What follows belongs to an exercise in optimizing a design on an open flow for small area, a short achievable clock period and few clock cycles; a production flow would make more cautious choices.
Where RTL was checked, it was by simulation tests only, not by an equivalence proof against the original.
The series may have gaps, and a smaller design here may also do less where the tests do not look.
For run 2, only the layout was checked, not whether the RTL still works.
Power and IR drop assume default switching activity.

Run 1, metal 3:
Cells faint in the background.
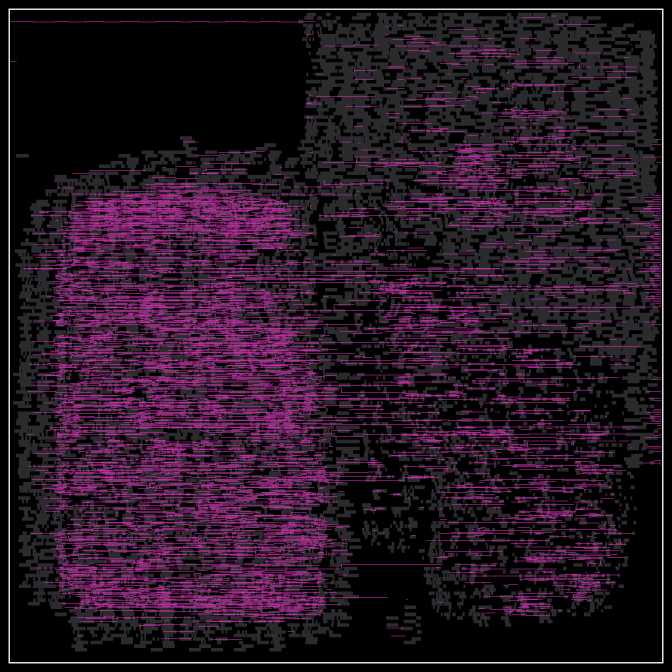
Run 1, wiring by layer:
Scale bar: 200 um. Only two layers are drawn.
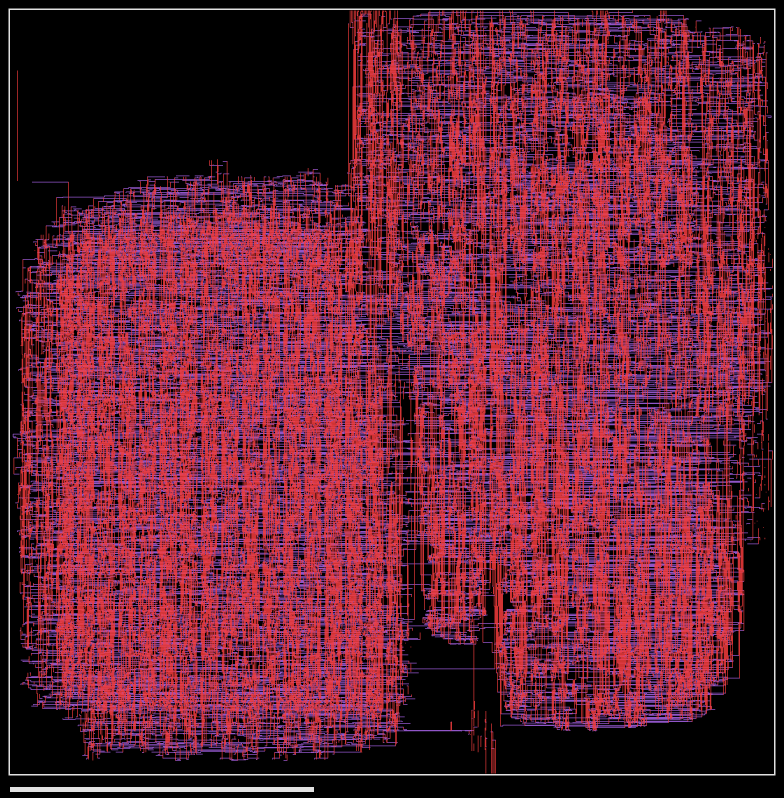
Run 1, clock routing:
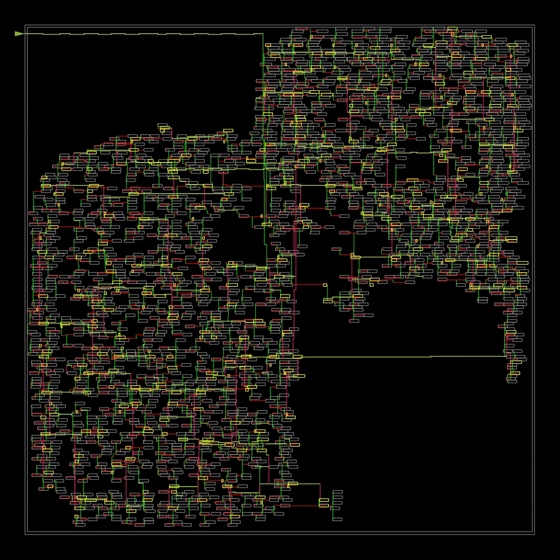
### config.mk
export PLATFORM = sky130hd
export DESIGN_NAME = pipelined_ver2
export DESIGN_NICKNAME = pipelined_ver2
export VERILOG_FILES = /design/flow/design.v
export SDC_FILE = /design/flow/constraint.sdc
export NUM_CORES = 4
export LEC_CHECK = 0
export CAP_MARGIN = 20
export CORE_MARGIN = 2
export CORE_UTILIZATION = 40
export SLEW_MARGIN = 20
### constraint.sdc
create_clock -name core_clock -period 20.0 [get_ports {clk}]
set_input_delay 4.0000 -clock core_clock [delete_from_list [all_inputs] [get_ports {clk}]]
set_output_delay 4.0000 -clock core_clock [all_outputs]
set_load 0.01 [all_outputs]
### design.v
module add_sub_comp #(
   parameter DATA_W = 4
)(
   input  wire [DATA_W-1:0]   oprand_A,
   input  wire [DATA_W-1:0]   oprand_B,
   input  wire                sub_sel,       
   input  wire                unsigned_sel,
   output wire [DATA_W-1:0]   result,
   output wire                less,          
   output wire                equal       
);
   wire  [DATA_W:0]  extended_A, 
                     extended_B, 
                     new_extended_B;
   assign extended_A     = unsigned_sel ? {1'b0, oprand_A} : {oprand_A[DATA_W-1], oprand_A};
   assign extended_B     = unsigned_sel ? {1'b0, oprand_B} : {oprand_B[DATA_W-1], oprand_B};
   assign new_extended_B = sub_sel      ? (~extended_B + 1'b1) : (extended_B);
   assign {less, result} = extended_A + new_extended_B;
   assign equal          = ~(less|(|result));
endmodule
module alu (
   input  wire [31:0] oprand_a,
   input  wire [31:0] oprand_b,
   input  wire [3:0]  alu_sel,
   output reg  [31:0] alu_data
);
   wire [31:0] result;
   wire        sub_sel, 
               unsigned_sel,
               less;
   assign sub_sel       = (alu_sel == 4'd2) | (alu_sel == 4'd3) | (alu_sel == 4'd4);
   assign unsigned_sel  = (alu_sel == 4'd4);
   add_sub_comp #(
      .DATA_W (32)
   ) u_add_sub_comp (
      .oprand_A      (oprand_a      ),
      .oprand_B      (oprand_b      ),
      .sub_sel       (sub_sel       ),
      .unsigned_sel  (unsigned_sel  ),
      .result        (result        ),
      .less          (less          ),
      .equal         (              )
   );
   always @(*) begin
      case(alu_sel)
         4'd1  : alu_data = result;
         4'd2  : alu_data = result;
         4'd3  : alu_data = {31'b0, less};
         4'd4 : alu_data = {31'b0, less};
         4'd5  : alu_data = oprand_a ^ oprand_b;
         4'd6   : alu_data = oprand_a | oprand_b;
         4'd7  : alu_data = oprand_a & oprand_b;
         4'd8  : alu_data = oprand_a << oprand_b[4:0];
         4'd9  : alu_data = oprand_a >> oprand_b[4:0];
         4'd10  : alu_data = oprand_a[31] ? ((oprand_a >> oprand_b[4:0]) | ~(32'hFFFF_FFFF >> oprand_b[4:0])) : (oprand_a >> oprand_b[4:0]);
         4'd11  : alu_data = oprand_b;
         default : alu_data = 32'b0;
      endcase
   end  
endmodule
module branch_cmp (
   input  wire [31:0]   a,
                        b,
   input  wire          br_unsigned,
   output wire          br_less,
                        br_equal
);
   add_sub_comp #(
      .DATA_W (32)
   ) u_add_sub_comp (
      .oprand_A      (a          ),
      .oprand_B      (b          ),
      .sub_sel       (1'b1       ),
      .unsigned_sel  (br_unsigned),
      .result        (           ),
      .less          (br_less    ),
      .equal         (br_equal   )
   );
endmodule
module control_unit (
   input  wire [31:0]   instr,
   input  wire          br_less,
                        br_equal,
   output reg           br_unsigned,
                        instr_vld,
                        mem_wr_en,
                        rd_wr_en,
                        pc_sel,
                        a_sel,
                        b_sel,
   output reg  [1:0]    wb_sel,
   output reg  [2:0]    data_mode,
   output reg  [3:0]    alu_sel
);
   wire [6:0] opcode;
   wire [2:0] funct3;
   wire [6:0] funct7;
   assign opcode = instr[6:0];
   assign funct3 = instr[14:12];
   assign funct7 = instr[31:25];
   always @(*) begin
      case (opcode)
         7'b0010011: begin
            instr_vld = 1;
            pc_sel = 0;
            rd_wr_en = 1;
            br_unsigned = 0;
            a_sel = 0;
            b_sel = 1;
            mem_wr_en = 0;
            data_mode = 3'd3;
            wb_sel = 2'd1;
            case (funct3)
               0: alu_sel = 4'd1;
               1: alu_sel = 4'd8;
               2: alu_sel = 4'd3;
               3: alu_sel = 4'd4;
               4: alu_sel = 4'd5;
               5: alu_sel = ((funct7 == 7'h20) ? 4'd10 : 4'd9);
               6: alu_sel = 4'd6;
               7: alu_sel = 4'd7;
               default: alu_sel = 0; 
            endcase
         end
         7'b0000011: begin
            instr_vld = 1;
            pc_sel = 0;
            rd_wr_en = 1;
            br_unsigned = 0;
            a_sel = 0;
            b_sel = 1;
            alu_sel = 4'd1;
            mem_wr_en = 0;
            wb_sel = 2'd2;
            case (funct3)
               0: data_mode = 3'd1;
               1: data_mode = 3'd2;
               2: data_mode = 3'd3;
               4: data_mode = 3'd4;
               5: data_mode = 3'd5;
               default: data_mode = 0;
            endcase
         end
         7'b1100111: begin
            instr_vld = 1;
            pc_sel = 1;
            rd_wr_en = 1;
            br_unsigned = 0;
            a_sel = 0;
            b_sel = 1;
            alu_sel = 4'd1;
            mem_wr_en = 0;
            wb_sel = 2'd3;
            data_mode = 0;
         end
         7'b0110011: begin
            instr_vld = 1;
            pc_sel = 0;
            rd_wr_en = 1;
            br_unsigned = 0;
            a_sel = 0;
            b_sel = 0;
            mem_wr_en = 0;
            wb_sel = 2'd1;
            data_mode = 0;
            case (funct3)
               0: alu_sel = ((funct7 == 7'h20) ? 4'd2 : 4'd1);
               1: alu_sel = 4'd8;
               2: alu_sel = 4'd3;
               3: alu_sel = 4'd4;
               4: alu_sel = 4'd5;
               5: alu_sel = ((funct7 == 7'h20) ? 4'd10 : 4'd9); 
               6: alu_sel = 4'd6;
               7: alu_sel = 4'd7;
               default: alu_sel = 0;
            endcase
         end
         7'b0100011: begin
            instr_vld = 1;
            pc_sel = 0;
            rd_wr_en = 0;
            br_unsigned = 0;
            a_sel = 0;
            b_sel = 1;
            alu_sel = 4'd1;
            mem_wr_en = 1;
            wb_sel = 0;
            case (funct3)
               0: data_mode = 3'd1;
               1: data_mode = 3'd2;
               2: data_mode = 3'd3;
               default: data_mode = 0;
            endcase
         end
         7'b1100011: begin
            instr_vld = 1;
            rd_wr_en = 0;
            a_sel = 1;
            b_sel = 1;
            alu_sel = 4'd1;
            mem_wr_en = 0;
            wb_sel = 0;
            data_mode = 0;
            case (funct3)
               0: begin
                  br_unsigned = 0;
                  pc_sel = br_equal;
               end
               1: begin
                  br_unsigned = 0;
                  pc_sel = ~br_equal;
               end
               4: begin
                  br_unsigned = 0;
                  pc_sel = br_less;
               end
               5: begin
                  br_unsigned = 0;
                  pc_sel = ~br_less;
               end
               6: begin
                  br_unsigned = 1;
                  pc_sel = br_less;
               end
               7: begin
                  br_unsigned = 1;
                  pc_sel = ~br_less;
               end
               default: begin
                  pc_sel = 0;
                  br_unsigned = 0;
               end
            endcase
         end
         7'b1101111: begin
            instr_vld = 1;
            pc_sel = 1;
            rd_wr_en = 1;
            br_unsigned = 0;
            a_sel = 1;
            b_sel = 1;
            alu_sel = 4'd1;
            mem_wr_en = 0;
            wb_sel = 2'd3;
            data_mode = 0;
         end
         7'b0110111: begin
            instr_vld = 1; 
            pc_sel = 0;
            rd_wr_en = 1;
            br_unsigned = 0;
            a_sel = 0;
            b_sel = 1;
            alu_sel = 4'd11;
            mem_wr_en = 0;
            wb_sel = 2'd1;
            data_mode = 0;
         end
         7'b0010111: begin
            instr_vld = 1;
            pc_sel = 0;
            rd_wr_en = 1;
            br_unsigned = 0;
            a_sel = 1;
            b_sel = 1;
            alu_sel = 4'd1;
            mem_wr_en = 0;
            wb_sel = 2'd1;
            data_mode = 0;
         end
         default: begin
            instr_vld = 0;
            pc_sel = 0;
            rd_wr_en = 0;
            br_unsigned = 0;
            a_sel = 0;
            b_sel = 0;
            alu_sel = 0;
            mem_wr_en = 0;
            wb_sel = 0;
            data_mode = 0;
         end
      endcase
   end
endmodule
module imm_gen (
   input  wire [31:0]   instr,
   output reg  [31:0]   imm
);
   always @(*) begin
      case(instr[6:0])
         7'b0010011, 7'b0000011, 7'b1100111: 
            imm = {{20{instr[31]}}, instr[31:20]};
         7'b0100011: 
            imm = {{20{instr[31]}}, instr[31:25], instr[11:7]};
         7'b1100011: 
            imm = {{19{instr[31]}}, instr[31], instr[7], instr[30:25], instr[11:8], 1'b0};
         7'b0110111, 7'b0010111:
            imm = {{instr[31:12]}, 12'b0};
         7'b1101111:
            imm = {{11{instr[31]}}, instr[31], instr[19:12], instr[20], instr[30:21], 1'b0};
         default: 
            imm = 32'b0;
      endcase
   end
endmodule
module reg_file (
   input  wire          clk, 
                        rst_n,
                        rd_wr_en,
   input  wire [4:0]    rs1_addr, 
                        rs2_addr, 
                        rd_addr,
   input  wire [31:0]   rd_data,
   output wire [31:0]   rs1_data, 
                        rs2_data
);
   reg [31:0] REG [0:31];
   always @(negedge clk or negedge rst_n) begin
      if (!rst_n) begin
         REG[0]   <= 32'b0;
         REG[1]   <= 32'b0;
         REG[2]   <= 32'b0;
         REG[3]   <= 32'b0;
         REG[4]   <= 32'b0;
         REG[5]   <= 32'b0;
         REG[6]   <= 32'b0;
         REG[7]   <= 32'b0;
         REG[8]   <= 32'b0;
         REG[9]   <= 32'b0;
         REG[10]  <= 32'b0;
         REG[11]  <= 32'b0;
         REG[12]  <= 32'b0;
         REG[13]  <= 32'b0;
         REG[14]  <= 32'b0;
         REG[15]  <= 32'b0;
         REG[16]  <= 32'b0;
         REG[17]  <= 32'b0;
         REG[18]  <= 32'b0;
         REG[19]  <= 32'b0;
         REG[20]  <= 32'b0;
         REG[21]  <= 32'b0;
         REG[22]  <= 32'b0;
         REG[23]  <= 32'b0;
         REG[24]  <= 32'b0;
         REG[25]  <= 32'b0;
         REG[26]  <= 32'b0;
         REG[27]  <= 32'b0;
         REG[28]  <= 32'b0;
         REG[29]  <= 32'b0;
         REG[30]  <= 32'b0;
         REG[31]  <= 32'b0; 
      end
      else begin 
         if (rd_wr_en && rd_addr != 0) begin
            REG[rd_addr] <= rd_data;
         end
      end
   end
   assign rs1_data = REG[rs1_addr];            
   assign rs2_data = REG[rs2_addr];
endmodule
module lsu (
   input  wire          w_en,
   input  wire [31:0]   w_data,
   output reg  [31:0]   r_data,
   input  wire [31:0]   addr,
   input  wire [2:0]    data_mode,      
   output wire          dmem_we,
   output reg  [3:0]    dmem_wstrb,
   output wire [31:0]   dmem_addr,
   output wire [31:0]   dmem_wdata,
   input  wire [31:0]   dmem_rdata
); 
   assign dmem_we    = w_en;
   assign dmem_addr  = addr;
   assign dmem_wdata = w_data;
   always @(*) begin
      case (data_mode)
         3'd1: dmem_wstrb = 4'b0001;
         3'd2: dmem_wstrb = 4'b0011;
         3'd3: dmem_wstrb = 4'b1111;
         default: dmem_wstrb = 4'b0000;
      endcase
   end
   always @(*) begin
      case (data_mode)
         3'd1: r_data = {{24{dmem_rdata[7]}}, dmem_rdata[7:0]};
         3'd2: r_data = {{16{dmem_rdata[15]}}, dmem_rdata[15:0]};
         3'd3: r_data = dmem_rdata;
         3'd4: r_data = {24'b0, dmem_rdata[7:0]};
         3'd5: r_data = {16'b0, dmem_rdata[15:0]};
         default: r_data = 32'b0;
      endcase
   end
endmodule
module F_reg (
   input  wire          clk,
                        rst_n,
                        stallF,
   input  wire [31:0]   nxt_pc,
   output reg  [31:0]   pcF
);
   always @(posedge clk or negedge rst_n) begin
      if (~rst_n) begin
         pcF <= 0;
      end
      else begin
         if (~stallF) begin
            pcF <= nxt_pc;
         end
         else begin
            pcF <= pcF;
         end
      end
   end
endmodule
module D_reg (
   input  wire          clk,
                        rst_n,
   input  wire          stallD, flushD,
   input  wire [31:0]   pcF, instrF, pc4F,
   output reg  [31:0]   pcD, instrD, pc4D
);
   always @(posedge clk or negedge rst_n) begin
      if (~rst_n) begin
         pcD <= 0;
         instrD <= 0;
         pc4D <= 0;
      end
      else begin
         if (flushD) begin
            pcD <= 0;
            instrD <= 0;
            pc4D <= 0;
         end
         else begin
            if (~stallD) begin
               pcD <= pcF;
               instrD <= instrF;
               pc4D <= pc4F;
            end
            else begin
               pcD <= pcD;
               instrD <= instrD;
               pc4D <= pc4D;               
            end
         end
      end
   end
endmodule
module E_reg (
   input  wire          clk,
                        rst_n,
   input  wire          flushE,
   input  wire          rd_wr_enD,
   input  wire [1:0]    wb_selD,
   input  wire          mem_wr_enD,
   input  wire [2:0]    data_modeD,
   input  wire [3:0]    alu_selD,
   input  wire          b_selD, a_selD,
                        br_unsignedD,
   input  wire [31:0]   instrD,
                        pcD,
                        rs1_dataD, rs2_dataD,
                        immD,
                        pc4D,
   input  wire [4:0]    rs1_addrD, rs2_addrD, rd_addrD,
   output reg           rd_wr_enE,
   output reg  [1:0]    wb_selE,
   output reg           mem_wr_enE,
   output reg  [2:0]    data_modeE,
   output reg  [3:0]    alu_selE,
   output reg           b_selE, a_selE,
                        br_unsignedE,
   output reg  [31:0]   instrE,
                        pcE,
                        rs1_dataE, rs2_dataE,
                        immE,
                        pc4E,
   output reg  [4:0]    rs1_addrE, rs2_addrE, rd_addrE
);
   always @(posedge clk or negedge rst_n) begin
      if (~rst_n) begin
         rd_wr_enE <= 0;
         wb_selE <= 0;
         mem_wr_enE <= 0;
         data_modeE <= 0;
         alu_selE <= 0;
         b_selE <= 0;
         a_selE <= 0;
         br_unsignedE <= 0;
         instrE <= 0;
         pcE <= 0;
         rs1_dataE <= 0; 
         rs2_dataE <= 0;
         immE <= 0;
         pc4E <= 0;
         rs1_addrE <= 0; 
         rs2_addrE <= 0;
         rd_addrE <= 0;
      end
      else begin
         if (flushE) begin
            rd_wr_enE <= 0;
            wb_selE <= 0;
            mem_wr_enE <= 0;
            data_modeE <= 0;
            alu_selE <= 0;
            b_selE <= 0;
            a_selE <= 0;
            br_unsignedE <= 0;
            instrE <= 0;
            pcE <= 0;
            rs1_dataE <= 0; 
            rs2_dataE <= 0;
            immE <= 0;
            pc4E <= 0;
            rs1_addrE <= 0; 
            rs2_addrE <= 0;
            rd_addrE <= 0;            
         end
         else begin
            rd_wr_enE <= rd_wr_enD;
            wb_selE <= wb_selD;
            mem_wr_enE <= mem_wr_enD;
            data_modeE <= data_modeD;
            alu_selE <= alu_selD;
            b_selE <= b_selD;
            a_selE <= a_selD;
            br_unsignedE <= br_unsignedD;
            instrE <= instrD;
            pcE <= pcD;
            rs1_dataE <= rs1_dataD; 
            rs2_dataE <= rs2_dataD;
            immE <= immD;
            pc4E <= pc4D;
            rs1_addrE <= rs1_addrD; 
            rs2_addrE <= rs2_addrD;
            rd_addrE <= rd_addrD;
         end
      end
   end
endmodule
module M_reg (
   input  wire          clk,
                        rst_n,
   input  wire          rd_wr_enE,
   input  wire [1:0]    wb_selE,
   input  wire          mem_wr_enE,
   input  wire [2:0]    data_modeE,
   input  wire [31:0]   alu_dataE,
                        FW_bE,
                        pc4E,
   input  wire [4:0]    rd_addrE,  
   output reg           rd_wr_enM,
   output reg  [1:0]    wb_selM,
   output reg           mem_wr_enM,
   output reg  [2:0]    data_modeM,
   output reg  [31:0]   alu_dataM,
                        FW_bM,
                        pc4M,
   output reg  [4:0]    rd_addrM
);
   always @(posedge clk or negedge rst_n) begin
      if (~rst_n) begin
         rd_wr_enM <= 0;
         wb_selM <= 0;
         mem_wr_enM <= 0;
         data_modeM <= 0;
         alu_dataM <= 0;
         FW_bM <= 0;
         pc4M <= 0;
         rd_addrM <= 0;
      end
      else begin
         rd_wr_enM <= rd_wr_enE;
         wb_selM <= wb_selE;
         mem_wr_enM <= mem_wr_enE;
         data_modeM <= data_modeE;
         alu_dataM <= alu_dataE;
         FW_bM <= FW_bE;
         pc4M <= pc4E;
         rd_addrM <= rd_addrE;       
      end
   end
endmodule
module W_reg (
   input  wire          clk,
                        rst_n,
   input  wire          rd_wr_enM,
   input  wire [1:0]    wb_selM,
   input  wire [31:0]   alu_dataM,
                        lsu_dataM,
                        pc4M,
   input  wire [4:0]    rd_addrM,
   output reg           rd_wr_enW,
   output reg  [1:0]    wb_selW,
   output reg  [31:0]   alu_dataW,
                        lsu_dataW,
                        pc4W,
   output reg  [4:0]    rd_addrW                      
);
   always @(posedge clk or negedge rst_n) begin
      if (~rst_n) begin
         rd_wr_enW <= 0;
         wb_selW <= 0;
         alu_dataW <= 0;
         lsu_dataW <= 0;
         pc4W <= 0;
         rd_addrW <= 0;
      end
      else begin
         rd_wr_enW <= rd_wr_enM;
         wb_selW <= wb_selM;
         alu_dataW <= alu_dataM;
         lsu_dataW <= lsu_dataM;
         pc4W <= pc4M;
         rd_addrW <= rd_addrM;
      end
   end
endmodule
module hazard_unit (
   input  wire [4:0] rs1_addrD, rs1_addrE,
                     rs2_addrD, rs2_addrE,
                     rd_addrE, rd_addrM, rd_addrW,
   input  wire       rd_wr_enM, rd_wr_enW,
                     br_selE, 
   input  wire [1:0] wb_selE,
   output reg        stallF, stallD,
                     flushD, flushE,
   output reg  [1:0] fwa_sel, fwb_sel
);
   wire lw_detect;
   always @(*) begin
      if (rs1_addrE != 5'b0) begin
         if ((rs1_addrE == rd_addrM) && rd_wr_enM) begin
            fwa_sel = 1;
         end
         else begin
            if ((rs1_addrE == rd_addrW) && rd_wr_enW) begin
               fwa_sel = 2;
            end
            else begin
               fwa_sel = 0;
            end
         end
      end
      else begin
         fwa_sel = 0;
      end   
   end
   always @(*) begin
      if (rs2_addrE != 5'b0) begin
         if ((rs2_addrE == rd_addrM) && rd_wr_enM) begin
            fwb_sel = 1;
         end
         else begin
            if ((rs2_addrE == rd_addrW) && rd_wr_enW) begin
               fwb_sel = 2;
            end
            else begin
               fwb_sel = 0;
            end
         end
      end
      else begin
         fwb_sel = 0;
      end   
   end
   assign lw_detect = (wb_selE == 2'd2) && ((rd_addrE == rs1_addrD)||(rd_addrE == rs2_addrD));
   always @(*) begin
      stallF = lw_detect;
      stallD = lw_detect; 
   end
   always @(*) begin
      flushD = 1'b0;
      flushE = lw_detect;
   end
endmodule   
module branch_sel (
   input  wire          br_lessE,
                        br_equalE,
   input  wire [31:0]   instrE,
   output reg           br_selE
);
   wire [6:0] opcode;
   wire [2:0] funct3;
   wire [6:0] funct7;
   assign opcode = instrE[6:0];
   assign funct3 = instrE[14:12];
   assign funct7 = instrE[31:25];
   always @(*) begin
      case (opcode)
         7'b1100111: begin
            br_selE = 1;
         end
         7'b1101111: begin
            br_selE = 1;
         end
         7'b1100011: begin
            case (funct3) 
               0: br_selE = br_equalE;
               1: br_selE = ~br_equalE;
               4: br_selE = br_lessE;
               5: br_selE = ~br_lessE;
               6: br_selE = br_lessE;
               7: br_selE = ~br_lessE;
               default: br_selE = 0;
            endcase
         end
         default: br_selE = 0;
      endcase
   end
endmodule
module two_bit_predictor (
   input  wire clk,
               rst_n,
               is_branch,
               prev_taken,
   output reg  predict_taken
);
   localparam STRONG_TAKEN = 2'b00;
   localparam WEAK_TAKEN   = 2'b01;
   localparam STRONG_NOT_TAKEN = 2'b10;
   localparam WEAK_NOT_TAKEN = 2'b11;
   reg [1:0] state, next_state;
   always @(*) begin
      case (state)
         STRONG_TAKEN:     next_state = prev_taken ? STRONG_TAKEN : WEAK_TAKEN;
         WEAK_TAKEN:       next_state = prev_taken ? STRONG_TAKEN : WEAK_NOT_TAKEN;
         WEAK_NOT_TAKEN:   next_state = prev_taken ? WEAK_TAKEN : STRONG_NOT_TAKEN;
         STRONG_NOT_TAKEN: next_state = prev_taken ? WEAK_NOT_TAKEN : STRONG_NOT_TAKEN;
         default: next_state = STRONG_NOT_TAKEN;
      endcase
   end
   always @(posedge clk or negedge rst_n) begin
      if (~rst_n) begin
         state <= STRONG_NOT_TAKEN;
      end
      else begin
         if (is_branch) begin
            state <= next_state;
         end
      end
   end
   always @(*) begin
      if (is_branch) begin
         case (state)
         STRONG_TAKEN:     predict_taken = 1;
         WEAK_TAKEN:       predict_taken = 1;
         WEAK_NOT_TAKEN:   predict_taken = 0;
         STRONG_NOT_TAKEN: predict_taken = 0;
         default:          predict_taken = 0;
         endcase      
      end
      else begin
         predict_taken = 0;
      end
   end
endmodule
module btb (
   input  wire          clk,
                        rst_n,
   input  wire [2:0]    r_addr, w_addr,         
   input  wire          w_en,
   input  wire [31:0]   pc_target_i,
   input  wire [26:0]   tag_i,                  
   output wire [31:0]   pc_target_o,
   output wire [26:0]   tag_o,
   output wire          vld_o
);
   reg        vld   [0:7];
   reg [56:0] cache [0:7];
   integer i;
   always @(posedge clk or negedge rst_n) begin
      if (~rst_n) begin
         for (i = 0; i < 8; i = i + 1) begin
            vld[i] <= 0;                
         end
      end
      else begin
         if (w_en) begin
            vld[w_addr] <= 1'b1;
         end      
      end
   end   
   always @(posedge clk) begin
      if (w_en) begin
         cache[w_addr] <= {tag_i, pc_target_i[31:2]};
      end
   end
   assign vld_o = vld[r_addr];
   assign {tag_o, pc_target_o[31:2]} = cache[r_addr];
   assign pc_target_o[1:0] = 2'b00;
endmodule
module branch_predictor (
   input  wire          clk,
                        rst_n,
   input  wire [31:0]   pcF, pc4F, pcD, pcE, pc4E,
                        alu_dataE,
   input  wire [31:0]   instrF, instrE,
   input  wire          br_selE,
   output wire [31:0]   nxt_pc,
   output               br_flush
);
   wire [6:0]  opcodeE, opcodeF;
   wire [2:0]  funct3E, funct3F;
   wire [6:0]  funct7E, funct7F;
   wire        is_branchF, is_branchE,
               predict_taken,
               vld_o;
   wire [31:0] pc_target_o,
               expected_pc,
               nxt_pc_tmp;
   wire [26:0] tag_o;
   assign opcodeE = instrE[6:0];
   assign funct3E = instrE[14:12];
   assign funct7E = instrE[31:25];
   assign opcodeF = instrF[6:0];
   assign funct3F = instrF[14:12];
   assign funct7F = instrF[31:25];
   assign is_branchE = (opcodeE == 7'b1100111) || (opcodeE == 7'b1101111) || (opcodeE == 7'b1100011);
   assign is_branchF = (opcodeF == 7'b1100111) || (opcodeF == 7'b1101111) || (opcodeF == 7'b1100011);
   assign expected_pc = br_selE ? alu_dataE : pc4E;
   assign br_flush = is_branchE && (pcD != expected_pc);
   assign nxt_pc_tmp = ((pcF[31:5] == tag_o) && vld_o && predict_taken && is_branchF) ? pc_target_o : pc4F;
   assign nxt_pc   = br_flush ? expected_pc : nxt_pc_tmp;
      two_bit_predictor u_two_bit_predictor (
         .clk           (clk),
         .rst_n         (rst_n),
         .is_branch     (is_branchE),
         .prev_taken    (br_selE),
         .predict_taken (predict_taken)
      );
   btb u_btb (
      .clk        (clk),
      .rst_n      (rst_n),
      .r_addr     (pcF[4:2]),
      .w_addr     (pcE[4:2]),
      .w_en       (is_branchE),
      .pc_target_i(alu_dataE),
      .tag_i      (pcE[31:5]),
      .pc_target_o(pc_target_o),
      .tag_o      (tag_o),
      .vld_o      (vld_o)
   );
endmodule
module pipelined_ver2 (
   input  wire          clk,
                        rst_n,
   output wire [31:0]   imem_addr,
   input  wire [31:0]   imem_rdata,
   output wire          dmem_we,
   output wire [3:0]    dmem_wstrb,
   output wire [31:0]   dmem_addr,
   output wire [31:0]   dmem_wdata,
   input  wire [31:0]   dmem_rdata
);
   wire        instr_vld_tmp,
               br_selE, 
               stallF, stallD,
               flushD, flushE,
               br_unsignedD, br_unsignedE,
               mem_wr_enD, mem_wr_enE, mem_wr_enM,
               rd_wr_enD, rd_wr_enE, rd_wr_enM, rd_wr_enW,
               a_selD, a_selE,
               b_selD, b_selE,
               br_lessE, br_equalE;
   wire [1:0]  wb_selD, wb_selE, wb_selM, wb_selW,
               fwa_sel, fwb_sel;
   wire [2:0]  data_modeD, data_modeE, data_modeM;
   wire [3:0]  alu_selD, alu_selE;
   wire [4:0]  rs1_addrD, rs1_addrE,
               rs2_addrD, rs2_addrE,
               rd_addrD, rd_addrE, rd_addrM, rd_addrW;
   wire [31:0] nxt_pc,
               pcF, pcD, pcE,
               pc4F, pc4D, pc4E, pc4M, pc4W,
               alu_dataE, alu_dataM, alu_dataW,
               instrF, instrD, instrE,
               rs1_dataD, rs1_dataE,
               rs2_dataD, rs2_dataE,
               immD, immE,
               FW_bM,
               oprand_aE,
               oprand_bE,
               lsu_dataM, lsu_dataW;
	reg [31:0] 	FW_aE, FW_bE,
	            wb_data;
   assign rs1_addrD = instrD[19:15];
   assign rs2_addrD = instrD[24:20];
   assign rd_addrD = instrD[11:7];
   wire br_flush;
   branch_predictor u_branch_predictor (
      .clk(clk),
      .rst_n(rst_n),
      .pcF(pcF),
      .pc4F(pc4F),
      .pcD(pcD),
      .pcE(pcE),
      .pc4E(pc4E),
      .alu_dataE(alu_dataE),
      .instrF(instrF),
      .instrE(instrE),
      .br_selE(br_selE),
      .nxt_pc(nxt_pc),
      .br_flush(br_flush)
   );
   assign pc4F = pcF + 4;
   F_reg u_F_reg (
      .clk     (clk     ),
      .rst_n   (rst_n   ),
      .stallF  (stallF  ),
      .nxt_pc  (nxt_pc  ),
      .pcF     (pcF     )
   );
   assign imem_addr = pcF;
   assign instrF    = imem_rdata;
   D_reg u_D_reg (
      .clk     (clk     ),
      .rst_n   (rst_n   ),
      .stallD  (stallD  ),
      .flushD  (flushD || br_flush),
      .pcF     (pcF     ),
      .instrF  (instrF  ),
      .pc4F    (pc4F    ),
      .pcD     (pcD     ),
      .instrD  (instrD  ),
      .pc4D    (pc4D    )
   );
   control_unit u_control_unit (
      .instr      (instrD        ),
      .br_less    (1'b0          ),
      .br_equal   (1'b0          ),
      .br_unsigned(br_unsignedD  ),
      .instr_vld  (instr_vld_tmp ),
      .mem_wr_en  (mem_wr_enD    ),
      .rd_wr_en   (rd_wr_enD     ),
      .pc_sel     (              ),
      .a_sel      (a_selD        ),
      .b_sel      (b_selD        ),
      .wb_sel     (wb_selD       ),
      .data_mode  (data_modeD    ),
      .alu_sel    (alu_selD      )
   );
   reg_file u_reg_file (
      .clk     (clk        ),
      .rst_n   (rst_n      ),
      .rd_wr_en(rd_wr_enW  ),
      .rs1_addr(rs1_addrD  ),
      .rs2_addr(rs2_addrD  ),
      .rd_addr (rd_addrW   ),
      .rs1_data(rs1_dataD  ),
      .rs2_data(rs2_dataD  ),
      .rd_data (wb_data    )
   );
   imm_gen u_imm_gen (
      .instr(instrD  ),
      .imm  (immD    )
   );
   E_reg u_E_reg (
      .clk           (clk           ),
      .rst_n         (rst_n         ),
      .flushE        (flushE || br_flush),
      .rd_wr_enD     (rd_wr_enD     ),
      .wb_selD       (wb_selD       ),
      .mem_wr_enD    (mem_wr_enD    ),
      .data_modeD    (data_modeD    ),
      .alu_selD      (alu_selD      ),
      .b_selD        (b_selD        ),
      .a_selD        (a_selD        ),
      .br_unsignedD  (br_unsignedD  ),
      .instrD        (instrD        ),
      .pcD           (pcD           ),
      .rs1_dataD     (rs1_dataD     ),
      .rs2_dataD     (rs2_dataD     ),
      .immD          (immD          ),
      .pc4D          (pc4D          ),
      .rs1_addrD     (rs1_addrD     ),
      .rs2_addrD     (rs2_addrD     ),
      .rd_addrD      (rd_addrD      ),
      .rd_wr_enE     (rd_wr_enE     ),
      .wb_selE       (wb_selE       ),
      .mem_wr_enE    (mem_wr_enE    ),
      .data_modeE    (data_modeE    ),
      .alu_selE      (alu_selE      ),
      .b_selE        (b_selE        ),
      .a_selE        (a_selE        ),
      .br_unsignedE  (br_unsignedE  ),
      .instrE        (instrE        ),
      .pcE           (pcE           ),
      .rs1_dataE     (rs1_dataE     ),
      .rs2_dataE     (rs2_dataE     ),
      .immE          (immE          ),
      .pc4E          (pc4E          ),
      .rs1_addrE     (rs1_addrE     ),
      .rs2_addrE     (rs2_addrE     ),
      .rd_addrE      (rd_addrE      )
   );
   wire [31:0] fw_dataM = (wb_selM == 2'd3) ? pc4M : alu_dataM;
   always @(*) begin
      case (fwa_sel)
         0: FW_aE = rs1_dataE;
         1: FW_aE = fw_dataM;
         2: FW_aE = wb_data;
         default: FW_aE = 0;
      endcase
   end
   always @(*) begin
      case (fwb_sel)
         0: FW_bE = rs2_dataE;
         1: FW_bE = fw_dataM;
         2: FW_bE = wb_data;
         default: FW_bE = 0;
      endcase
   end
   assign oprand_aE = a_selE ? pcE : FW_aE;
   assign oprand_bE = b_selE ? immE : FW_bE;
   alu u_alu (
      .oprand_a(oprand_aE  ),
      .oprand_b(oprand_bE  ),
      .alu_sel (alu_selE   ),
      .alu_data(alu_dataE  )
   );
   branch_cmp u_branch_cmp (
      .a          (FW_aE         ),
      .b          (FW_bE         ),
      .br_unsigned(br_unsignedE  ),
      .br_less    (br_lessE      ),
      .br_equal   (br_equalE     )
   );
   branch_sel u_branch_sel (
      .br_lessE   (br_lessE   ),
      .br_equalE  (br_equalE  ),
      .instrE     (instrE     ),
      .br_selE    (br_selE    )
   );
   M_reg u_M_reg (
      .clk        (clk        ),
      .rst_n      (rst_n      ),
      .rd_wr_enE  (rd_wr_enE  ),
      .wb_selE    (wb_selE    ),
      .mem_wr_enE (mem_wr_enE ),
      .data_modeE (data_modeE ),
      .alu_dataE  (alu_dataE  ),
      .FW_bE      (FW_bE      ),
      .pc4E       (pc4E       ),
      .rd_addrE   (rd_addrE   ),
      .rd_wr_enM  (rd_wr_enM  ),
      .wb_selM    (wb_selM    ),
      .mem_wr_enM (mem_wr_enM ),
      .data_modeM (data_modeM ),
      .alu_dataM  (alu_dataM  ),
      .FW_bM      (FW_bM      ),
      .pc4M       (pc4M       ),
      .rd_addrM   (rd_addrM   )
   );
   lsu u_lsu (
      .w_en       (mem_wr_enM       ),
      .w_data     (FW_bM            ),
      .r_data     (lsu_dataM        ),
      .addr       (alu_dataM        ),
      .data_mode  (data_modeM       ),
      .dmem_we    (dmem_we          ),
      .dmem_wstrb (dmem_wstrb       ),
      .dmem_addr  (dmem_addr        ),
      .dmem_wdata (dmem_wdata       ),
      .dmem_rdata (dmem_rdata       )
   );
   W_reg u_W_reg (
      .clk        (clk        ),
      .rst_n      (rst_n      ),
      .rd_wr_enM  (rd_wr_enM  ),
      .wb_selM    (wb_selM    ),
      .alu_dataM  (alu_dataM  ),
      .lsu_dataM  (lsu_dataM  ),
      .pc4M       (pc4M       ),
      .rd_addrM   (rd_addrM   ),
      .rd_wr_enW  (rd_wr_enW  ),
      .wb_selW    (wb_selW    ),
      .alu_dataW  (alu_dataW  ),
      .lsu_dataW   (lsu_dataW  ),
      .pc4W       (pc4W       ),
      .rd_addrW   (rd_addrW   )
   );
   always @(*) begin
      case (wb_selW)
         2'd1: wb_data = alu_dataW;
         2'd2: wb_data = lsu_dataW;
         2'd3: wb_data = pc4W;
         default: wb_data = 0;
      endcase
   end
   hazard_unit u_hazard_unit (
      .rs1_addrD  (rs1_addrD  ),
      .rs2_addrD  (rs2_addrD  ),
      .rs1_addrE  (rs1_addrE  ),
      .rs2_addrE  (rs2_addrE  ),
      .rd_addrE   (rd_addrE   ),
      .rd_addrM   (rd_addrM   ),
      .rd_addrW   (rd_addrW   ),
      .rd_wr_enM  (rd_wr_enM  ),
      .rd_wr_enW  (rd_wr_enW  ),
      .br_selE    (br_selE    ),
      .wb_selE    (wb_selE    ),
      .stallF     (stallF     ),
      .stallD     (stallD     ),
      .flushD     (flushD     ),
      .flushE     (flushE     ),
      .fwa_sel    (fwa_sel    ),
      .fwb_sel    (fwb_sel    )
   );
endmodule
### run.sh
#!/bin/bash
# synth_recipe.tcl (not shown) runs the flow's synth.tcl, then flattens the netlist and writes it again
# the make line also repeats each setting of config.mk as NAME=value (left out here)
make -C /OpenROAD-flow-scripts/flow DESIGN_CONFIG=/design/flow/config.mk WORK_HOME=/design/flow/orfs CLKGATE_MAP_FILE= SYNTH_SCRIPT=/design/flow/synth_recipe.tcl finish
==> results.yml, run 1 <==
run_status:
  outcome: "complete, no violations"
synth:
  synthesis.instances: 9595
  synth_top_family_by_area: "compound AO/OA/AOI/OAI gates"
  synth-async-reset-ratio_pct: 77.5
  count_of_flip_flops_with_a_built_in_enable_after_synthesis: 456
  synth-xor-area-share_pct: 1.48
  area_fraction_in_compound_gates_after_synthesis_pct: 21.5
worst_hold_path:
  worstHoldPathType: "reg2reg"
floorplanning:
  start_util_pct: 40.1
cts:
  clock_sink_count: 2025
worst_setup_path:
  critical_path.cell_chain: "buf_16 > buf_4"
  worst-path-buf-inv: 2
flow_run:
  cap_violations: 0
final_layout:
  clock_tree_area_fraction_pct: 6.52
  multi_input_area_um2: 43500
  layout.cells.most_common_list: "sky130_fd_sc_hd__dfrtn_1 (1024), sky130_fd_sc_hd__nor2_1 (898), sky130_fd_sc_hd__nand2_1 (860)"
  buffer_area_share_pct: 3.92
  final.clkbuf_count: 303
  num-nonclk-buffers: 514
  biggestRegsByFlops: "u_reg_file.REG (1024), u_branch_predictor.u_btb.cache (456)"
timing:
  final_hold_viol_count: 0
  worst_slack_ns: 5.32
power:
  vdd_drop_max_mv: 0.120
drt:
  detail_route.vias_per_cell: 6.96
global_route:
  globalRouteOverflowTotal: 0
Testbench counts for the RTL of run 1, summed over its fixed seeds: cycles 193,428.
About 'metal 3':
The layer carries 66.5 mm of wire. The layer holds 13% of the routed length. 1639 nets have wire on it. The longest straight run is 179 um. The wires run mostly horizontal.

About 'wiring by layer':
met1: in purple, wire length 180 mm. met2: in red, wire length 205 mm.
DR WL/cell: 38.0 um
total routing usage reported by global routing: 38.1%

About 'clock routing':
total clock network power: 0.00415 W
final setup skew: 0.163 ns
clock latency (worst-skew pair): 0.92 ns

[run 1: path summary, 6_finish.rpt]
| path | cells past startpoint | end | slack [ns] |
|---|---|---|---|
| min in group asynchronous | 1 | u_E_reg.rs2_dataE[3]$_DFF_PN0_ | 3.17 |
| hold / removal | 0 | u_W_reg.pc4W[14]$_DFF_PN0_ | 0.34 |
| max in group core_clock | 5 | u_reg_file.REG[30][24]$_DFFE_NN0P_ | 6.33 |
| setup reg to reg | 5 | u_reg_file.REG[30][24]$_DFFE_NN0P_ | 6.33 |
| setup / recovery | 2 | u_reg_file.REG[7][17]$_DFFE_NN0P_ | 5.32 |
| hold reg to reg | 0 | u_W_reg.pc4W[14]$_DFF_PN0_ | 0.34 |
[run 1: routing by layer]
metal	up-vias	routed length [um]
li1	35600	-
met1	44800	180000
met4	28	42800
met3	2421	66500
met5	-	389
met2	7755	205000
[run 1: through the flow]
step,cells,hold slack [ns]
after global placement,12600,0.340
after floorplan,9595,0.331
after global routing,13000,0.359
final,13000,0.341
after detailed placement,12600,0.335
after CTS,13000,0.338
## Run 2: files that changed since run 1, shown whole
==> design.v <==
module pipelined_ver2 (
   input  wire          clk,
                        rst_n,
   output wire [31:0]   imem_addr,
   input  wire [31:0]   imem_rdata,
   output wire          dmem_we,
   output wire [3:0]    dmem_wstrb,
   output wire [31:0]   dmem_addr,
   output wire [31:0]   dmem_wdata,
   input  wire [31:0]   dmem_rdata
);
   integer i;
   reg  [31:2] pc;                       
   reg         x_vld;
   reg         x_stall;                  
   reg  [31:2] x_pc;
   reg  [31:0] x_imm;
   reg  [31:1] x_oh1, x_oh2;             
   reg         x_fm1, x_fw1, x_fm2, x_fw2;  
   reg         x_usep;                   
   reg         x_bimm, x_b4;             
   reg         x_sub;
   reg         x_sgn;                    
   reg         x_op_add, x_op_lt, x_op_xor, x_op_or, x_op_and, x_op_sh;
   reg         x_sh_l, x_sh_a;           
   reg         x_jal, x_jalr, x_br;
   reg         x_br_lt, x_br_inv;        
   reg         x_ld, x_st;
   reg  [2:0]  x_f3;
   reg         x_rw;                     
   reg  [4:0]  x_rd;
   reg         m_rw, m_we;
   reg  [4:0]  m_rd;
   reg  [31:0] m_res, m_wdata;
   reg  [3:0]  m_wstrb;
   reg         m_ldw, m_ldh, m_ldhs, m_ldbs, m_alu;
   reg         w_rw;
   reg  [4:0]  w_rd;
   reg  [31:0] w_data;
   reg  [32*32-1:32] rf;                
   reg  [31:1] rf_vld;
   wire [31:0] ins = imem_rdata;
   wire [4:0]  opc = ins[6:2];
   wire [4:0]  rs1 = ins[19:15];
   wire [4:0]  rs2 = ins[24:20];
   wire [4:0]  rd  = ins[11:7];
   wire [2:0]  f3  = ins[14:12];
   wire d_lui   = (opc == 5'b01101);
   wire d_auipc = (opc == 5'b00101);
   wire d_jal   = (opc == 5'b11011);
   wire d_jalr  = (opc == 5'b11001);
   wire d_br    = (opc == 5'b11000);
   wire d_ld    = (opc == 5'b00000);
   wire d_st    = (opc == 5'b01000);
   wire d_opi   = (opc == 5'b00100);
   wire d_op    = (opc == 5'b01100);
   wire d_use1  = d_jalr | d_br | d_ld | d_st | d_opi | d_op;
   wire d_use2  = d_br | d_st | d_op;
   wire d_rw    = (d_lui | d_auipc | d_jal | d_jalr | d_ld | d_opi | d_op) && (rd != 5'd0);
   reg [31:0] d_imm;
   always @(*) begin
      if (d_st)
         d_imm = {{20{ins[31]}}, ins[31:25], ins[11:7]};
      else if (d_br)
         d_imm = {{19{ins[31]}}, ins[31], ins[7], ins[30:25], ins[11:8], 1'b0};
      else if (d_lui | d_auipc)
         d_imm = {ins[31:12], 12'b0};
      else if (d_jal)
         d_imm = {{11{ins[31]}}, ins[31], ins[19:12], ins[20], ins[30:21], 1'b0};
      else
         d_imm = {{20{ins[31]}}, ins[31:20]};
   end
   wire d_alu = d_op | d_opi;
   wire d_sub = d_op & ins[30] & (f3 == 3'd0);
   wire x_adv_rw = x_vld & x_rw;
   wire d_fm1 = d_use1 & x_adv_rw & (x_rd == rs1);
   wire d_fm2 = d_use2 & x_adv_rw & (x_rd == rs2);
   wire d_fw1 = d_use1 & m_rw & (m_rd == rs1) & ~d_fm1;
   wire d_fw2 = d_use2 & m_rw & (m_rd == rs2) & ~d_fm2;
   wire d_stall = x_ld & (d_fm1 | d_fm2);
   reg [31:1] d_oh1, d_oh2;
   always @(*) begin
      for (i = 1; i < 32; i = i + 1) begin
         d_oh1[i] = d_use1 & (rs1 == i);
         d_oh2[i] = d_use2 & (rs2 == i);
      end
   end
   wire stall = x_stall & x_vld;
   reg [31:1] sel1, sel2;
   reg [31:0] rs1v, rs2v;
   always @(*) begin
      sel1 = x_oh1 & rf_vld & {31{~(x_fm1 | x_fw1)}};
      sel2 = x_oh2 & rf_vld & {31{~(x_fm2 | x_fw2)}};
      rs1v = ({32{x_fm1}} & m_res) | ({32{x_fw1}} & w_data);
      rs2v = ({32{x_fm2}} & m_res) | ({32{x_fw2}} & w_data);
      for (i = 1; i < 32; i = i + 1) begin
         rs1v = rs1v | ({32{sel1[i]}} & rf[32*i +: 32]);
         rs2v = rs2v | ({32{sel2[i]}} & rf[32*i +: 32]);
      end
   end
   wire [31:0] opa = x_usep ? {x_pc, 2'b00} : rs1v;
   wire [31:0] opb = x_b4 ? 32'd4 : (x_bimm ? x_imm : rs2v);
   wire [31:0] sum = opa + (opb ^ {32{x_sub}}) + {31'b0, x_sub};
   wire        eq  = (opa == opb);
   wire        lt  = ({opa[31] ^ x_sgn, opa[30:0]} < {opb[31] ^ x_sgn, opb[30:0]});
   reg  [31:0] sh_in, sh_rev;
   always @(*) begin
      for (i = 0; i < 32; i = i + 1) sh_in[i] = x_sh_l ? opa[31 - i] : opa[i];
   end
   wire [32:0] sh_ext = {x_sh_a & opa[31], sh_in};
   wire [32:0] sh_out = $signed(sh_ext) >>> opb[4:0];
   always @(*) begin
      for (i = 0; i < 32; i = i + 1) sh_rev[i] = x_sh_l ? sh_out[31 - i] : sh_out[i];
   end
   wire [31:0] res = ({32{x_op_add}} & sum)
                   | {31'b0, x_op_lt & lt}
                   | ({32{x_op_xor}} & (opa ^ opb))
                   | ({32{x_op_or }} & (opa | opb))
                   | ({32{x_op_and}} & (opa & opb))
                   | ({32{x_op_sh }} & sh_rev);
   wire        cond     = (x_br_lt ? lt : eq) ^ x_br_inv;
   wire        taken    = x_jal | x_jalr | (x_br & cond);
   wire [31:0] tgt      = (x_jalr ? rs1v : {x_pc, 2'b00}) + x_imm;
   wire        tgt_next = ~x_jalr & (x_imm == 32'd4);
   wire        redirect = x_vld & ~x_stall & taken & ~tgt_next;
   wire        x_go     = x_vld & ~stall;    
   always @(posedge clk or negedge rst_n) begin
      if (!rst_n) begin
         pc    <= 30'd0;
         x_vld <= 1'b0;
         m_rw  <= 1'b0;
         m_we  <= 1'b0;
         w_rw  <= 1'b0;
      end else begin
         if (!stall)
            pc <= redirect ? tgt[31:2] : pc + 30'd1;
         x_vld <= stall | ~redirect;
         m_rw  <= x_go & x_rw;
         m_we  <= x_go & x_st;
         w_rw  <= m_rw;
      end
   end
   always @(posedge clk) begin
      if (stall) begin
         x_stall <= 1'b0;
         x_fm1   <= 1'b0;
         x_fw1   <= x_fm1;
         x_fm2   <= 1'b0;
         x_fw2   <= x_fm2;
      end else begin
         x_stall  <= d_stall;
         x_pc     <= pc;
         x_imm    <= d_imm;
         x_oh1    <= d_oh1;
         x_oh2    <= d_oh2;
         x_fm1    <= d_fm1;
         x_fw1    <= d_fw1;
         x_fm2    <= d_fm2;
         x_fw2    <= d_fw2;
         x_usep   <= d_auipc | d_jal | d_jalr;
         x_bimm   <= ~(d_op | d_br);
         x_b4     <= d_jal | d_jalr;
         x_sub    <= d_sub;
         x_sgn    <= d_br ? ~f3[1] : ~f3[0];
         x_op_add <= ~d_alu | (f3 == 3'd0);
         x_op_lt  <= d_alu & (f3[2:1] == 2'b01);
         x_op_xor <= d_alu & (f3 == 3'd4);
         x_op_or  <= d_alu & (f3 == 3'd6);
         x_op_and <= d_alu & (f3 == 3'd7);
         x_op_sh  <= d_alu & (f3[1:0] == 2'b01);
         x_sh_l   <= ~f3[2];
         x_sh_a   <= ins[30] & f3[2];
         x_jal    <= d_jal;
         x_jalr   <= d_jalr;
         x_br     <= d_br;
         x_br_lt  <= f3[2];
         x_br_inv <= f3[0];
         x_ld     <= d_ld;
         x_st     <= d_st;
         x_f3     <= f3;
         x_rw     <= d_rw;
         x_rd     <= rd;
      end
      m_rd    <= x_rd;
      m_res   <= res;
      m_wdata <= rs2v;
      m_wstrb <= {x_f3[1], x_f3[1], x_f3[1] | x_f3[0], 1'b1};
      m_ldw   <= x_ld & (x_f3[1:0] == 2'b10);
      m_ldh   <= x_ld & (x_f3[1:0] == 2'b01);
      m_ldhs  <= x_ld & (x_f3[1:0] == 2'b01) & ~x_f3[2];
      m_ldbs  <= x_ld & (x_f3[1:0] == 2'b00) & ~x_f3[2];
      m_alu   <= ~x_ld;
      w_rd   <= m_rd;
      w_data[7:0]   <= ({8{m_alu}} & m_res[7:0]) | ({8{~m_alu}} & dmem_rdata[7:0]);
      w_data[15:8]  <= ({8{m_alu}} & m_res[15:8]) | ({8{m_ldw | m_ldh}} & dmem_rdata[15:8])
                     | ({8{m_ldbs & dmem_rdata[7]}});
      w_data[31:16] <= ({16{m_alu}} & m_res[31:16]) | ({16{m_ldw}} & dmem_rdata[31:16])
                     | ({16{m_ldbs & dmem_rdata[7]}}) | ({16{m_ldhs & dmem_rdata[15]}});
      for (i = 1; i < 32; i = i + 1)
         if (w_rw && w_rd == i) rf[32*i +: 32] <= w_data;
   end
   always @(posedge clk or negedge rst_n) begin
      if (!rst_n)
         rf_vld <= 31'd0;
      else
         for (i = 1; i < 32; i = i + 1)
            if (w_rw && w_rd == i) rf_vld[i] <= 1'b1;
   end
   assign imem_addr  = {pc, 2'b00};
   assign dmem_we    = m_we;
   assign dmem_wstrb = m_wstrb;
   assign dmem_addr  = m_res;
   assign dmem_wdata = m_wdata;
endmodule
Run 2, wiring by layer:
Scale bar: 100 um. Only two layers are drawn.
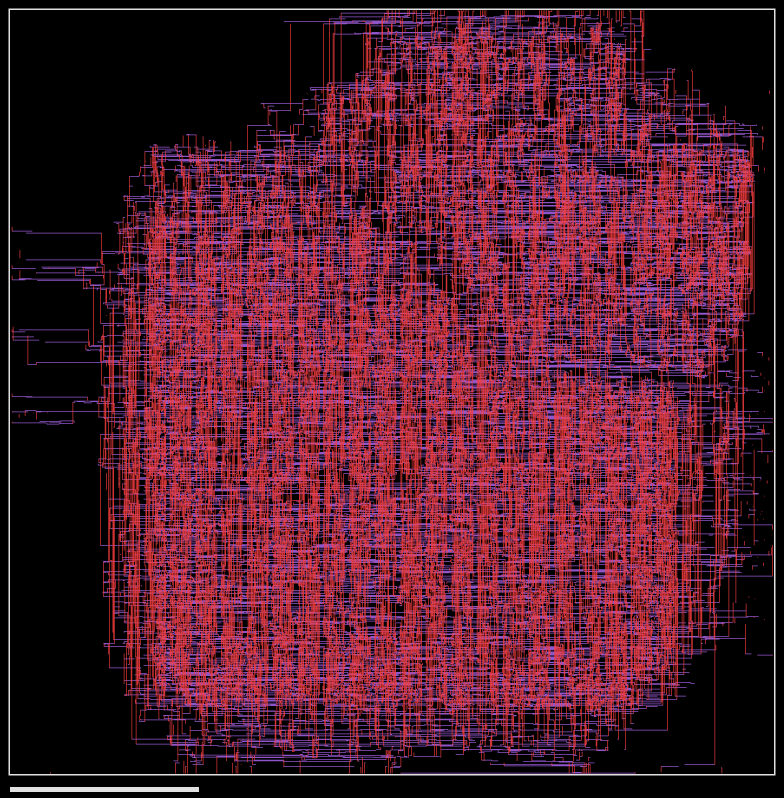
met2: in red, wire length 125 mm. met1: in purple, wire length 107 mm.
total number of vias: 55.1k
DR WL/cell: 42.7 um
final wirelength: 319000 um

==> results.yml, run 2 <==
synth:
  synthesis.instances: 5014
  area_fraction_in_compound_gates_after_synthesis_pct: 18.7
  yosys-top-cells-area: "sky130_fd_sc_hd__edfxtp_1 (53%), sky130_fd_sc_hd__a22oi_1 (10%), sky130_fd_sc_hd__dfxtp_1 (3.7%), sky130_fd_sc_hd__ha_1 (3.0%), sky130_fd_sc_hd__dfrtp_1 (2.5%)"
  synth_fa_ha_area_share_pct: 3.07
  synth-xor-area-share_pct: 1.48
  synth_top_family_by_area: "compound AO/OA/AOI/OAI gates"
  count_of_flip_flops_with_a_built_in_enable_after_synthesis: 1143
floorplanning:
  floorplan.die_area_um2: 164000
  start_util_pct: 40.2
global_route:
  total_routing_usage_reported_by_global_routing_pct: 37.9
  globalRouteOverflowTotal: 0
worst_hold_path:
  hold_path_end: "w_rd[0]$_DFF_P_"
  hold-path-cell-count: 0
power:
  pwr.group.clock_w: 0.00271
  vdd_drop_max_mv: 0.0589
final_layout:
  buffer_area_share_pct: 4.48
  multi_input_area_um2: 24100
  num-nonclk-buffers: 385
  clock_tree_area_fraction_pct: 6.38
  instances_no_fill: 7481
worst_setup_path:
  critical_path.cell_chain: "buf_4 > buf_4 > nor4bb_4 > buf_4 > buf_4 > a222oi_1 > nand4_1 > nor3_1 > a31oi_2 > ha_1 > and4_1 > and3_1 > a2111oi_1 > o32a_1 > o311ai_0 > a31oi_1 > o311ai_0 > xnor2_1 > o221ai_1"
  worst-path-buf-inv: 4
  critPathLaunchType: "flop"
  capture_point_of_the_worst_reg_to_reg_path: "m_res[30]$_DFF_P_"
  r2r.worst_path.cells: 19
run_status:
  outcome: "complete, no violations"
drt:
  detail_route.vias_per_cell: 7.37
cts:
  clock_sink_count: 1326
  clk_lat_worst_skew_ns: 0.84
timing:
  final_hold_viol_count: 0
  hold-worst-slack_ns: 0.404
  worst_slack_ns: 10.50
  finalClockSkew_ns: 0.0526
placement:
  placed_instances: 7209
flow_run:
  cap_violations: 0
Run 2, metal 3:
Cells faint in the background.
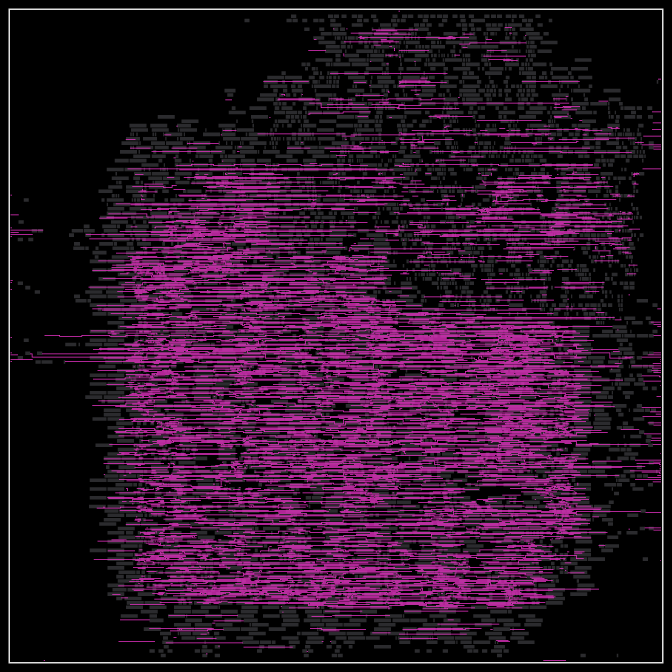
The longest straight run is 231 um. 1120 nets have wire on it. The wires run mostly horizontal. The layer holds 17% of the routed length. The layer carries 55.0 mm of wire.

## run 2: cell count changes in the layout (fill, tap and decap cells not counted), moves of 492 or more
cell,change
sky130_fd_sc_hd__edfxtp_1,+687
sky130_fd_sc_hd__nor2_1,-607
sky130_fd_sc_hd__o21ai_0,-492
sky130_fd_sc_hd__dfrtn_1,-1024
sky130_fd_sc_hd__a22oi_1,+519
sky130_fd_sc_hd__a21oi_1,-682
sky130_fd_sc_hd__nand2_1,-612
## run 2: worst max path at each step
stage / start / end / slack, ns / cells past startpoint
CTS: x_fm1$_SDFF_PP0_ / m_res[30]$_DFF_P_ / 11.23 / 19
floorplan: x_vld$_DFF_PN0_ / pc[14]$_DFFE_PN0N_ / 13.90 / 6
global route: x_fm1$_SDFF_PP0_ / m_res[30]$_DFF_P_ / 10.84 / 21
global placement: x_fm1$_SDFF_PP0_ / m_res[30]$_DFF_P_ / 10.99 / 20
finish: x_fm1$_SDFF_PP0_ / m_res[30]$_DFF_P_ / 10.50 / 19
detailed placement: x_fm1$_SDFF_PP0_ / m_res[30]$_DFF_P_ / 11.28 / 19
## run 2: routing by layer
metal,part of all wire (%),wire [um]
met5,0.13,411
met4,9.9,31600
met3,17,55000
met2,39,125000
met1,34,107000
## Run 3: files that changed since run 2, shown whole
removed: run.sh
==> design.v <==
module pipelined_ver2 (
   input  wire          clk,
                        rst_n,
   output wire [31:0]   imem_addr,
   input  wire [31:0]   imem_rdata,
   output wire          dmem_we,
   output wire [3:0]    dmem_wstrb,
   output wire [31:0]   dmem_addr,
   output wire [31:0]   dmem_wdata,
   input  wire [31:0]   dmem_rdata
);
   integer i;
   localparam IB = 2;
   localparam NE = 1 << IB;
   localparam TB = 11 - IB;
   reg  [31:2] pc;                       
   reg         x_vld;
   reg         x_pred;                   
   reg  [31:2] x_pc;
   reg  [31:0] x_imm;
   reg  [31:1] x_sel1, x_sel2;           
   reg         x_fm1, x_fw1, x_fm2, x_fw2;  
   reg         x_usep;                   
   reg         x_bimm;                   
   reg         x_ta;                     
   reg         x_sub;
   reg         x_sgn;                    
   reg         x_op_add, x_op_lt, x_op_xor, x_op_or, x_op_and, x_op_sh;
   reg         x_sh_l, x_sh_a;           
   reg         x_jal, x_jalr, x_br;
   reg         x_br_lt, x_br_inv;        
   reg         x_tnext;                  
   reg         x_ld, x_st;
   reg  [2:0]  x_f3;
   reg         x_rw;                     
   reg  [4:0]  x_rd;
   reg         m_rw, m_we;
   reg  [4:0]  m_rd;
   reg  [31:0] m_res, m_wdata;
   reg  [3:0]  m_wstrb;
   reg         m_ldw, m_ldh, m_ldhs, m_ldbs, m_alu;
   reg         w_rw;
   reg  [4:0]  w_rd;
   reg  [31:0] w_data;
   reg  [32*32-1:32] rf;
   reg  [NE-1:0]    bt_vld;
   reg  [NE*TB-1:0] bt_tag;
   reg  [NE*11-1:0] bt_tgt;
   wire [31:0] ins = imem_rdata;
   wire [4:0]  opc = ins[6:2];
   wire [4:0]  rs1 = ins[19:15];
   wire [4:0]  rs2 = ins[24:20];
   wire [4:0]  rd  = ins[11:7];
   wire [2:0]  f3  = ins[14:12];
   wire d_lui   = (opc == 5'b01101);
   wire d_auipc = (opc == 5'b00101);
   wire d_jal   = (opc == 5'b11011);
   wire d_jalr  = (opc == 5'b11001);
   wire d_br    = (opc == 5'b11000);
   wire d_ld    = (opc == 5'b00000);
   wire d_st    = (opc == 5'b01000);
   wire d_opi   = (opc == 5'b00100);
   wire d_op    = (opc == 5'b01100);
   wire d_use1  = d_jalr | d_br | d_ld | d_st | d_opi | d_op;
   wire d_use2  = d_br | d_st | d_op;
   wire d_rw    = (d_lui | d_auipc | d_jal | d_jalr | d_ld | d_opi | d_op) && (rd != 5'd0);
   reg [31:0] d_imm;
   always @(*) begin
      if (d_st)
         d_imm = {{20{ins[31]}}, ins[31:25], ins[11:7]};
      else if (d_br)
         d_imm = {{19{ins[31]}}, ins[31], ins[7], ins[30:25], ins[11:8], 1'b0};
      else if (d_lui | d_auipc)
         d_imm = {ins[31:12], 12'b0};
      else if (d_jal)
         d_imm = {{11{ins[31]}}, ins[31], ins[19:12], ins[20], ins[30:21], 1'b0};
      else
         d_imm = {{20{ins[31]}}, ins[31:20]};
   end
   wire d_tnext = d_jal ? (ins[31:12] == 20'h00400)
                        : ({ins[31:25], ins[11:7]} == 12'h004);
   wire d_alu = d_op | d_opi;
   wire d_sub = d_op & ins[30] & (f3 == 3'd0);
   wire x_adv_rw = x_vld & x_rw;
   wire d_fm1 = d_use1 & x_adv_rw & (x_rd == rs1);
   wire d_fm2 = d_use2 & x_adv_rw & (x_rd == rs2);
   wire d_fw1 = d_use1 & m_rw & (m_rd == rs1) & ~d_fm1;
   wire d_fw2 = d_use2 & m_rw & (m_rd == rs2) & ~d_fm2;
   wire x_ldv   = x_vld & x_ld & x_rw;
   wire d_stall = x_ldv & ((x_rd == rs1) | (x_rd == rs2));
   reg [31:1] d_sel1, d_sel2;
   always @(*) begin
      for (i = 1; i < 32; i = i + 1) begin
         d_sel1[i] = d_use1 & ~(d_fm1 | d_fw1) & (rs1 == i);
         d_sel2[i] = d_use2 & ~(d_fm2 | d_fw2) & (rs2 == i);
      end
   end
   wire [IB-1:0] f_idx  = pc[IB+1:2];
   wire          bt_hit = bt_vld[f_idx] & (bt_tag[f_idx*TB +: TB] == pc[12:IB+2]);
   wire [31:2]   bt_pc  = {pc[31:13], bt_tgt[f_idx*11 +: 11]};
   reg [31:0] opa, opb;
   always @(*) begin
      opa = ({32{x_fm1}} & m_res) | ({32{x_fw1}} & w_data) | ({32{x_usep}} & {x_pc, 2'b00});
      opb = ({32{x_fm2}} & m_res) | ({32{x_fw2}} & w_data) | ({32{x_bimm}} & x_imm);
      for (i = 1; i < 32; i = i + 1) begin
         opa = opa | ({32{x_sel1[i]}} & rf[32*i +: 32]);
         opb = opb | ({32{x_sel2[i]}} & rf[32*i +: 32]);
      end
   end
   wire [31:0] sum = opa + (opb ^ {32{x_sub}}) + {31'b0, x_sub};
   wire        eq  = (opa == opb);
   wire        lt  = ({opa[31] ^ x_sgn, opa[30:0]} < {opb[31] ^ x_sgn, opb[30:0]});
   reg  [31:0] sh_in, sh_rev;
   always @(*) begin
      for (i = 0; i < 32; i = i + 1) sh_in[i] = x_sh_l ? opa[31 - i] : opa[i];
   end
   wire        sh_f   = x_sh_a & opa[31];
   wire [31:0] sh_1   = opb[0] ? {sh_f, sh_in[31:1]} : sh_in;
   wire [31:0] sh_2   = opb[1] ? {{2{sh_f}}, sh_1[31:2]} : sh_1;
   wire [31:0] sh_4   = opb[2] ? {{4{sh_f}}, sh_2[31:4]} : sh_2;
   wire [31:0] sh_8   = opb[3] ? {{8{sh_f}}, sh_4[31:8]} : sh_4;
   wire [31:0] sh_out = opb[4] ? {{16{sh_f}}, sh_8[31:16]} : sh_8;
   always @(*) begin
      for (i = 0; i < 32; i = i + 1) sh_rev[i] = x_sh_l ? sh_out[31 - i] : sh_out[i];
   end
   wire [31:0] tgt   = (x_ta ? opa : {x_pc, 2'b00}) + x_imm;
   wire [31:2] x_pc1 = x_pc + 30'd1;
   wire [31:0] res = ({32{x_op_add}} & sum)
                   | {31'b0, x_op_lt & lt}
                   | ({32{x_op_xor}} & (opa ^ opb))
                   | ({32{x_op_or }} & (opa | opb))
                   | ({32{x_op_and}} & (opa & opb))
                   | ({32{x_op_sh }} & sh_rev)
                   | ({32{x_jal | x_jalr}} & {x_pc1, 2'b00})
                   | ({32{x_st}} & tgt);
   wire        cond     = (x_br_lt ? lt : eq) ^ x_br_inv;
   wire        taken    = x_jal | x_jalr | (x_br & cond);
   wire        fix_t    = x_vld & (x_jalr | ~(x_pred | x_tnext));
   wire        fix_n    = x_vld & x_pred;
   wire [31:2] seq_pc   = d_stall ? pc : (bt_hit ? bt_pc : pc + 30'd1);
   wire [31:2] npc_t    = fix_t ? tgt[31:2] : seq_pc;
   wire [31:2] npc_n    = fix_n ? x_pc1 : seq_pc;
   wire [31:2] npc      = taken ? npc_t : npc_n;
   wire        redirect = taken ? fix_t : fix_n;
   wire [IB-1:0] x_idx  = x_pc[IB+1:2];
   wire        bt_ins   = x_vld & (x_jal | x_br) & taken;
   wire        bt_del   = x_vld & x_br & ~taken & x_pred;
   wire [31:0] rf_wd = w_data & {32{rst_n}};
   reg  [31:1] rf_we;
   always @(*) begin
      for (i = 1; i < 32; i = i + 1) rf_we[i] = ~rst_n | (w_rw & (w_rd == i));
   end
   always @(posedge clk or negedge rst_n) begin
      if (!rst_n) begin
         pc     <= 30'd0;
         x_vld  <= 1'b0;
         m_rw   <= 1'b0;
         m_we   <= 1'b0;
         w_rw   <= 1'b0;
         bt_vld <= {NE{1'b0}};
      end else begin
         pc    <= npc;
         x_vld <= ~redirect & ~d_stall;
         m_rw  <= x_vld & x_rw;
         m_we  <= x_vld & x_st;
         w_rw  <= m_rw;
         if (bt_ins) bt_vld[x_idx] <= 1'b1;
         else if (bt_del) bt_vld[x_idx] <= 1'b0;
      end
   end
   always @(posedge clk) begin
         x_pred   <= bt_hit;
         x_pc     <= pc;
         x_imm    <= d_imm;
         x_sel1   <= d_sel1;
         x_sel2   <= d_sel2;
         x_fm1    <= d_fm1;
         x_fw1    <= d_fw1;
         x_fm2    <= d_fm2;
         x_fw2    <= d_fw2;
         x_usep   <= d_auipc;
         x_bimm   <= ~(d_op | d_br | d_st);
         x_ta     <= d_jalr | d_st;
         x_sub    <= d_sub;
         x_sgn    <= d_br ? ~f3[1] : ~f3[0];
         x_op_add <= d_ld | d_lui | d_auipc | (d_alu & (f3 == 3'd0));
         x_op_lt  <= d_alu & (f3[2:1] == 2'b01);
         x_op_xor <= d_alu & (f3 == 3'd4);
         x_op_or  <= d_alu & (f3 == 3'd6);
         x_op_and <= d_alu & (f3 == 3'd7);
         x_op_sh  <= d_alu & (f3[1:0] == 2'b01);
         x_sh_l   <= ~f3[2];
         x_sh_a   <= ins[30] & f3[2];
         x_jal    <= d_jal;
         x_jalr   <= d_jalr;
         x_br     <= d_br;
         x_br_lt  <= f3[2];
         x_br_inv <= f3[0];
         x_tnext  <= d_tnext;
         x_ld     <= d_ld;
         x_st     <= d_st;
         x_f3     <= f3;
         x_rw     <= d_rw;
         x_rd     <= rd;
      if (bt_ins) begin
         bt_tag[x_idx*TB +: TB] <= x_pc[12:IB+2];
         bt_tgt[x_idx*11 +: 11] <= tgt[12:2];
      end
      m_rd    <= x_rd;
      m_res   <= res;
      m_wdata <= opb;
      m_wstrb <= {x_f3[1], x_f3[1], x_f3[1] | x_f3[0], 1'b1};
      m_ldw   <= x_ld & (x_f3[1:0] == 2'b10);
      m_ldh   <= x_ld & (x_f3[1:0] == 2'b01);
      m_ldhs  <= x_ld & (x_f3[1:0] == 2'b01) & ~x_f3[2];
      m_ldbs  <= x_ld & (x_f3[1:0] == 2'b00) & ~x_f3[2];
      m_alu   <= ~x_ld;
      w_rd   <= m_rd;
      w_data[7:0]   <= ({8{m_alu}} & m_res[7:0]) | ({8{~m_alu}} & dmem_rdata[7:0]);
      w_data[15:8]  <= ({8{m_alu}} & m_res[15:8]) | ({8{m_ldw | m_ldh}} & dmem_rdata[15:8])
                     | ({8{m_ldbs & dmem_rdata[7]}});
      w_data[31:16] <= ({16{m_alu}} & m_res[31:16]) | ({16{m_ldw}} & dmem_rdata[31:16])
                     | ({16{m_ldbs & dmem_rdata[7]}}) | ({16{m_ldhs & dmem_rdata[15]}});
      for (i = 1; i < 32; i = i + 1)
         if (rf_we[i]) rf[32*i +: 32] <= rf_wd;
   end
   assign imem_addr  = {pc, 2'b00};
   assign dmem_we    = m_we;
   assign dmem_wstrb = m_wstrb;
   assign dmem_addr  = m_res;
   assign dmem_wdata = m_wdata;
endmodule
==> flow/run.sh <==
#!/bin/bash
# The standard layout, with timing repair aimed well inside the clock
# period: the repair steps of the standard flow work to a setup margin.
set -euo pipefail
bash standard.sh SETUP_SLACK_MARGIN=15 finish > standard.log 2>&1
==> standard.sh <==
#!/bin/bash
# synth_recipe.tcl (not shown) runs the flow's synth.tcl, then flattens the netlist and writes it again
# the make line also repeats each setting of config.mk as NAME=value (left out here)
make -C /OpenROAD-flow-scripts/flow DESIGN_CONFIG=/design/flow/config.mk WORK_HOME=/design/flow/orfs CLKGATE_MAP_FILE= SYNTH_SCRIPT=/design/flow/synth_recipe.tcl "${@:-finish}"
Run 3, metal 3:
Cells faint in the background.
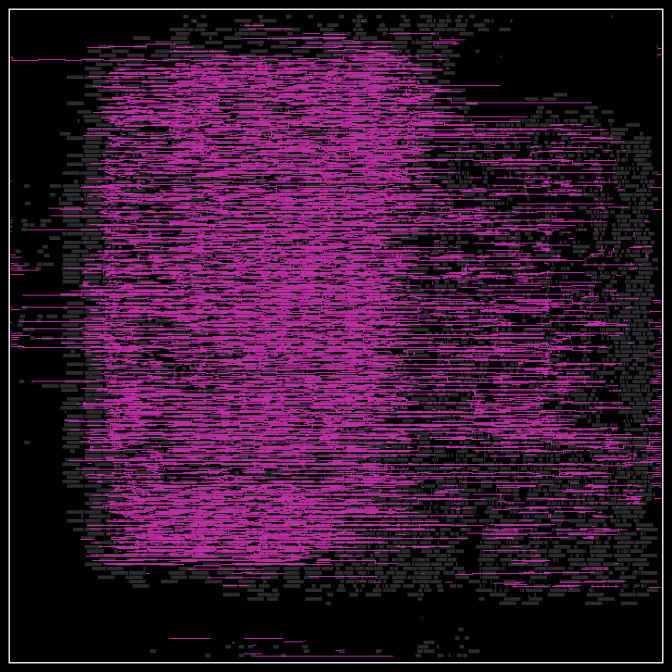
The layer carries 70.6 mm of wire. The longest straight run is 197 um. The wires run mostly horizontal.

==> results.yml, run 3 <==
run_status:
  outcome: "complete, no violations"
worst_hold_path:
  hold-path-cell-count: 0
  worstHoldPathType: "reg2reg"
  hold_path_end: "w_rd[3]$_DFF_P_"
timing:
  worst_slack_ns: 14.53
  finalClockSkew_ns: 0.0306
  hold-worst-slack_ns: 0.403
  final_hold_viol_count: 0
final_layout:
  num-nonclk-buffers: 793
  final_instance_area_um2: 83000
  largest_class: "sequential cells"
  clock_tree_area_fraction_pct: 5.97
  fraction_of_area_in_multi_input_gates_pct: 32.5
  final.clkbuf_count: 186
  instances_no_fill: 8289
  layout.cells.most_common_list: "sky130_fd_sc_hd__edfxtp_1 (1072), sky130_fd_sc_hd__a22oi_1 (872), sky130_fd_sc_hd__buf_4 (431)"
  biggestRegsByFlops: "rf (992), bt_tgt (44), bt_tag (36)"
  multi_input_area_um2: 26900
  final_nets: 6188
  final_standard_cell_utilization_of_the_core_pct: 51.1
  buffer_area_share_pct: 10.3
synth:
  synth-async-reset-ratio_pct: 2.75
  ys_warn_count: 1
  yosys-top-cells-area: "sky130_fd_sc_hd__edfxtp_1 (49%), sky130_fd_sc_hd__a22oi_1 (10%), sky130_fd_sc_hd__dfxtp_1 (8.3%), sky130_fd_sc_hd__ha_1 (3.1%), sky130_fd_sc_hd__nand4_1 (2.3%)"
  synthesis.instances: 5356
  count_of_flip_flops_with_a_built_in_enable_after_synthesis: 1072
global_route:
  first_global_vias: 55400
  globalRouteOverflowTotal: 0
  total_routing_usage_reported_by_global_routing_pct: 41.7
worst_setup_path:
  capture_point_of_the_worst_reg_to_reg_path: "m_res[31]$_DFF_P_"
  r2r.worst_path.cells: 22
  regToRegSetupSlack_ns: 14.69
  setup.worst_path.end: "dmem_addr[21]"
  critical_path.cell_chain: "buf_6"
  crit_path_start: "m_res[21]$_DFF_P_"
  critical_path_cell_count: 1
  critPathLaunchType: "flop"
  worst-path-buf-inv: 1
drt:
  num_vias: 62500
  route.detailed.wl_per_inst_um: 44.8
  detail_route.vias_per_cell: 7.53
  wl_um: 371000
floorplanning:
  fp.coreArea_um2: 162000
  floorplan.die_area_um2: 166000
  start_util_pct: 40.2
  chipHeight_um: 408
  floorplan.tapcells: 2175
cts:
  clk_lat_worst_skew_ns: 0.82
  clock_sink_count: 1380
  post_cts_hold_buffer_count: 0
  cts_max_path_buffers: 3
placement:
  placed_instances: 7525
power:
  vdd_drop_max_mv: 0.0945
flow_run:
  cap_violations: 0
Testbench counts for the RTL of run 3, summed over its fixed seeds: cycles 155,275.
Run 3, supply network:
Scale bar: 100 um. Pins as bars on the die edge.
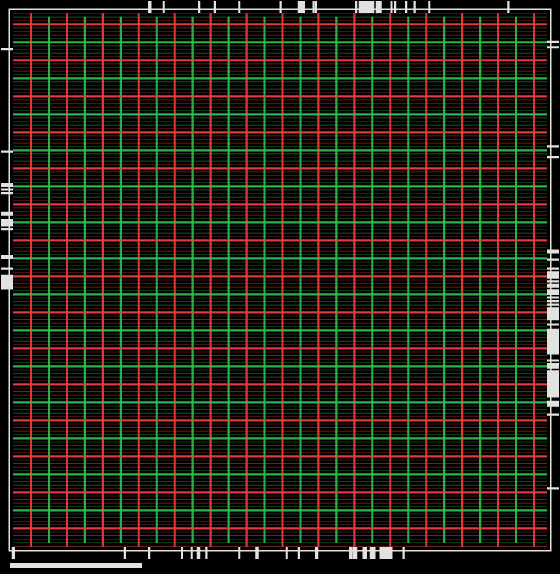
VSS: in red. VDD: in green.
167 signal pins sit on the boundary. 29 straps on met4.

==> run 3: cell types whose count changed in the layout (fill, tap and decap cells not counted), moves of 71 or more <==
cell and delta:
sky130_fd_sc_hd__edfxtp_1 -71, sky130_fd_sc_hd__clkdlybuf4s50_1 -118, sky130_fd_sc_hd__buf_6 +138, sky130_fd_sc_hd__buf_12 +76, sky130_fd_sc_hd__buf_4 +209, sky130_fd_sc_hd__dfxtp_4 +81
==> run 3: logic make-up (layout without fill, tap and decap cells) <==
kind of cell,count (synthesis),after routing,synth area share [%]
AOI/OAI and AO/OA,1772,1772,19.6
xor gates and xnor gates,164,164,2.20
adders and majority gates,164,164,3.17
buffers and inverters,538,1243,3.30
DFF,1380,1380,59.1
muxes,193,193,3.89
other,2,40,0.0115
and+or+nand+nor,1143,1158,8.77
==> run 3: power breakdown <==
part	total (W)	switching, W	internal, W
Sequential	0.00378	0.000366	0.00341
Combinational	0.00214	0.00136	0.000781
Clock	0.00286	0.00122	0.00164
Total	0.00878	0.00295	0.00584
==> run 3: routing by layer <==
metal	global-route usage, %	part of all wire, %	vias to the layer above
met4	31.0	11	42
met5	4.66	0.31	-
met2	56.7	38	7498
li1	-	-	22700
met3	23.8	19	2438
met1	48.0	32	29800
==> run 3 -> run 4 <==
--- a/design.v
+++ b/design.v
@@ -19,7 +19,7 @@
    reg  [31:2] x_pc;
    reg  [31:0] x_imm;
    reg  [31:1] x_sel1, x_sel2;           
-   reg         x_fm1, x_fw1, x_fm2, x_fw2;  
+   reg         x_fm1, x_fm2;             
    reg         x_usep;                   
    reg         x_bimm;                   
    reg         x_ta;                     
@@ -39,9 +39,6 @@
    reg  [31:0] m_res, m_wdata;
    reg  [3:0]  m_wstrb;
    reg         m_ldw, m_ldh, m_ldhs, m_ldbs, m_alu;
-   reg         w_rw;
-   reg  [4:0]  w_rd;
-   reg  [31:0] w_data;
    reg  [32*32-1:32] rf;
    reg  [NE-1:0]    bt_vld;
    reg  [NE*TB-1:0] bt_tag;
@@ -84,15 +81,13 @@
    wire x_adv_rw = x_vld & x_rw;
    wire d_fm1 = d_use1 & x_adv_rw & (x_rd == rs1);
    wire d_fm2 = d_use2 & x_adv_rw & (x_rd == rs2);
-   wire d_fw1 = d_use1 & m_rw & (m_rd == rs1) & ~d_fm1;
-   wire d_fw2 = d_use2 & m_rw & (m_rd == rs2) & ~d_fm2;
    wire x_ldv   = x_vld & x_ld & x_rw;
    wire d_stall = x_ldv & ((x_rd == rs1) | (x_rd == rs2));
    reg [31:1] d_sel1, d_sel2;
    always @(*) begin
       for (i = 1; i < 32; i = i + 1) begin
-         d_sel1[i] = d_use1 & ~(d_fm1 | d_fw1) & (rs1 == i);
-         d_sel2[i] = d_use2 & ~(d_fm2 | d_fw2) & (rs2 == i);
+         d_sel1[i] = d_use1 & ~d_fm1 & (rs1 == i);
+         d_sel2[i] = d_use2 & ~d_fm2 & (rs2 == i);
       end
    end
    wire [IB-1:0] f_idx  = pc[IB+1:2];
@@ -100,8 +95,8 @@
    wire [31:2]   bt_pc  = {pc[31:13], bt_tgt[f_idx*11 +: 11]};
    reg [31:0] opa, opb;
    always @(*) begin
-      opa = ({32{x_fm1}} & m_res) | ({32{x_fw1}} & w_data) | ({32{x_usep}} & {x_pc, 2'b00});
-      opb = ({32{x_fm2}} & m_res) | ({32{x_fw2}} & w_data) | ({32{x_bimm}} & x_imm);
+      opa = ({32{x_fm1}} & m_res) | ({32{x_usep}} & {x_pc, 2'b00});
+      opb = ({32{x_fm2}} & m_res) | ({32{x_bimm}} & x_imm);
       for (i = 1; i < 32; i = i + 1) begin
          opa = opa | ({32{x_sel1[i]}} & rf[32*i +: 32]);
          opb = opb | ({32{x_sel2[i]}} & rf[32*i +: 32]);
@@ -137,18 +132,23 @@
    wire        taken    = x_jal | x_jalr | (x_br & cond);
    wire        fix_t    = x_vld & (x_jalr | ~(x_pred | x_tnext));
    wire        fix_n    = x_vld & x_pred;
-   wire [31:2] seq_pc   = d_stall ? pc : (bt_hit ? bt_pc : pc + 30'd1);
+   wire [31:2] seq_pc   = bt_hit ? bt_pc : pc + 30'd1;
    wire [31:2] npc_t    = fix_t ? tgt[31:2] : seq_pc;
    wire [31:2] npc_n    = fix_n ? x_pc1 : seq_pc;
-   wire [31:2] npc      = taken ? npc_t : npc_n;
+   wire [31:2] npc      = d_stall ? (fix_n ? x_pc1 : pc) : (taken ? npc_t : npc_n);
    wire        redirect = taken ? fix_t : fix_n;
    wire [IB-1:0] x_idx  = x_pc[IB+1:2];
    wire        bt_ins   = x_vld & (x_jal | x_br) & taken;
    wire        bt_del   = x_vld & x_br & ~taken & x_pred;
-   wire [31:0] rf_wd = w_data & {32{rst_n}};
+   wire [31:0] rf_wd;
+   assign rf_wd[7:0]   = ({8{m_alu}} & m_res[7:0]) | ({8{~m_alu}} & dmem_rdata[7:0]);
+   assign rf_wd[15:8]  = ({8{m_alu}} & m_res[15:8]) | ({8{m_ldw | m_ldh}} & dmem_rdata[15:8])
+                       | ({8{m_ldbs & dmem_rdata[7]}});
+   assign rf_wd[31:16] = ({16{m_alu}} & m_res[31:16]) | ({16{m_ldw}} & dmem_rdata[31:16])
+                       | ({16{m_ldbs & dmem_rdata[7]}}) | ({16{m_ldhs & dmem_rdata[15]}});
    reg  [31:1] rf_we;
    always @(*) begin
-      for (i = 1; i < 32; i = i + 1) rf_we[i] = ~rst_n | (w_rw & (w_rd == i));
+      for (i = 1; i < 32; i = i + 1) rf_we[i] = ~rst_n | (m_rw & (m_rd == i));
    end
    always @(posedge clk or negedge rst_n) begin
       if (!rst_n) begin
@@ -156,14 +156,12 @@
          x_vld  <= 1'b0;
          m_rw   <= 1'b0;
          m_we   <= 1'b0;
-         w_rw   <= 1'b0;
          bt_vld <= {NE{1'b0}};
       end else begin
          pc    <= npc;
          x_vld <= ~redirect & ~d_stall;
          m_rw  <= x_vld & x_rw;
          m_we  <= x_vld & x_st;
-         w_rw  <= m_rw;
          if (bt_ins) bt_vld[x_idx] <= 1'b1;
          else if (bt_del) bt_vld[x_idx] <= 1'b0;
       end
@@ -175,9 +173,7 @@
          x_sel1   <= d_sel1;
          x_sel2   <= d_sel2;
          x_fm1    <= d_fm1;
-         x_fw1    <= d_fw1;
          x_fm2    <= d_fm2;
-         x_fw2    <= d_fw2;
          x_usep   <= d_auipc;
          x_bimm   <= ~(d_op | d_br | d_st);
          x_ta     <= d_jalr | d_st;
@@ -215,14 +211,8 @@
       m_ldhs  <= x_ld & (x_f3[1:0] == 2'b01) & ~x_f3[2];
       m_ldbs  <= x_ld & (x_f3[1:0] == 2'b00) & ~x_f3[2];
       m_alu   <= ~x_ld;
-      w_rd   <= m_rd;
-      w_data[7:0]   <= ({8{m_alu}} & m_res[7:0]) | ({8{~m_alu}} & dmem_rdata[7:0]);
-      w_data[15:8]  <= ({8{m_alu}} & m_res[15:8]) | ({8{m_ldw | m_ldh}} & dmem_rdata[15:8])
-                     | ({8{m_ldbs & dmem_rdata[7]}});
-      w_data[31:16] <= ({16{m_alu}} & m_res[31:16]) | ({16{m_ldw}} & dmem_rdata[31:16])
-                     | ({16{m_ldbs & dmem_rdata[7]}}) | ({16{m_ldhs & dmem_rdata[15]}});
       for (i = 1; i < 32; i = i + 1)
-         if (rf_we[i]) rf[32*i +: 32] <= rf_wd;
+         if (rf_we[i]) rf[32*i +: 32] <= rf_wd & {32{rst_n}};
    end
    assign imem_addr  = {pc, 2'b00};
    assign dmem_we    = m_we;
--- a/config.mk
+++ b/config.mk
@@ -7,5 +7,5 @@
 export LEC_CHECK = 0
 export CAP_MARGIN = 20
 export CORE_MARGIN = 2
-export CORE_UTILIZATION = 40
+export CORE_UTILIZATION = 50
 export SLEW_MARGIN = 20
Run 4, supply network:
Scale bar: 100 um. Pins as bars on the die edge.
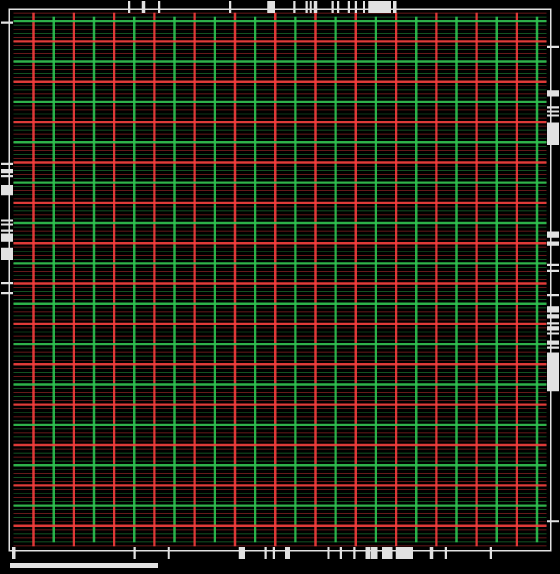
VSS: in red. VDD: in green.
133 met1 rails follow the rows. 26 straps on met4. The core has 132 rows. 167 signal pins sit on the boundary. 26 straps on met5.
Die Y: 364 um
Max rail drop VDD: 0.0798 mV
Die Wd: 364 um
area of the core: 129000 um2

==> results.yml, run 4 <==
run_status:
  outcome: "complete, no violations"
synth:
  ys_warn_count: 1
  synthesis.instances: 5367
  count_of_flip_flops_with_a_built_in_enable_after_synthesis: 1072
final_layout:
  final_standard_cell_utilization_of_the_core_pct: 63.0
  final_instance_area_um2: 81300
  instances_no_fill: 7768
  layout.cells.most_common_list: "sky130_fd_sc_hd__edfxtp_1 (1072), sky130_fd_sc_hd__a22oi_1 (716), sky130_fd_sc_hd__buf_4 (340)"
  final_nets: 6097
worst_setup_path:
  crit_path_start: "m_res[26]$_DFF_P_"
  r2r.worst_path.cells: 19
  capture_point_of_the_worst_reg_to_reg_path: "m_res[26]$_DFF_P_"
  worst-path-buf-inv: 1
  regToRegSetupSlack_ns: 14.85
  critical_path.cell_chain: "buf_6"
power:
  pwr-share-seq_pct: 43.2
  power.combinational.total_w: 0.00207
  power.sequential.total_w: 0.00366
  pwr.group.clock_w: 0.00275
  power.combinational.fraction_pct: 24.4
flow_run:
  cap_violations: 0
global_route:
  grt.busiest_layer: "met2"
  met2_capacity_usage_during_global_routing_pct: 71.0
  groute.layer.met1.usage_pct: 61.3
  globalRouteOverflowTotal: 0
cts:
  clk_lat_worst_skew_ns: 0.83
  clock_sink_count: 1340
  post_cts_hold_buffer_count: 0
worst_hold_path:
  hold-path-cell-count: 0
  worstHoldPathType: "reg2reg"
placement:
  placed_instances: 7080
timing:
  hold-worst-slack_ns: 0.426
  finalClockSkew_ns: 0.0405
floorplanning:
  start_util_pct: 50.2
Testbench counts for the RTL of run 4, summed over its fixed seeds: cycles 155,275.
Run 4, wiring by layer:
Scale bar: 100 um. Only two layers are drawn.
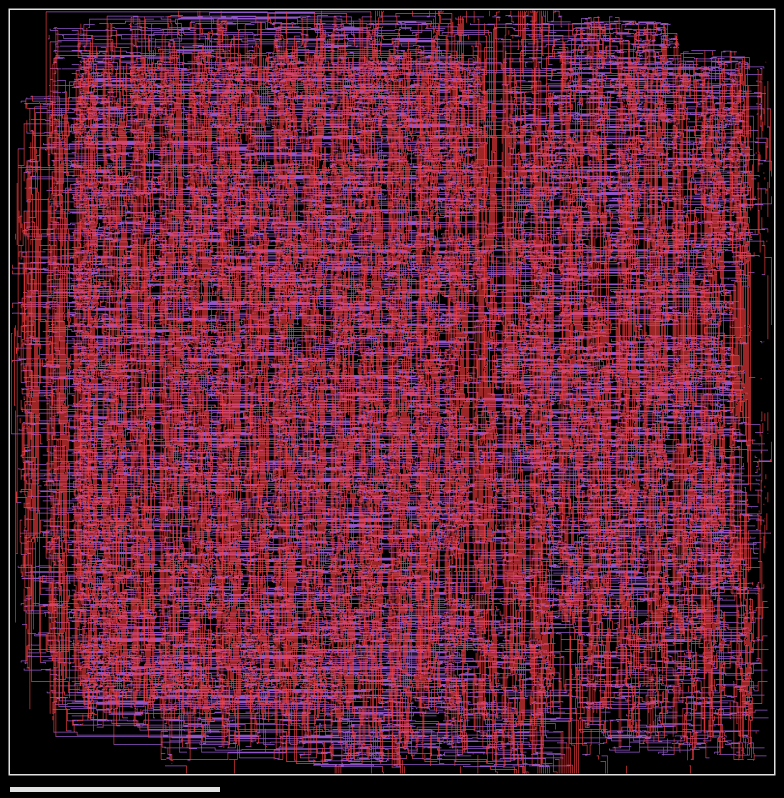
met1: in purple, wire length 116 mm. met2: in red, wire length 139 mm.
final wirelength: 364000 um
total routing usage reported by global routing: 53.0%

[run 4: cell count changes in the layout (fill, tap and decap cells not counted), moves of 45 or more]
cell / before / now
sky130_fd_sc_hd__nand2_2: 8 / 53
sky130_fd_sc_hd__nand4_1: 244 / 173
sky130_fd_sc_hd__a222oi_1: 2 / 69
sky130_fd_sc_hd__a22oi_1: 872 / 716
sky130_fd_sc_hd__buf_4: 431 / 340
[run 4: final cells by class]
cell class / instances / area, um2 / share of cell area, %
multi-input cells: 3517 / 27600 / 34.0
diodes: 42 / 105 / 0.129
well taps: 1742 / 2180 / 2.68
clock buffers: 190 / 4040 / 4.97
flip-flops and latches: 1340 / 38100 / 46.9
repair buffers: 687 / 7780 / 9.57
inverters: 178 / 701 / 0.862
clock inverters: 72 / 746 / 0.917
[run 4: cells by family (layout without fill, tap and decap cells)]
kind of cell,count (synthesis),after routing,synth area share (%)
buf+inv,544,1127,3.62
simple gates,1196,1212,9.07
flops,1340,1340,58.3
xor+xnor,152,152,2.06
compound gates,1831,1848,20.8
other cells,2,45,0.0116
fa+ha+maj,164,164,3.19
mux,138,138,2.93
==> run 4 -> run 5 <==
--- a/design.v
+++ b/design.v
@@ -10,7 +10,7 @@
    input  wire [31:0]   dmem_rdata
 );
    integer i;
-   localparam IB = 2;
+   localparam IB = 1;
    localparam NE = 1 << IB;
    localparam TB = 11 - IB;
    reg  [31:2] pc;                       
@@ -41,6 +41,7 @@
    reg         m_ldw, m_ldh, m_ldhs, m_ldbs, m_alu;
    reg  [32*32-1:32] rf;
    reg  [NE-1:0]    bt_vld;
+   reg  [NE-1:0]    bt_bwd;              
    reg  [NE*TB-1:0] bt_tag;
    reg  [NE*11-1:0] bt_tgt;
    wire [31:0] ins = imem_rdata;
@@ -93,6 +94,9 @@
    wire [IB-1:0] f_idx  = pc[IB+1:2];
    wire          bt_hit = bt_vld[f_idx] & (bt_tag[f_idx*TB +: TB] == pc[12:IB+2]);
    wire [31:2]   bt_pc  = {pc[31:13], bt_tgt[f_idx*11 +: 11]};
+   wire [4:0]    f_low  = {1'b0, pc[5:2]} + {1'b0, ins[25:22]};
+   wire          f_jal  = d_jal & (ins[31:26] == 6'd0) & (ins[21:12] == 10'd0) & ~f_low[4];
+   wire [31:2]   f_tgt  = {pc[31:6], f_low[3:0]};
    reg [31:0] opa, opb;
    always @(*) begin
       opa = ({32{x_fm1}} & m_res) | ({32{x_usep}} & {x_pc, 2'b00});
@@ -133,12 +137,12 @@
    wire        fix_t    = x_vld & (x_jalr | ~(x_pred | x_tnext));
    wire        fix_n    = x_vld & x_pred;
    wire [31:2] seq_pc   = bt_hit ? bt_pc : pc + 30'd1;
-   wire [31:2] npc_t    = fix_t ? tgt[31:2] : seq_pc;
-   wire [31:2] npc_n    = fix_n ? x_pc1 : seq_pc;
-   wire [31:2] npc      = d_stall ? (fix_n ? x_pc1 : pc) : (taken ? npc_t : npc_n);
+   wire [31:2] fix_pc   = taken ? tgt[31:2] : x_pc1;
+   wire [31:2] npc      = d_stall ? (fix_n ? x_pc1 : pc) : redirect ? fix_pc : f_jal ? f_tgt : seq_pc;
    wire        redirect = taken ? fix_t : fix_n;
    wire [IB-1:0] x_idx  = x_pc[IB+1:2];
-   wire        bt_ins   = x_vld & (x_jal | x_br) & taken;
+   wire        bt_ins   = x_vld & (x_jal | x_br) & taken
+                        & (x_imm[31] | ~(bt_vld[x_idx] & bt_bwd[x_idx]));
    wire        bt_del   = x_vld & x_br & ~taken & x_pred;
    wire [31:0] rf_wd;
    assign rf_wd[7:0]   = ({8{m_alu}} & m_res[7:0]) | ({8{~m_alu}} & dmem_rdata[7:0]);
@@ -167,7 +171,7 @@
       end
    end
    always @(posedge clk) begin
-         x_pred   <= bt_hit;
+         x_pred   <= bt_hit | f_jal;
          x_pc     <= pc;
          x_imm    <= d_imm;
          x_sel1   <= d_sel1;
@@ -201,6 +205,7 @@
       if (bt_ins) begin
          bt_tag[x_idx*TB +: TB] <= x_pc[12:IB+2];
          bt_tgt[x_idx*11 +: 11] <= tgt[12:2];
+         bt_bwd[x_idx]          <= x_imm[31];
       end
       m_rd    <= x_rd;
       m_res   <= res;
--- a/config.mk
+++ b/config.mk
@@ -7,5 +7,7 @@
 export LEC_CHECK = 0
 export CAP_MARGIN = 20
 export CORE_MARGIN = 2
-export CORE_UTILIZATION = 50
+export CORE_UTILIZATION = 55
+export CTS_CLUSTER_DIAMETER = 100
+export CTS_CLUSTER_SIZE = 20
 export SLEW_MARGIN = 20
Run 5, supply network:
Scale bar: 100 um. Pins as bars on the die edge.
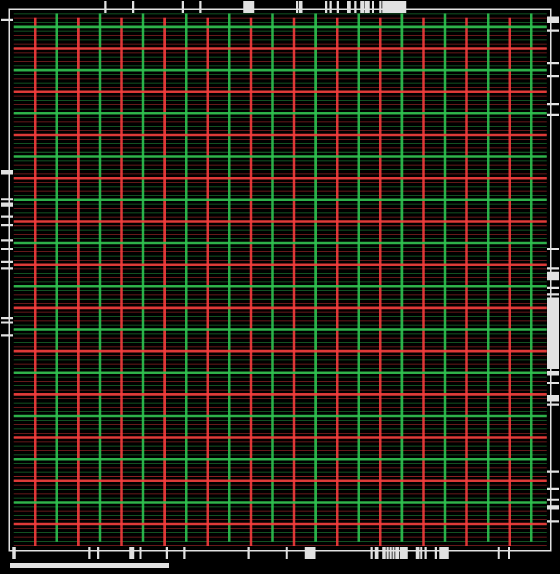
VSS: in red. VDD: in green.
24 straps on met5. 24 straps on met4. 167 signal pins sit on the boundary. The core has 123 rows.
Die Y: 340 um
area of the core: 112000 um2
Die Wd: 340 um

==> results.yml, run 5 <==
final_layout:
  n_sequential_cell: 1302
  fraction_of_area_in_multi_input_gates_pct: 35.2
  final.signal_inverter_count: 130
  final_standard_cell_utilization_of_the_core_pct: 69.0
  largest_class: "sequential cells"
  antenna_cells_inserted: 36
  buffer_area_share_pct: 10.9
  multi_input_area_um2: 27300
synth:
  count_of_flip_flops_with_a_built_in_enable_after_synthesis: 1036
  yosys.area_share.simple_pct: 8.98
  synthesis.instances: 5079
  synth-async-reset-ratio_pct: 2.69
  synth_fa_ha_area_share_pct: 3.41
  multiplexer_area_fraction_after_synthesis_pct: 3.19
worst_setup_path:
  critPathLaunchType: "input port"
  regToRegSetupSlack_ns: 14.55
  crit_path_start: "imem_rdata[16]"
  worst-path-buf-inv: 4
  critical_path_cell_count: 13
floorplanning:
  floorplan.die_area_um2: 115000
  floorplan.tapcells: 1500
power:
  power.combinational.fraction_pct: 27.4
  switching_share_of_total_power_pct: 35.2
  power.sequential.total_w: 0.00356
  pwr.group.clock_w: 0.00170
  pwr-share-seq_pct: 49.2
  internal_power_w: 0.00469
  power_frac_clock_pct: 23.5
run_status:
  outcome: "complete, no violations"
worst_hold_path:
  hold-path-cell-count: 0
  worstHoldPathType: "reg2reg"
global_route:
  groute.layer.met1.usage_pct: 63.8
  global_route.usage.met3_pct: 34.3
  met2_capacity_usage_during_global_routing_pct: 77.3
placement:
  placed_instances: 6566
cts:
  cts_max_path_buffers: 3
timing:
  hold-worst-slack_ns: 0.419
drt:
  detail_route.vias_per_cell: 8.45
flow_run:
  cap_violations: 0
Testbench counts for the RTL of run 5, summed over its fixed seeds: cycles 152,409.
Run 5, wiring by layer:
Scale bar: 100 um. Only two layers are drawn.
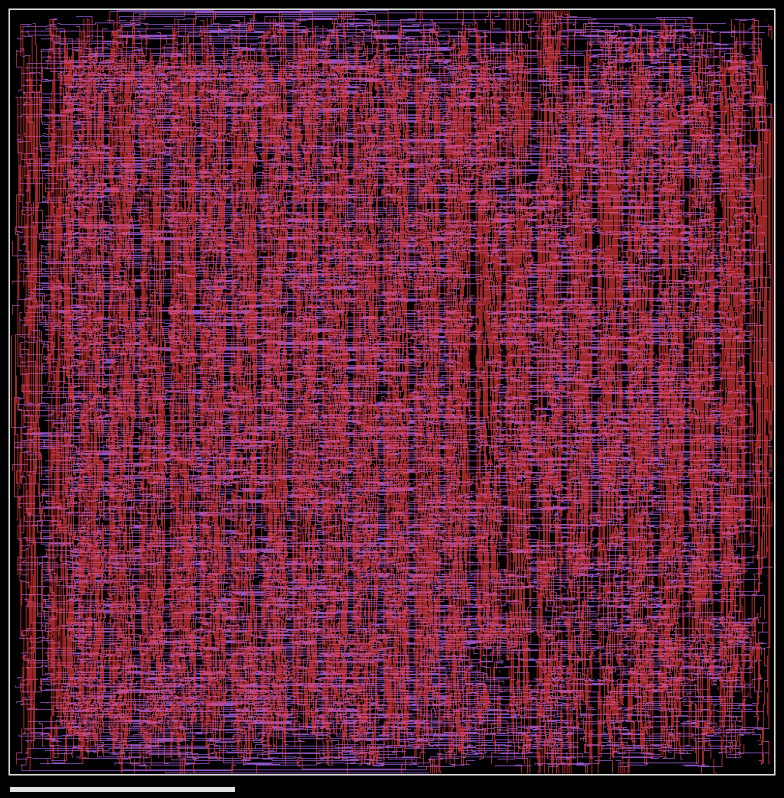
met1: in purple, wire length 103 mm. met2: in red, wire length 133 mm.
total routing usage reported by global routing: 57.2%
final wirelength: 349000 um
total number of vias: 61.0k
DR WL/cell: 48.4 um

## run 5: cell types whose count changed in the layout (fill, tap and decap cells not counted), moves of 23 or more
cell                        change
sky130_fd_sc_hd__a221oi_2      +23
sky130_fd_sc_hd__inv_1         -48
sky130_fd_sc_hd__mux2i_1       +34
sky130_fd_sc_hd__edfxtp_1      -36
sky130_fd_sc_hd__clkbuf_1      +24
sky130_fd_sc_hd__clkbuf_16     -68
sky130_fd_sc_hd__o22ai_1       -43
sky130_fd_sc_hd__nand2_1       -52
sky130_fd_sc_hd__buf_4         +52
## run 5: how the worst min path moves through the flow
stage	startpoint	to	slack, ns
after floorplan	x_rd[1]$_DFF_P_	m_rd[1]$_DFF_P_	0.37
after global placement	x_rd[0]$_DFF_P_	m_rd[0]$_DFF_P_	0.39
after detailed placement	x_rd[0]$_DFF_P_	m_rd[0]$_DFF_P_	0.39
after CTS	x_rd[4]$_DFF_P_	m_rd[4]$_DFF_P_	0.42
after global routing	x_rd[0]$_DFF_P_	m_rd[0]$_DFF_P_	0.44
final	x_rd[0]$_DFF_P_	m_rd[0]$_DFF_P_	0.42
==> run 5 -> run 6 <==
--- a/design.v
+++ b/design.v
@@ -78,7 +78,7 @@
    wire d_tnext = d_jal ? (ins[31:12] == 20'h00400)
                         : ({ins[31:25], ins[11:7]} == 12'h004);
    wire d_alu = d_op | d_opi;
-   wire d_sub = d_op & ins[30] & (f3 == 3'd0);
+   wire d_sub = d_br | (d_alu & (f3[2:1] == 2'b01)) | (d_op & ins[30] & (f3 == 3'd0));
    wire x_adv_rw = x_vld & x_rw;
    wire d_fm1 = d_use1 & x_adv_rw & (x_rd == rs1);
    wire d_fm2 = d_use2 & x_adv_rw & (x_rd == rs2);
@@ -106,9 +106,9 @@
          opb = opb | ({32{x_sel2[i]}} & rf[32*i +: 32]);
       end
    end
-   wire [31:0] sum = opa + (opb ^ {32{x_sub}}) + {31'b0, x_sub};
+   wire [32:0] sum = {1'b0, opa} + {1'b0, opb ^ {32{x_sub}}} + {32'b0, x_sub};
    wire        eq  = (opa == opb);
-   wire        lt  = ({opa[31] ^ x_sgn, opa[30:0]} < {opb[31] ^ x_sgn, opb[30:0]});
+   wire        lt  = (opa[31] ^ opb[31]) ? (x_sgn ? opa[31] : opb[31]) : sum[31];
    reg  [31:0] sh_in, sh_rev;
    always @(*) begin
       for (i = 0; i < 32; i = i + 1) sh_in[i] = x_sh_l ? opa[31 - i] : opa[i];
@@ -124,7 +124,7 @@
    end
    wire [31:0] tgt   = (x_ta ? opa : {x_pc, 2'b00}) + x_imm;
    wire [31:2] x_pc1 = x_pc + 30'd1;
-   wire [31:0] res = ({32{x_op_add}} & sum)
+   wire [31:0] res = ({32{x_op_add}} & sum[31:0])
                    | {31'b0, x_op_lt & lt}
                    | ({32{x_op_xor}} & (opa ^ opb))
                    | ({32{x_op_or }} & (opa | opb))
Run 6, metal 3:
Cells faint in the background.
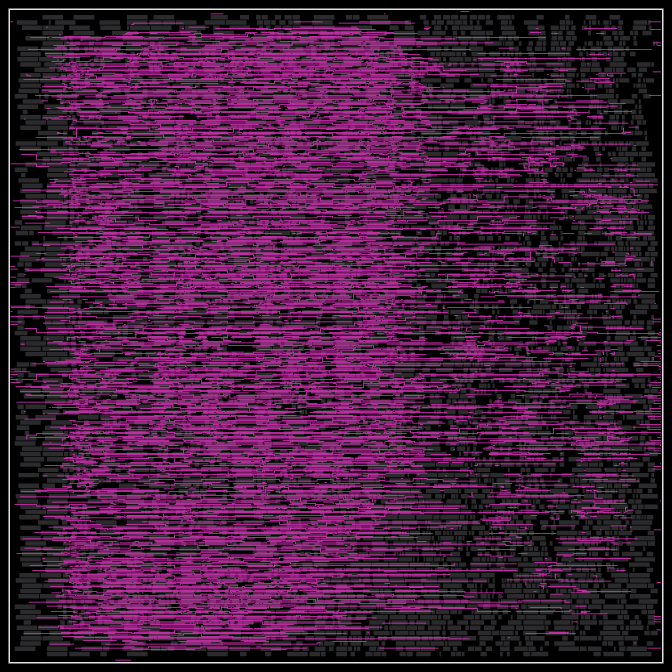
The wires run mostly horizontal. The layer carries 70.4 mm of wire. The longest straight run is 185 um. 1384 nets have wire on it. The layer holds 20% of the routed length.

==> results.yml, run 6 <==
run_status:
  outcome: "complete, no violations"
final_layout:
  final.clkbuf_count: 122
  sequential_standard_cell_area_um2: 37000
  final.signal_inverter_count: 118
  antenna_cells_inserted: 54
  buffer_area_share_pct: 11.2
  largest_class: "sequential cells"
  layout.cells.most_common_list: "sky130_fd_sc_hd__edfxtp_1 (1036), sky130_fd_sc_hd__a22oi_1 (716), sky130_fd_sc_hd__buf_4 (379)"
  final_instance_area_um2: 76400
  clock_tree_area_fraction_pct: 2.95
  num-nonclk-buffers: 764
  final_standard_cell_utilization_of_the_core_pct: 69.2
  fraction_of_area_in_multi_input_gates_pct: 34.3
synth:
  yosys.area_share.simple_pct: 8.56
  yosys-top-cells-area: "sky130_fd_sc_hd__edfxtp_1 (51%), sky130_fd_sc_hd__a22oi_1 (9.1%), sky130_fd_sc_hd__dfxtp_1 (7.6%), sky130_fd_sc_hd__ha_1 (2.7%), sky130_fd_sc_hd__a221oi_1 (2.2%)"
  count_of_flip_flops_with_a_built_in_enable_after_synthesis: 1036
  synthesis.instances: 4917
timing:
  final_hold_viol_count: 0
  finalClockSkew_ns: 0.0500
  hold-worst-slack_ns: 0.409
drt:
  num_vias: 60500
  route.detailed.wl_per_inst_um: 50.5
floorplanning:
  floorplan.die_area_um2: 114000
  start_util_pct: 55.2
  die_width_um: 337
  chipHeight_um: 337
power:
  internal_power_w: 0.00466
  power.combinational.total_w: 0.00194
  power.sequential.total_w: 0.00358
  pwr-share-seq_pct: 49.6
worst_hold_path:
  worstHoldPathType: "reg2reg"
worst_setup_path:
  critical_path.cell_chain: "buf_12 > ha_4 > inv_2 > fa_2 > nor2b_2 > o21ai_2 > nand2_2 > nor3_4 > nor2_4 > buf_12 > clkinv_8 > a31oi_4 > o21ai_4 > buf_12 > buf_6 > a21oi_4 > a211oi_2"
  worst-path-buf-inv: 6
  critPathLaunchType: "input port"
cts:
  post_cts_hold_buffer_count: 0
global_route:
  globalRouteOverflowTotal: 0
Testbench counts for the RTL of run 6, summed over its fixed seeds: cycles 152,409.
Run 6, clock routing:
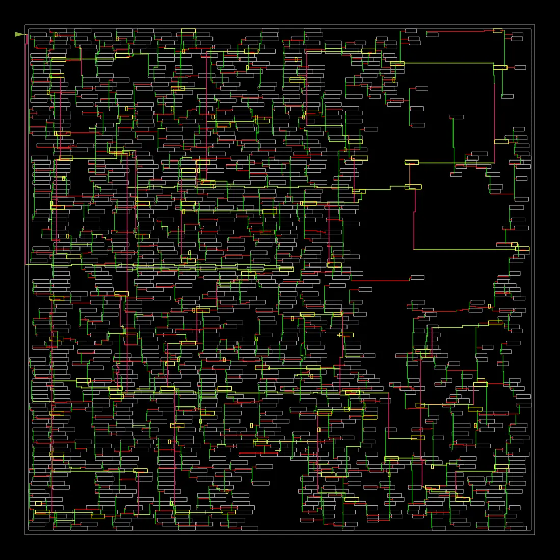
final sequential cell count: 1302
CTS Sinks: 1302

[run 6: changes by cell type in the layout (fill, tap and decap cells not counted), sizes merged, moves of 16 or more]
cell,previous run,this run
xnor2,67,110
ha,164,132
xor2,82,50
nor2,243,212
a21oi,168,144
nand2,268,248
and3,37,18
diode,36,54
nor2b,53,37
[run 6: per-layer routing]
metal,vias to the layer above,share of wire (%)
met1,28500,29
met4,66,13
met5,-,0.77
met2,7812,37
met3,2982,20
li1,21100,-
[run 6: worst paths after layout]
path	slack, ns	to	from	depth (start not counted)
max in group asynchronous	16.55	pc[13]$_DFFE_PN0P_	rst_n	1
min	0.41	m_rd[3]$_DFF_P_	x_rd[3]$_DFF_P_	0
min reg2reg	0.41	m_rd[3]$_DFF_P_	x_rd[3]$_DFF_P_	0
max reg2reg	14.37	pc[7]$_DFFE_PN0P_	x_fm2$_DFF_P_	21
max	14.26	pc[25]$_DFFE_PN0P_	imem_rdata[22]	17
min in group asynchronous	3.11	pc[30]$_DFFE_PN0P_	rst_n	1

## separate check: timing with driven ports
The results above use ideal ports. As a check the final layouts listed here were re-extracted and re-timed, cells and wires unchanged. Step 1 (the two cells are an assumption about what drives the block):
set clk [get_ports {clk}]
set_driving_cell -lib_cell sky130_fd_sc_hd__clkbuf_16 $clk
set_driving_cell -lib_cell sky130_fd_sc_hd__buf_2 [delete_from_list [all_inputs] $clk]
Step 2, shift: input delay + t, output delay - t, t = (earliest + latest rising clock arrival at the registers) / 2. This alone moves slack from input paths to output paths. Slacks: ideal ports / drivers / drivers and shift; pairs: ideal ports / drivers.
| run | t, ns | setup slack, ns | cell pins on the clock port's net |
|---|---|---|---|
| run 2 | 0.899 | 10.499 / 10.499 / 10.499 | 1 |
| run 3 | 0.889 | 14.533 / 14.444 / 13.697 | 1 |
| run 4 | 0.902 | 14.524 / 14.440 / 13.846 | 1 |
| run 5 | 0.810 | 14.540 / 14.548 / 13.750 | 1 |
| run 6 | 0.823 | 14.255 / 14.274 / 13.452 | 1 |
After both steps setup and hold are still met in every run listed. For run 3, which loses most, drivers alone change the setup slack by -0.089 ns; drivers and shift together by -0.836 ns.
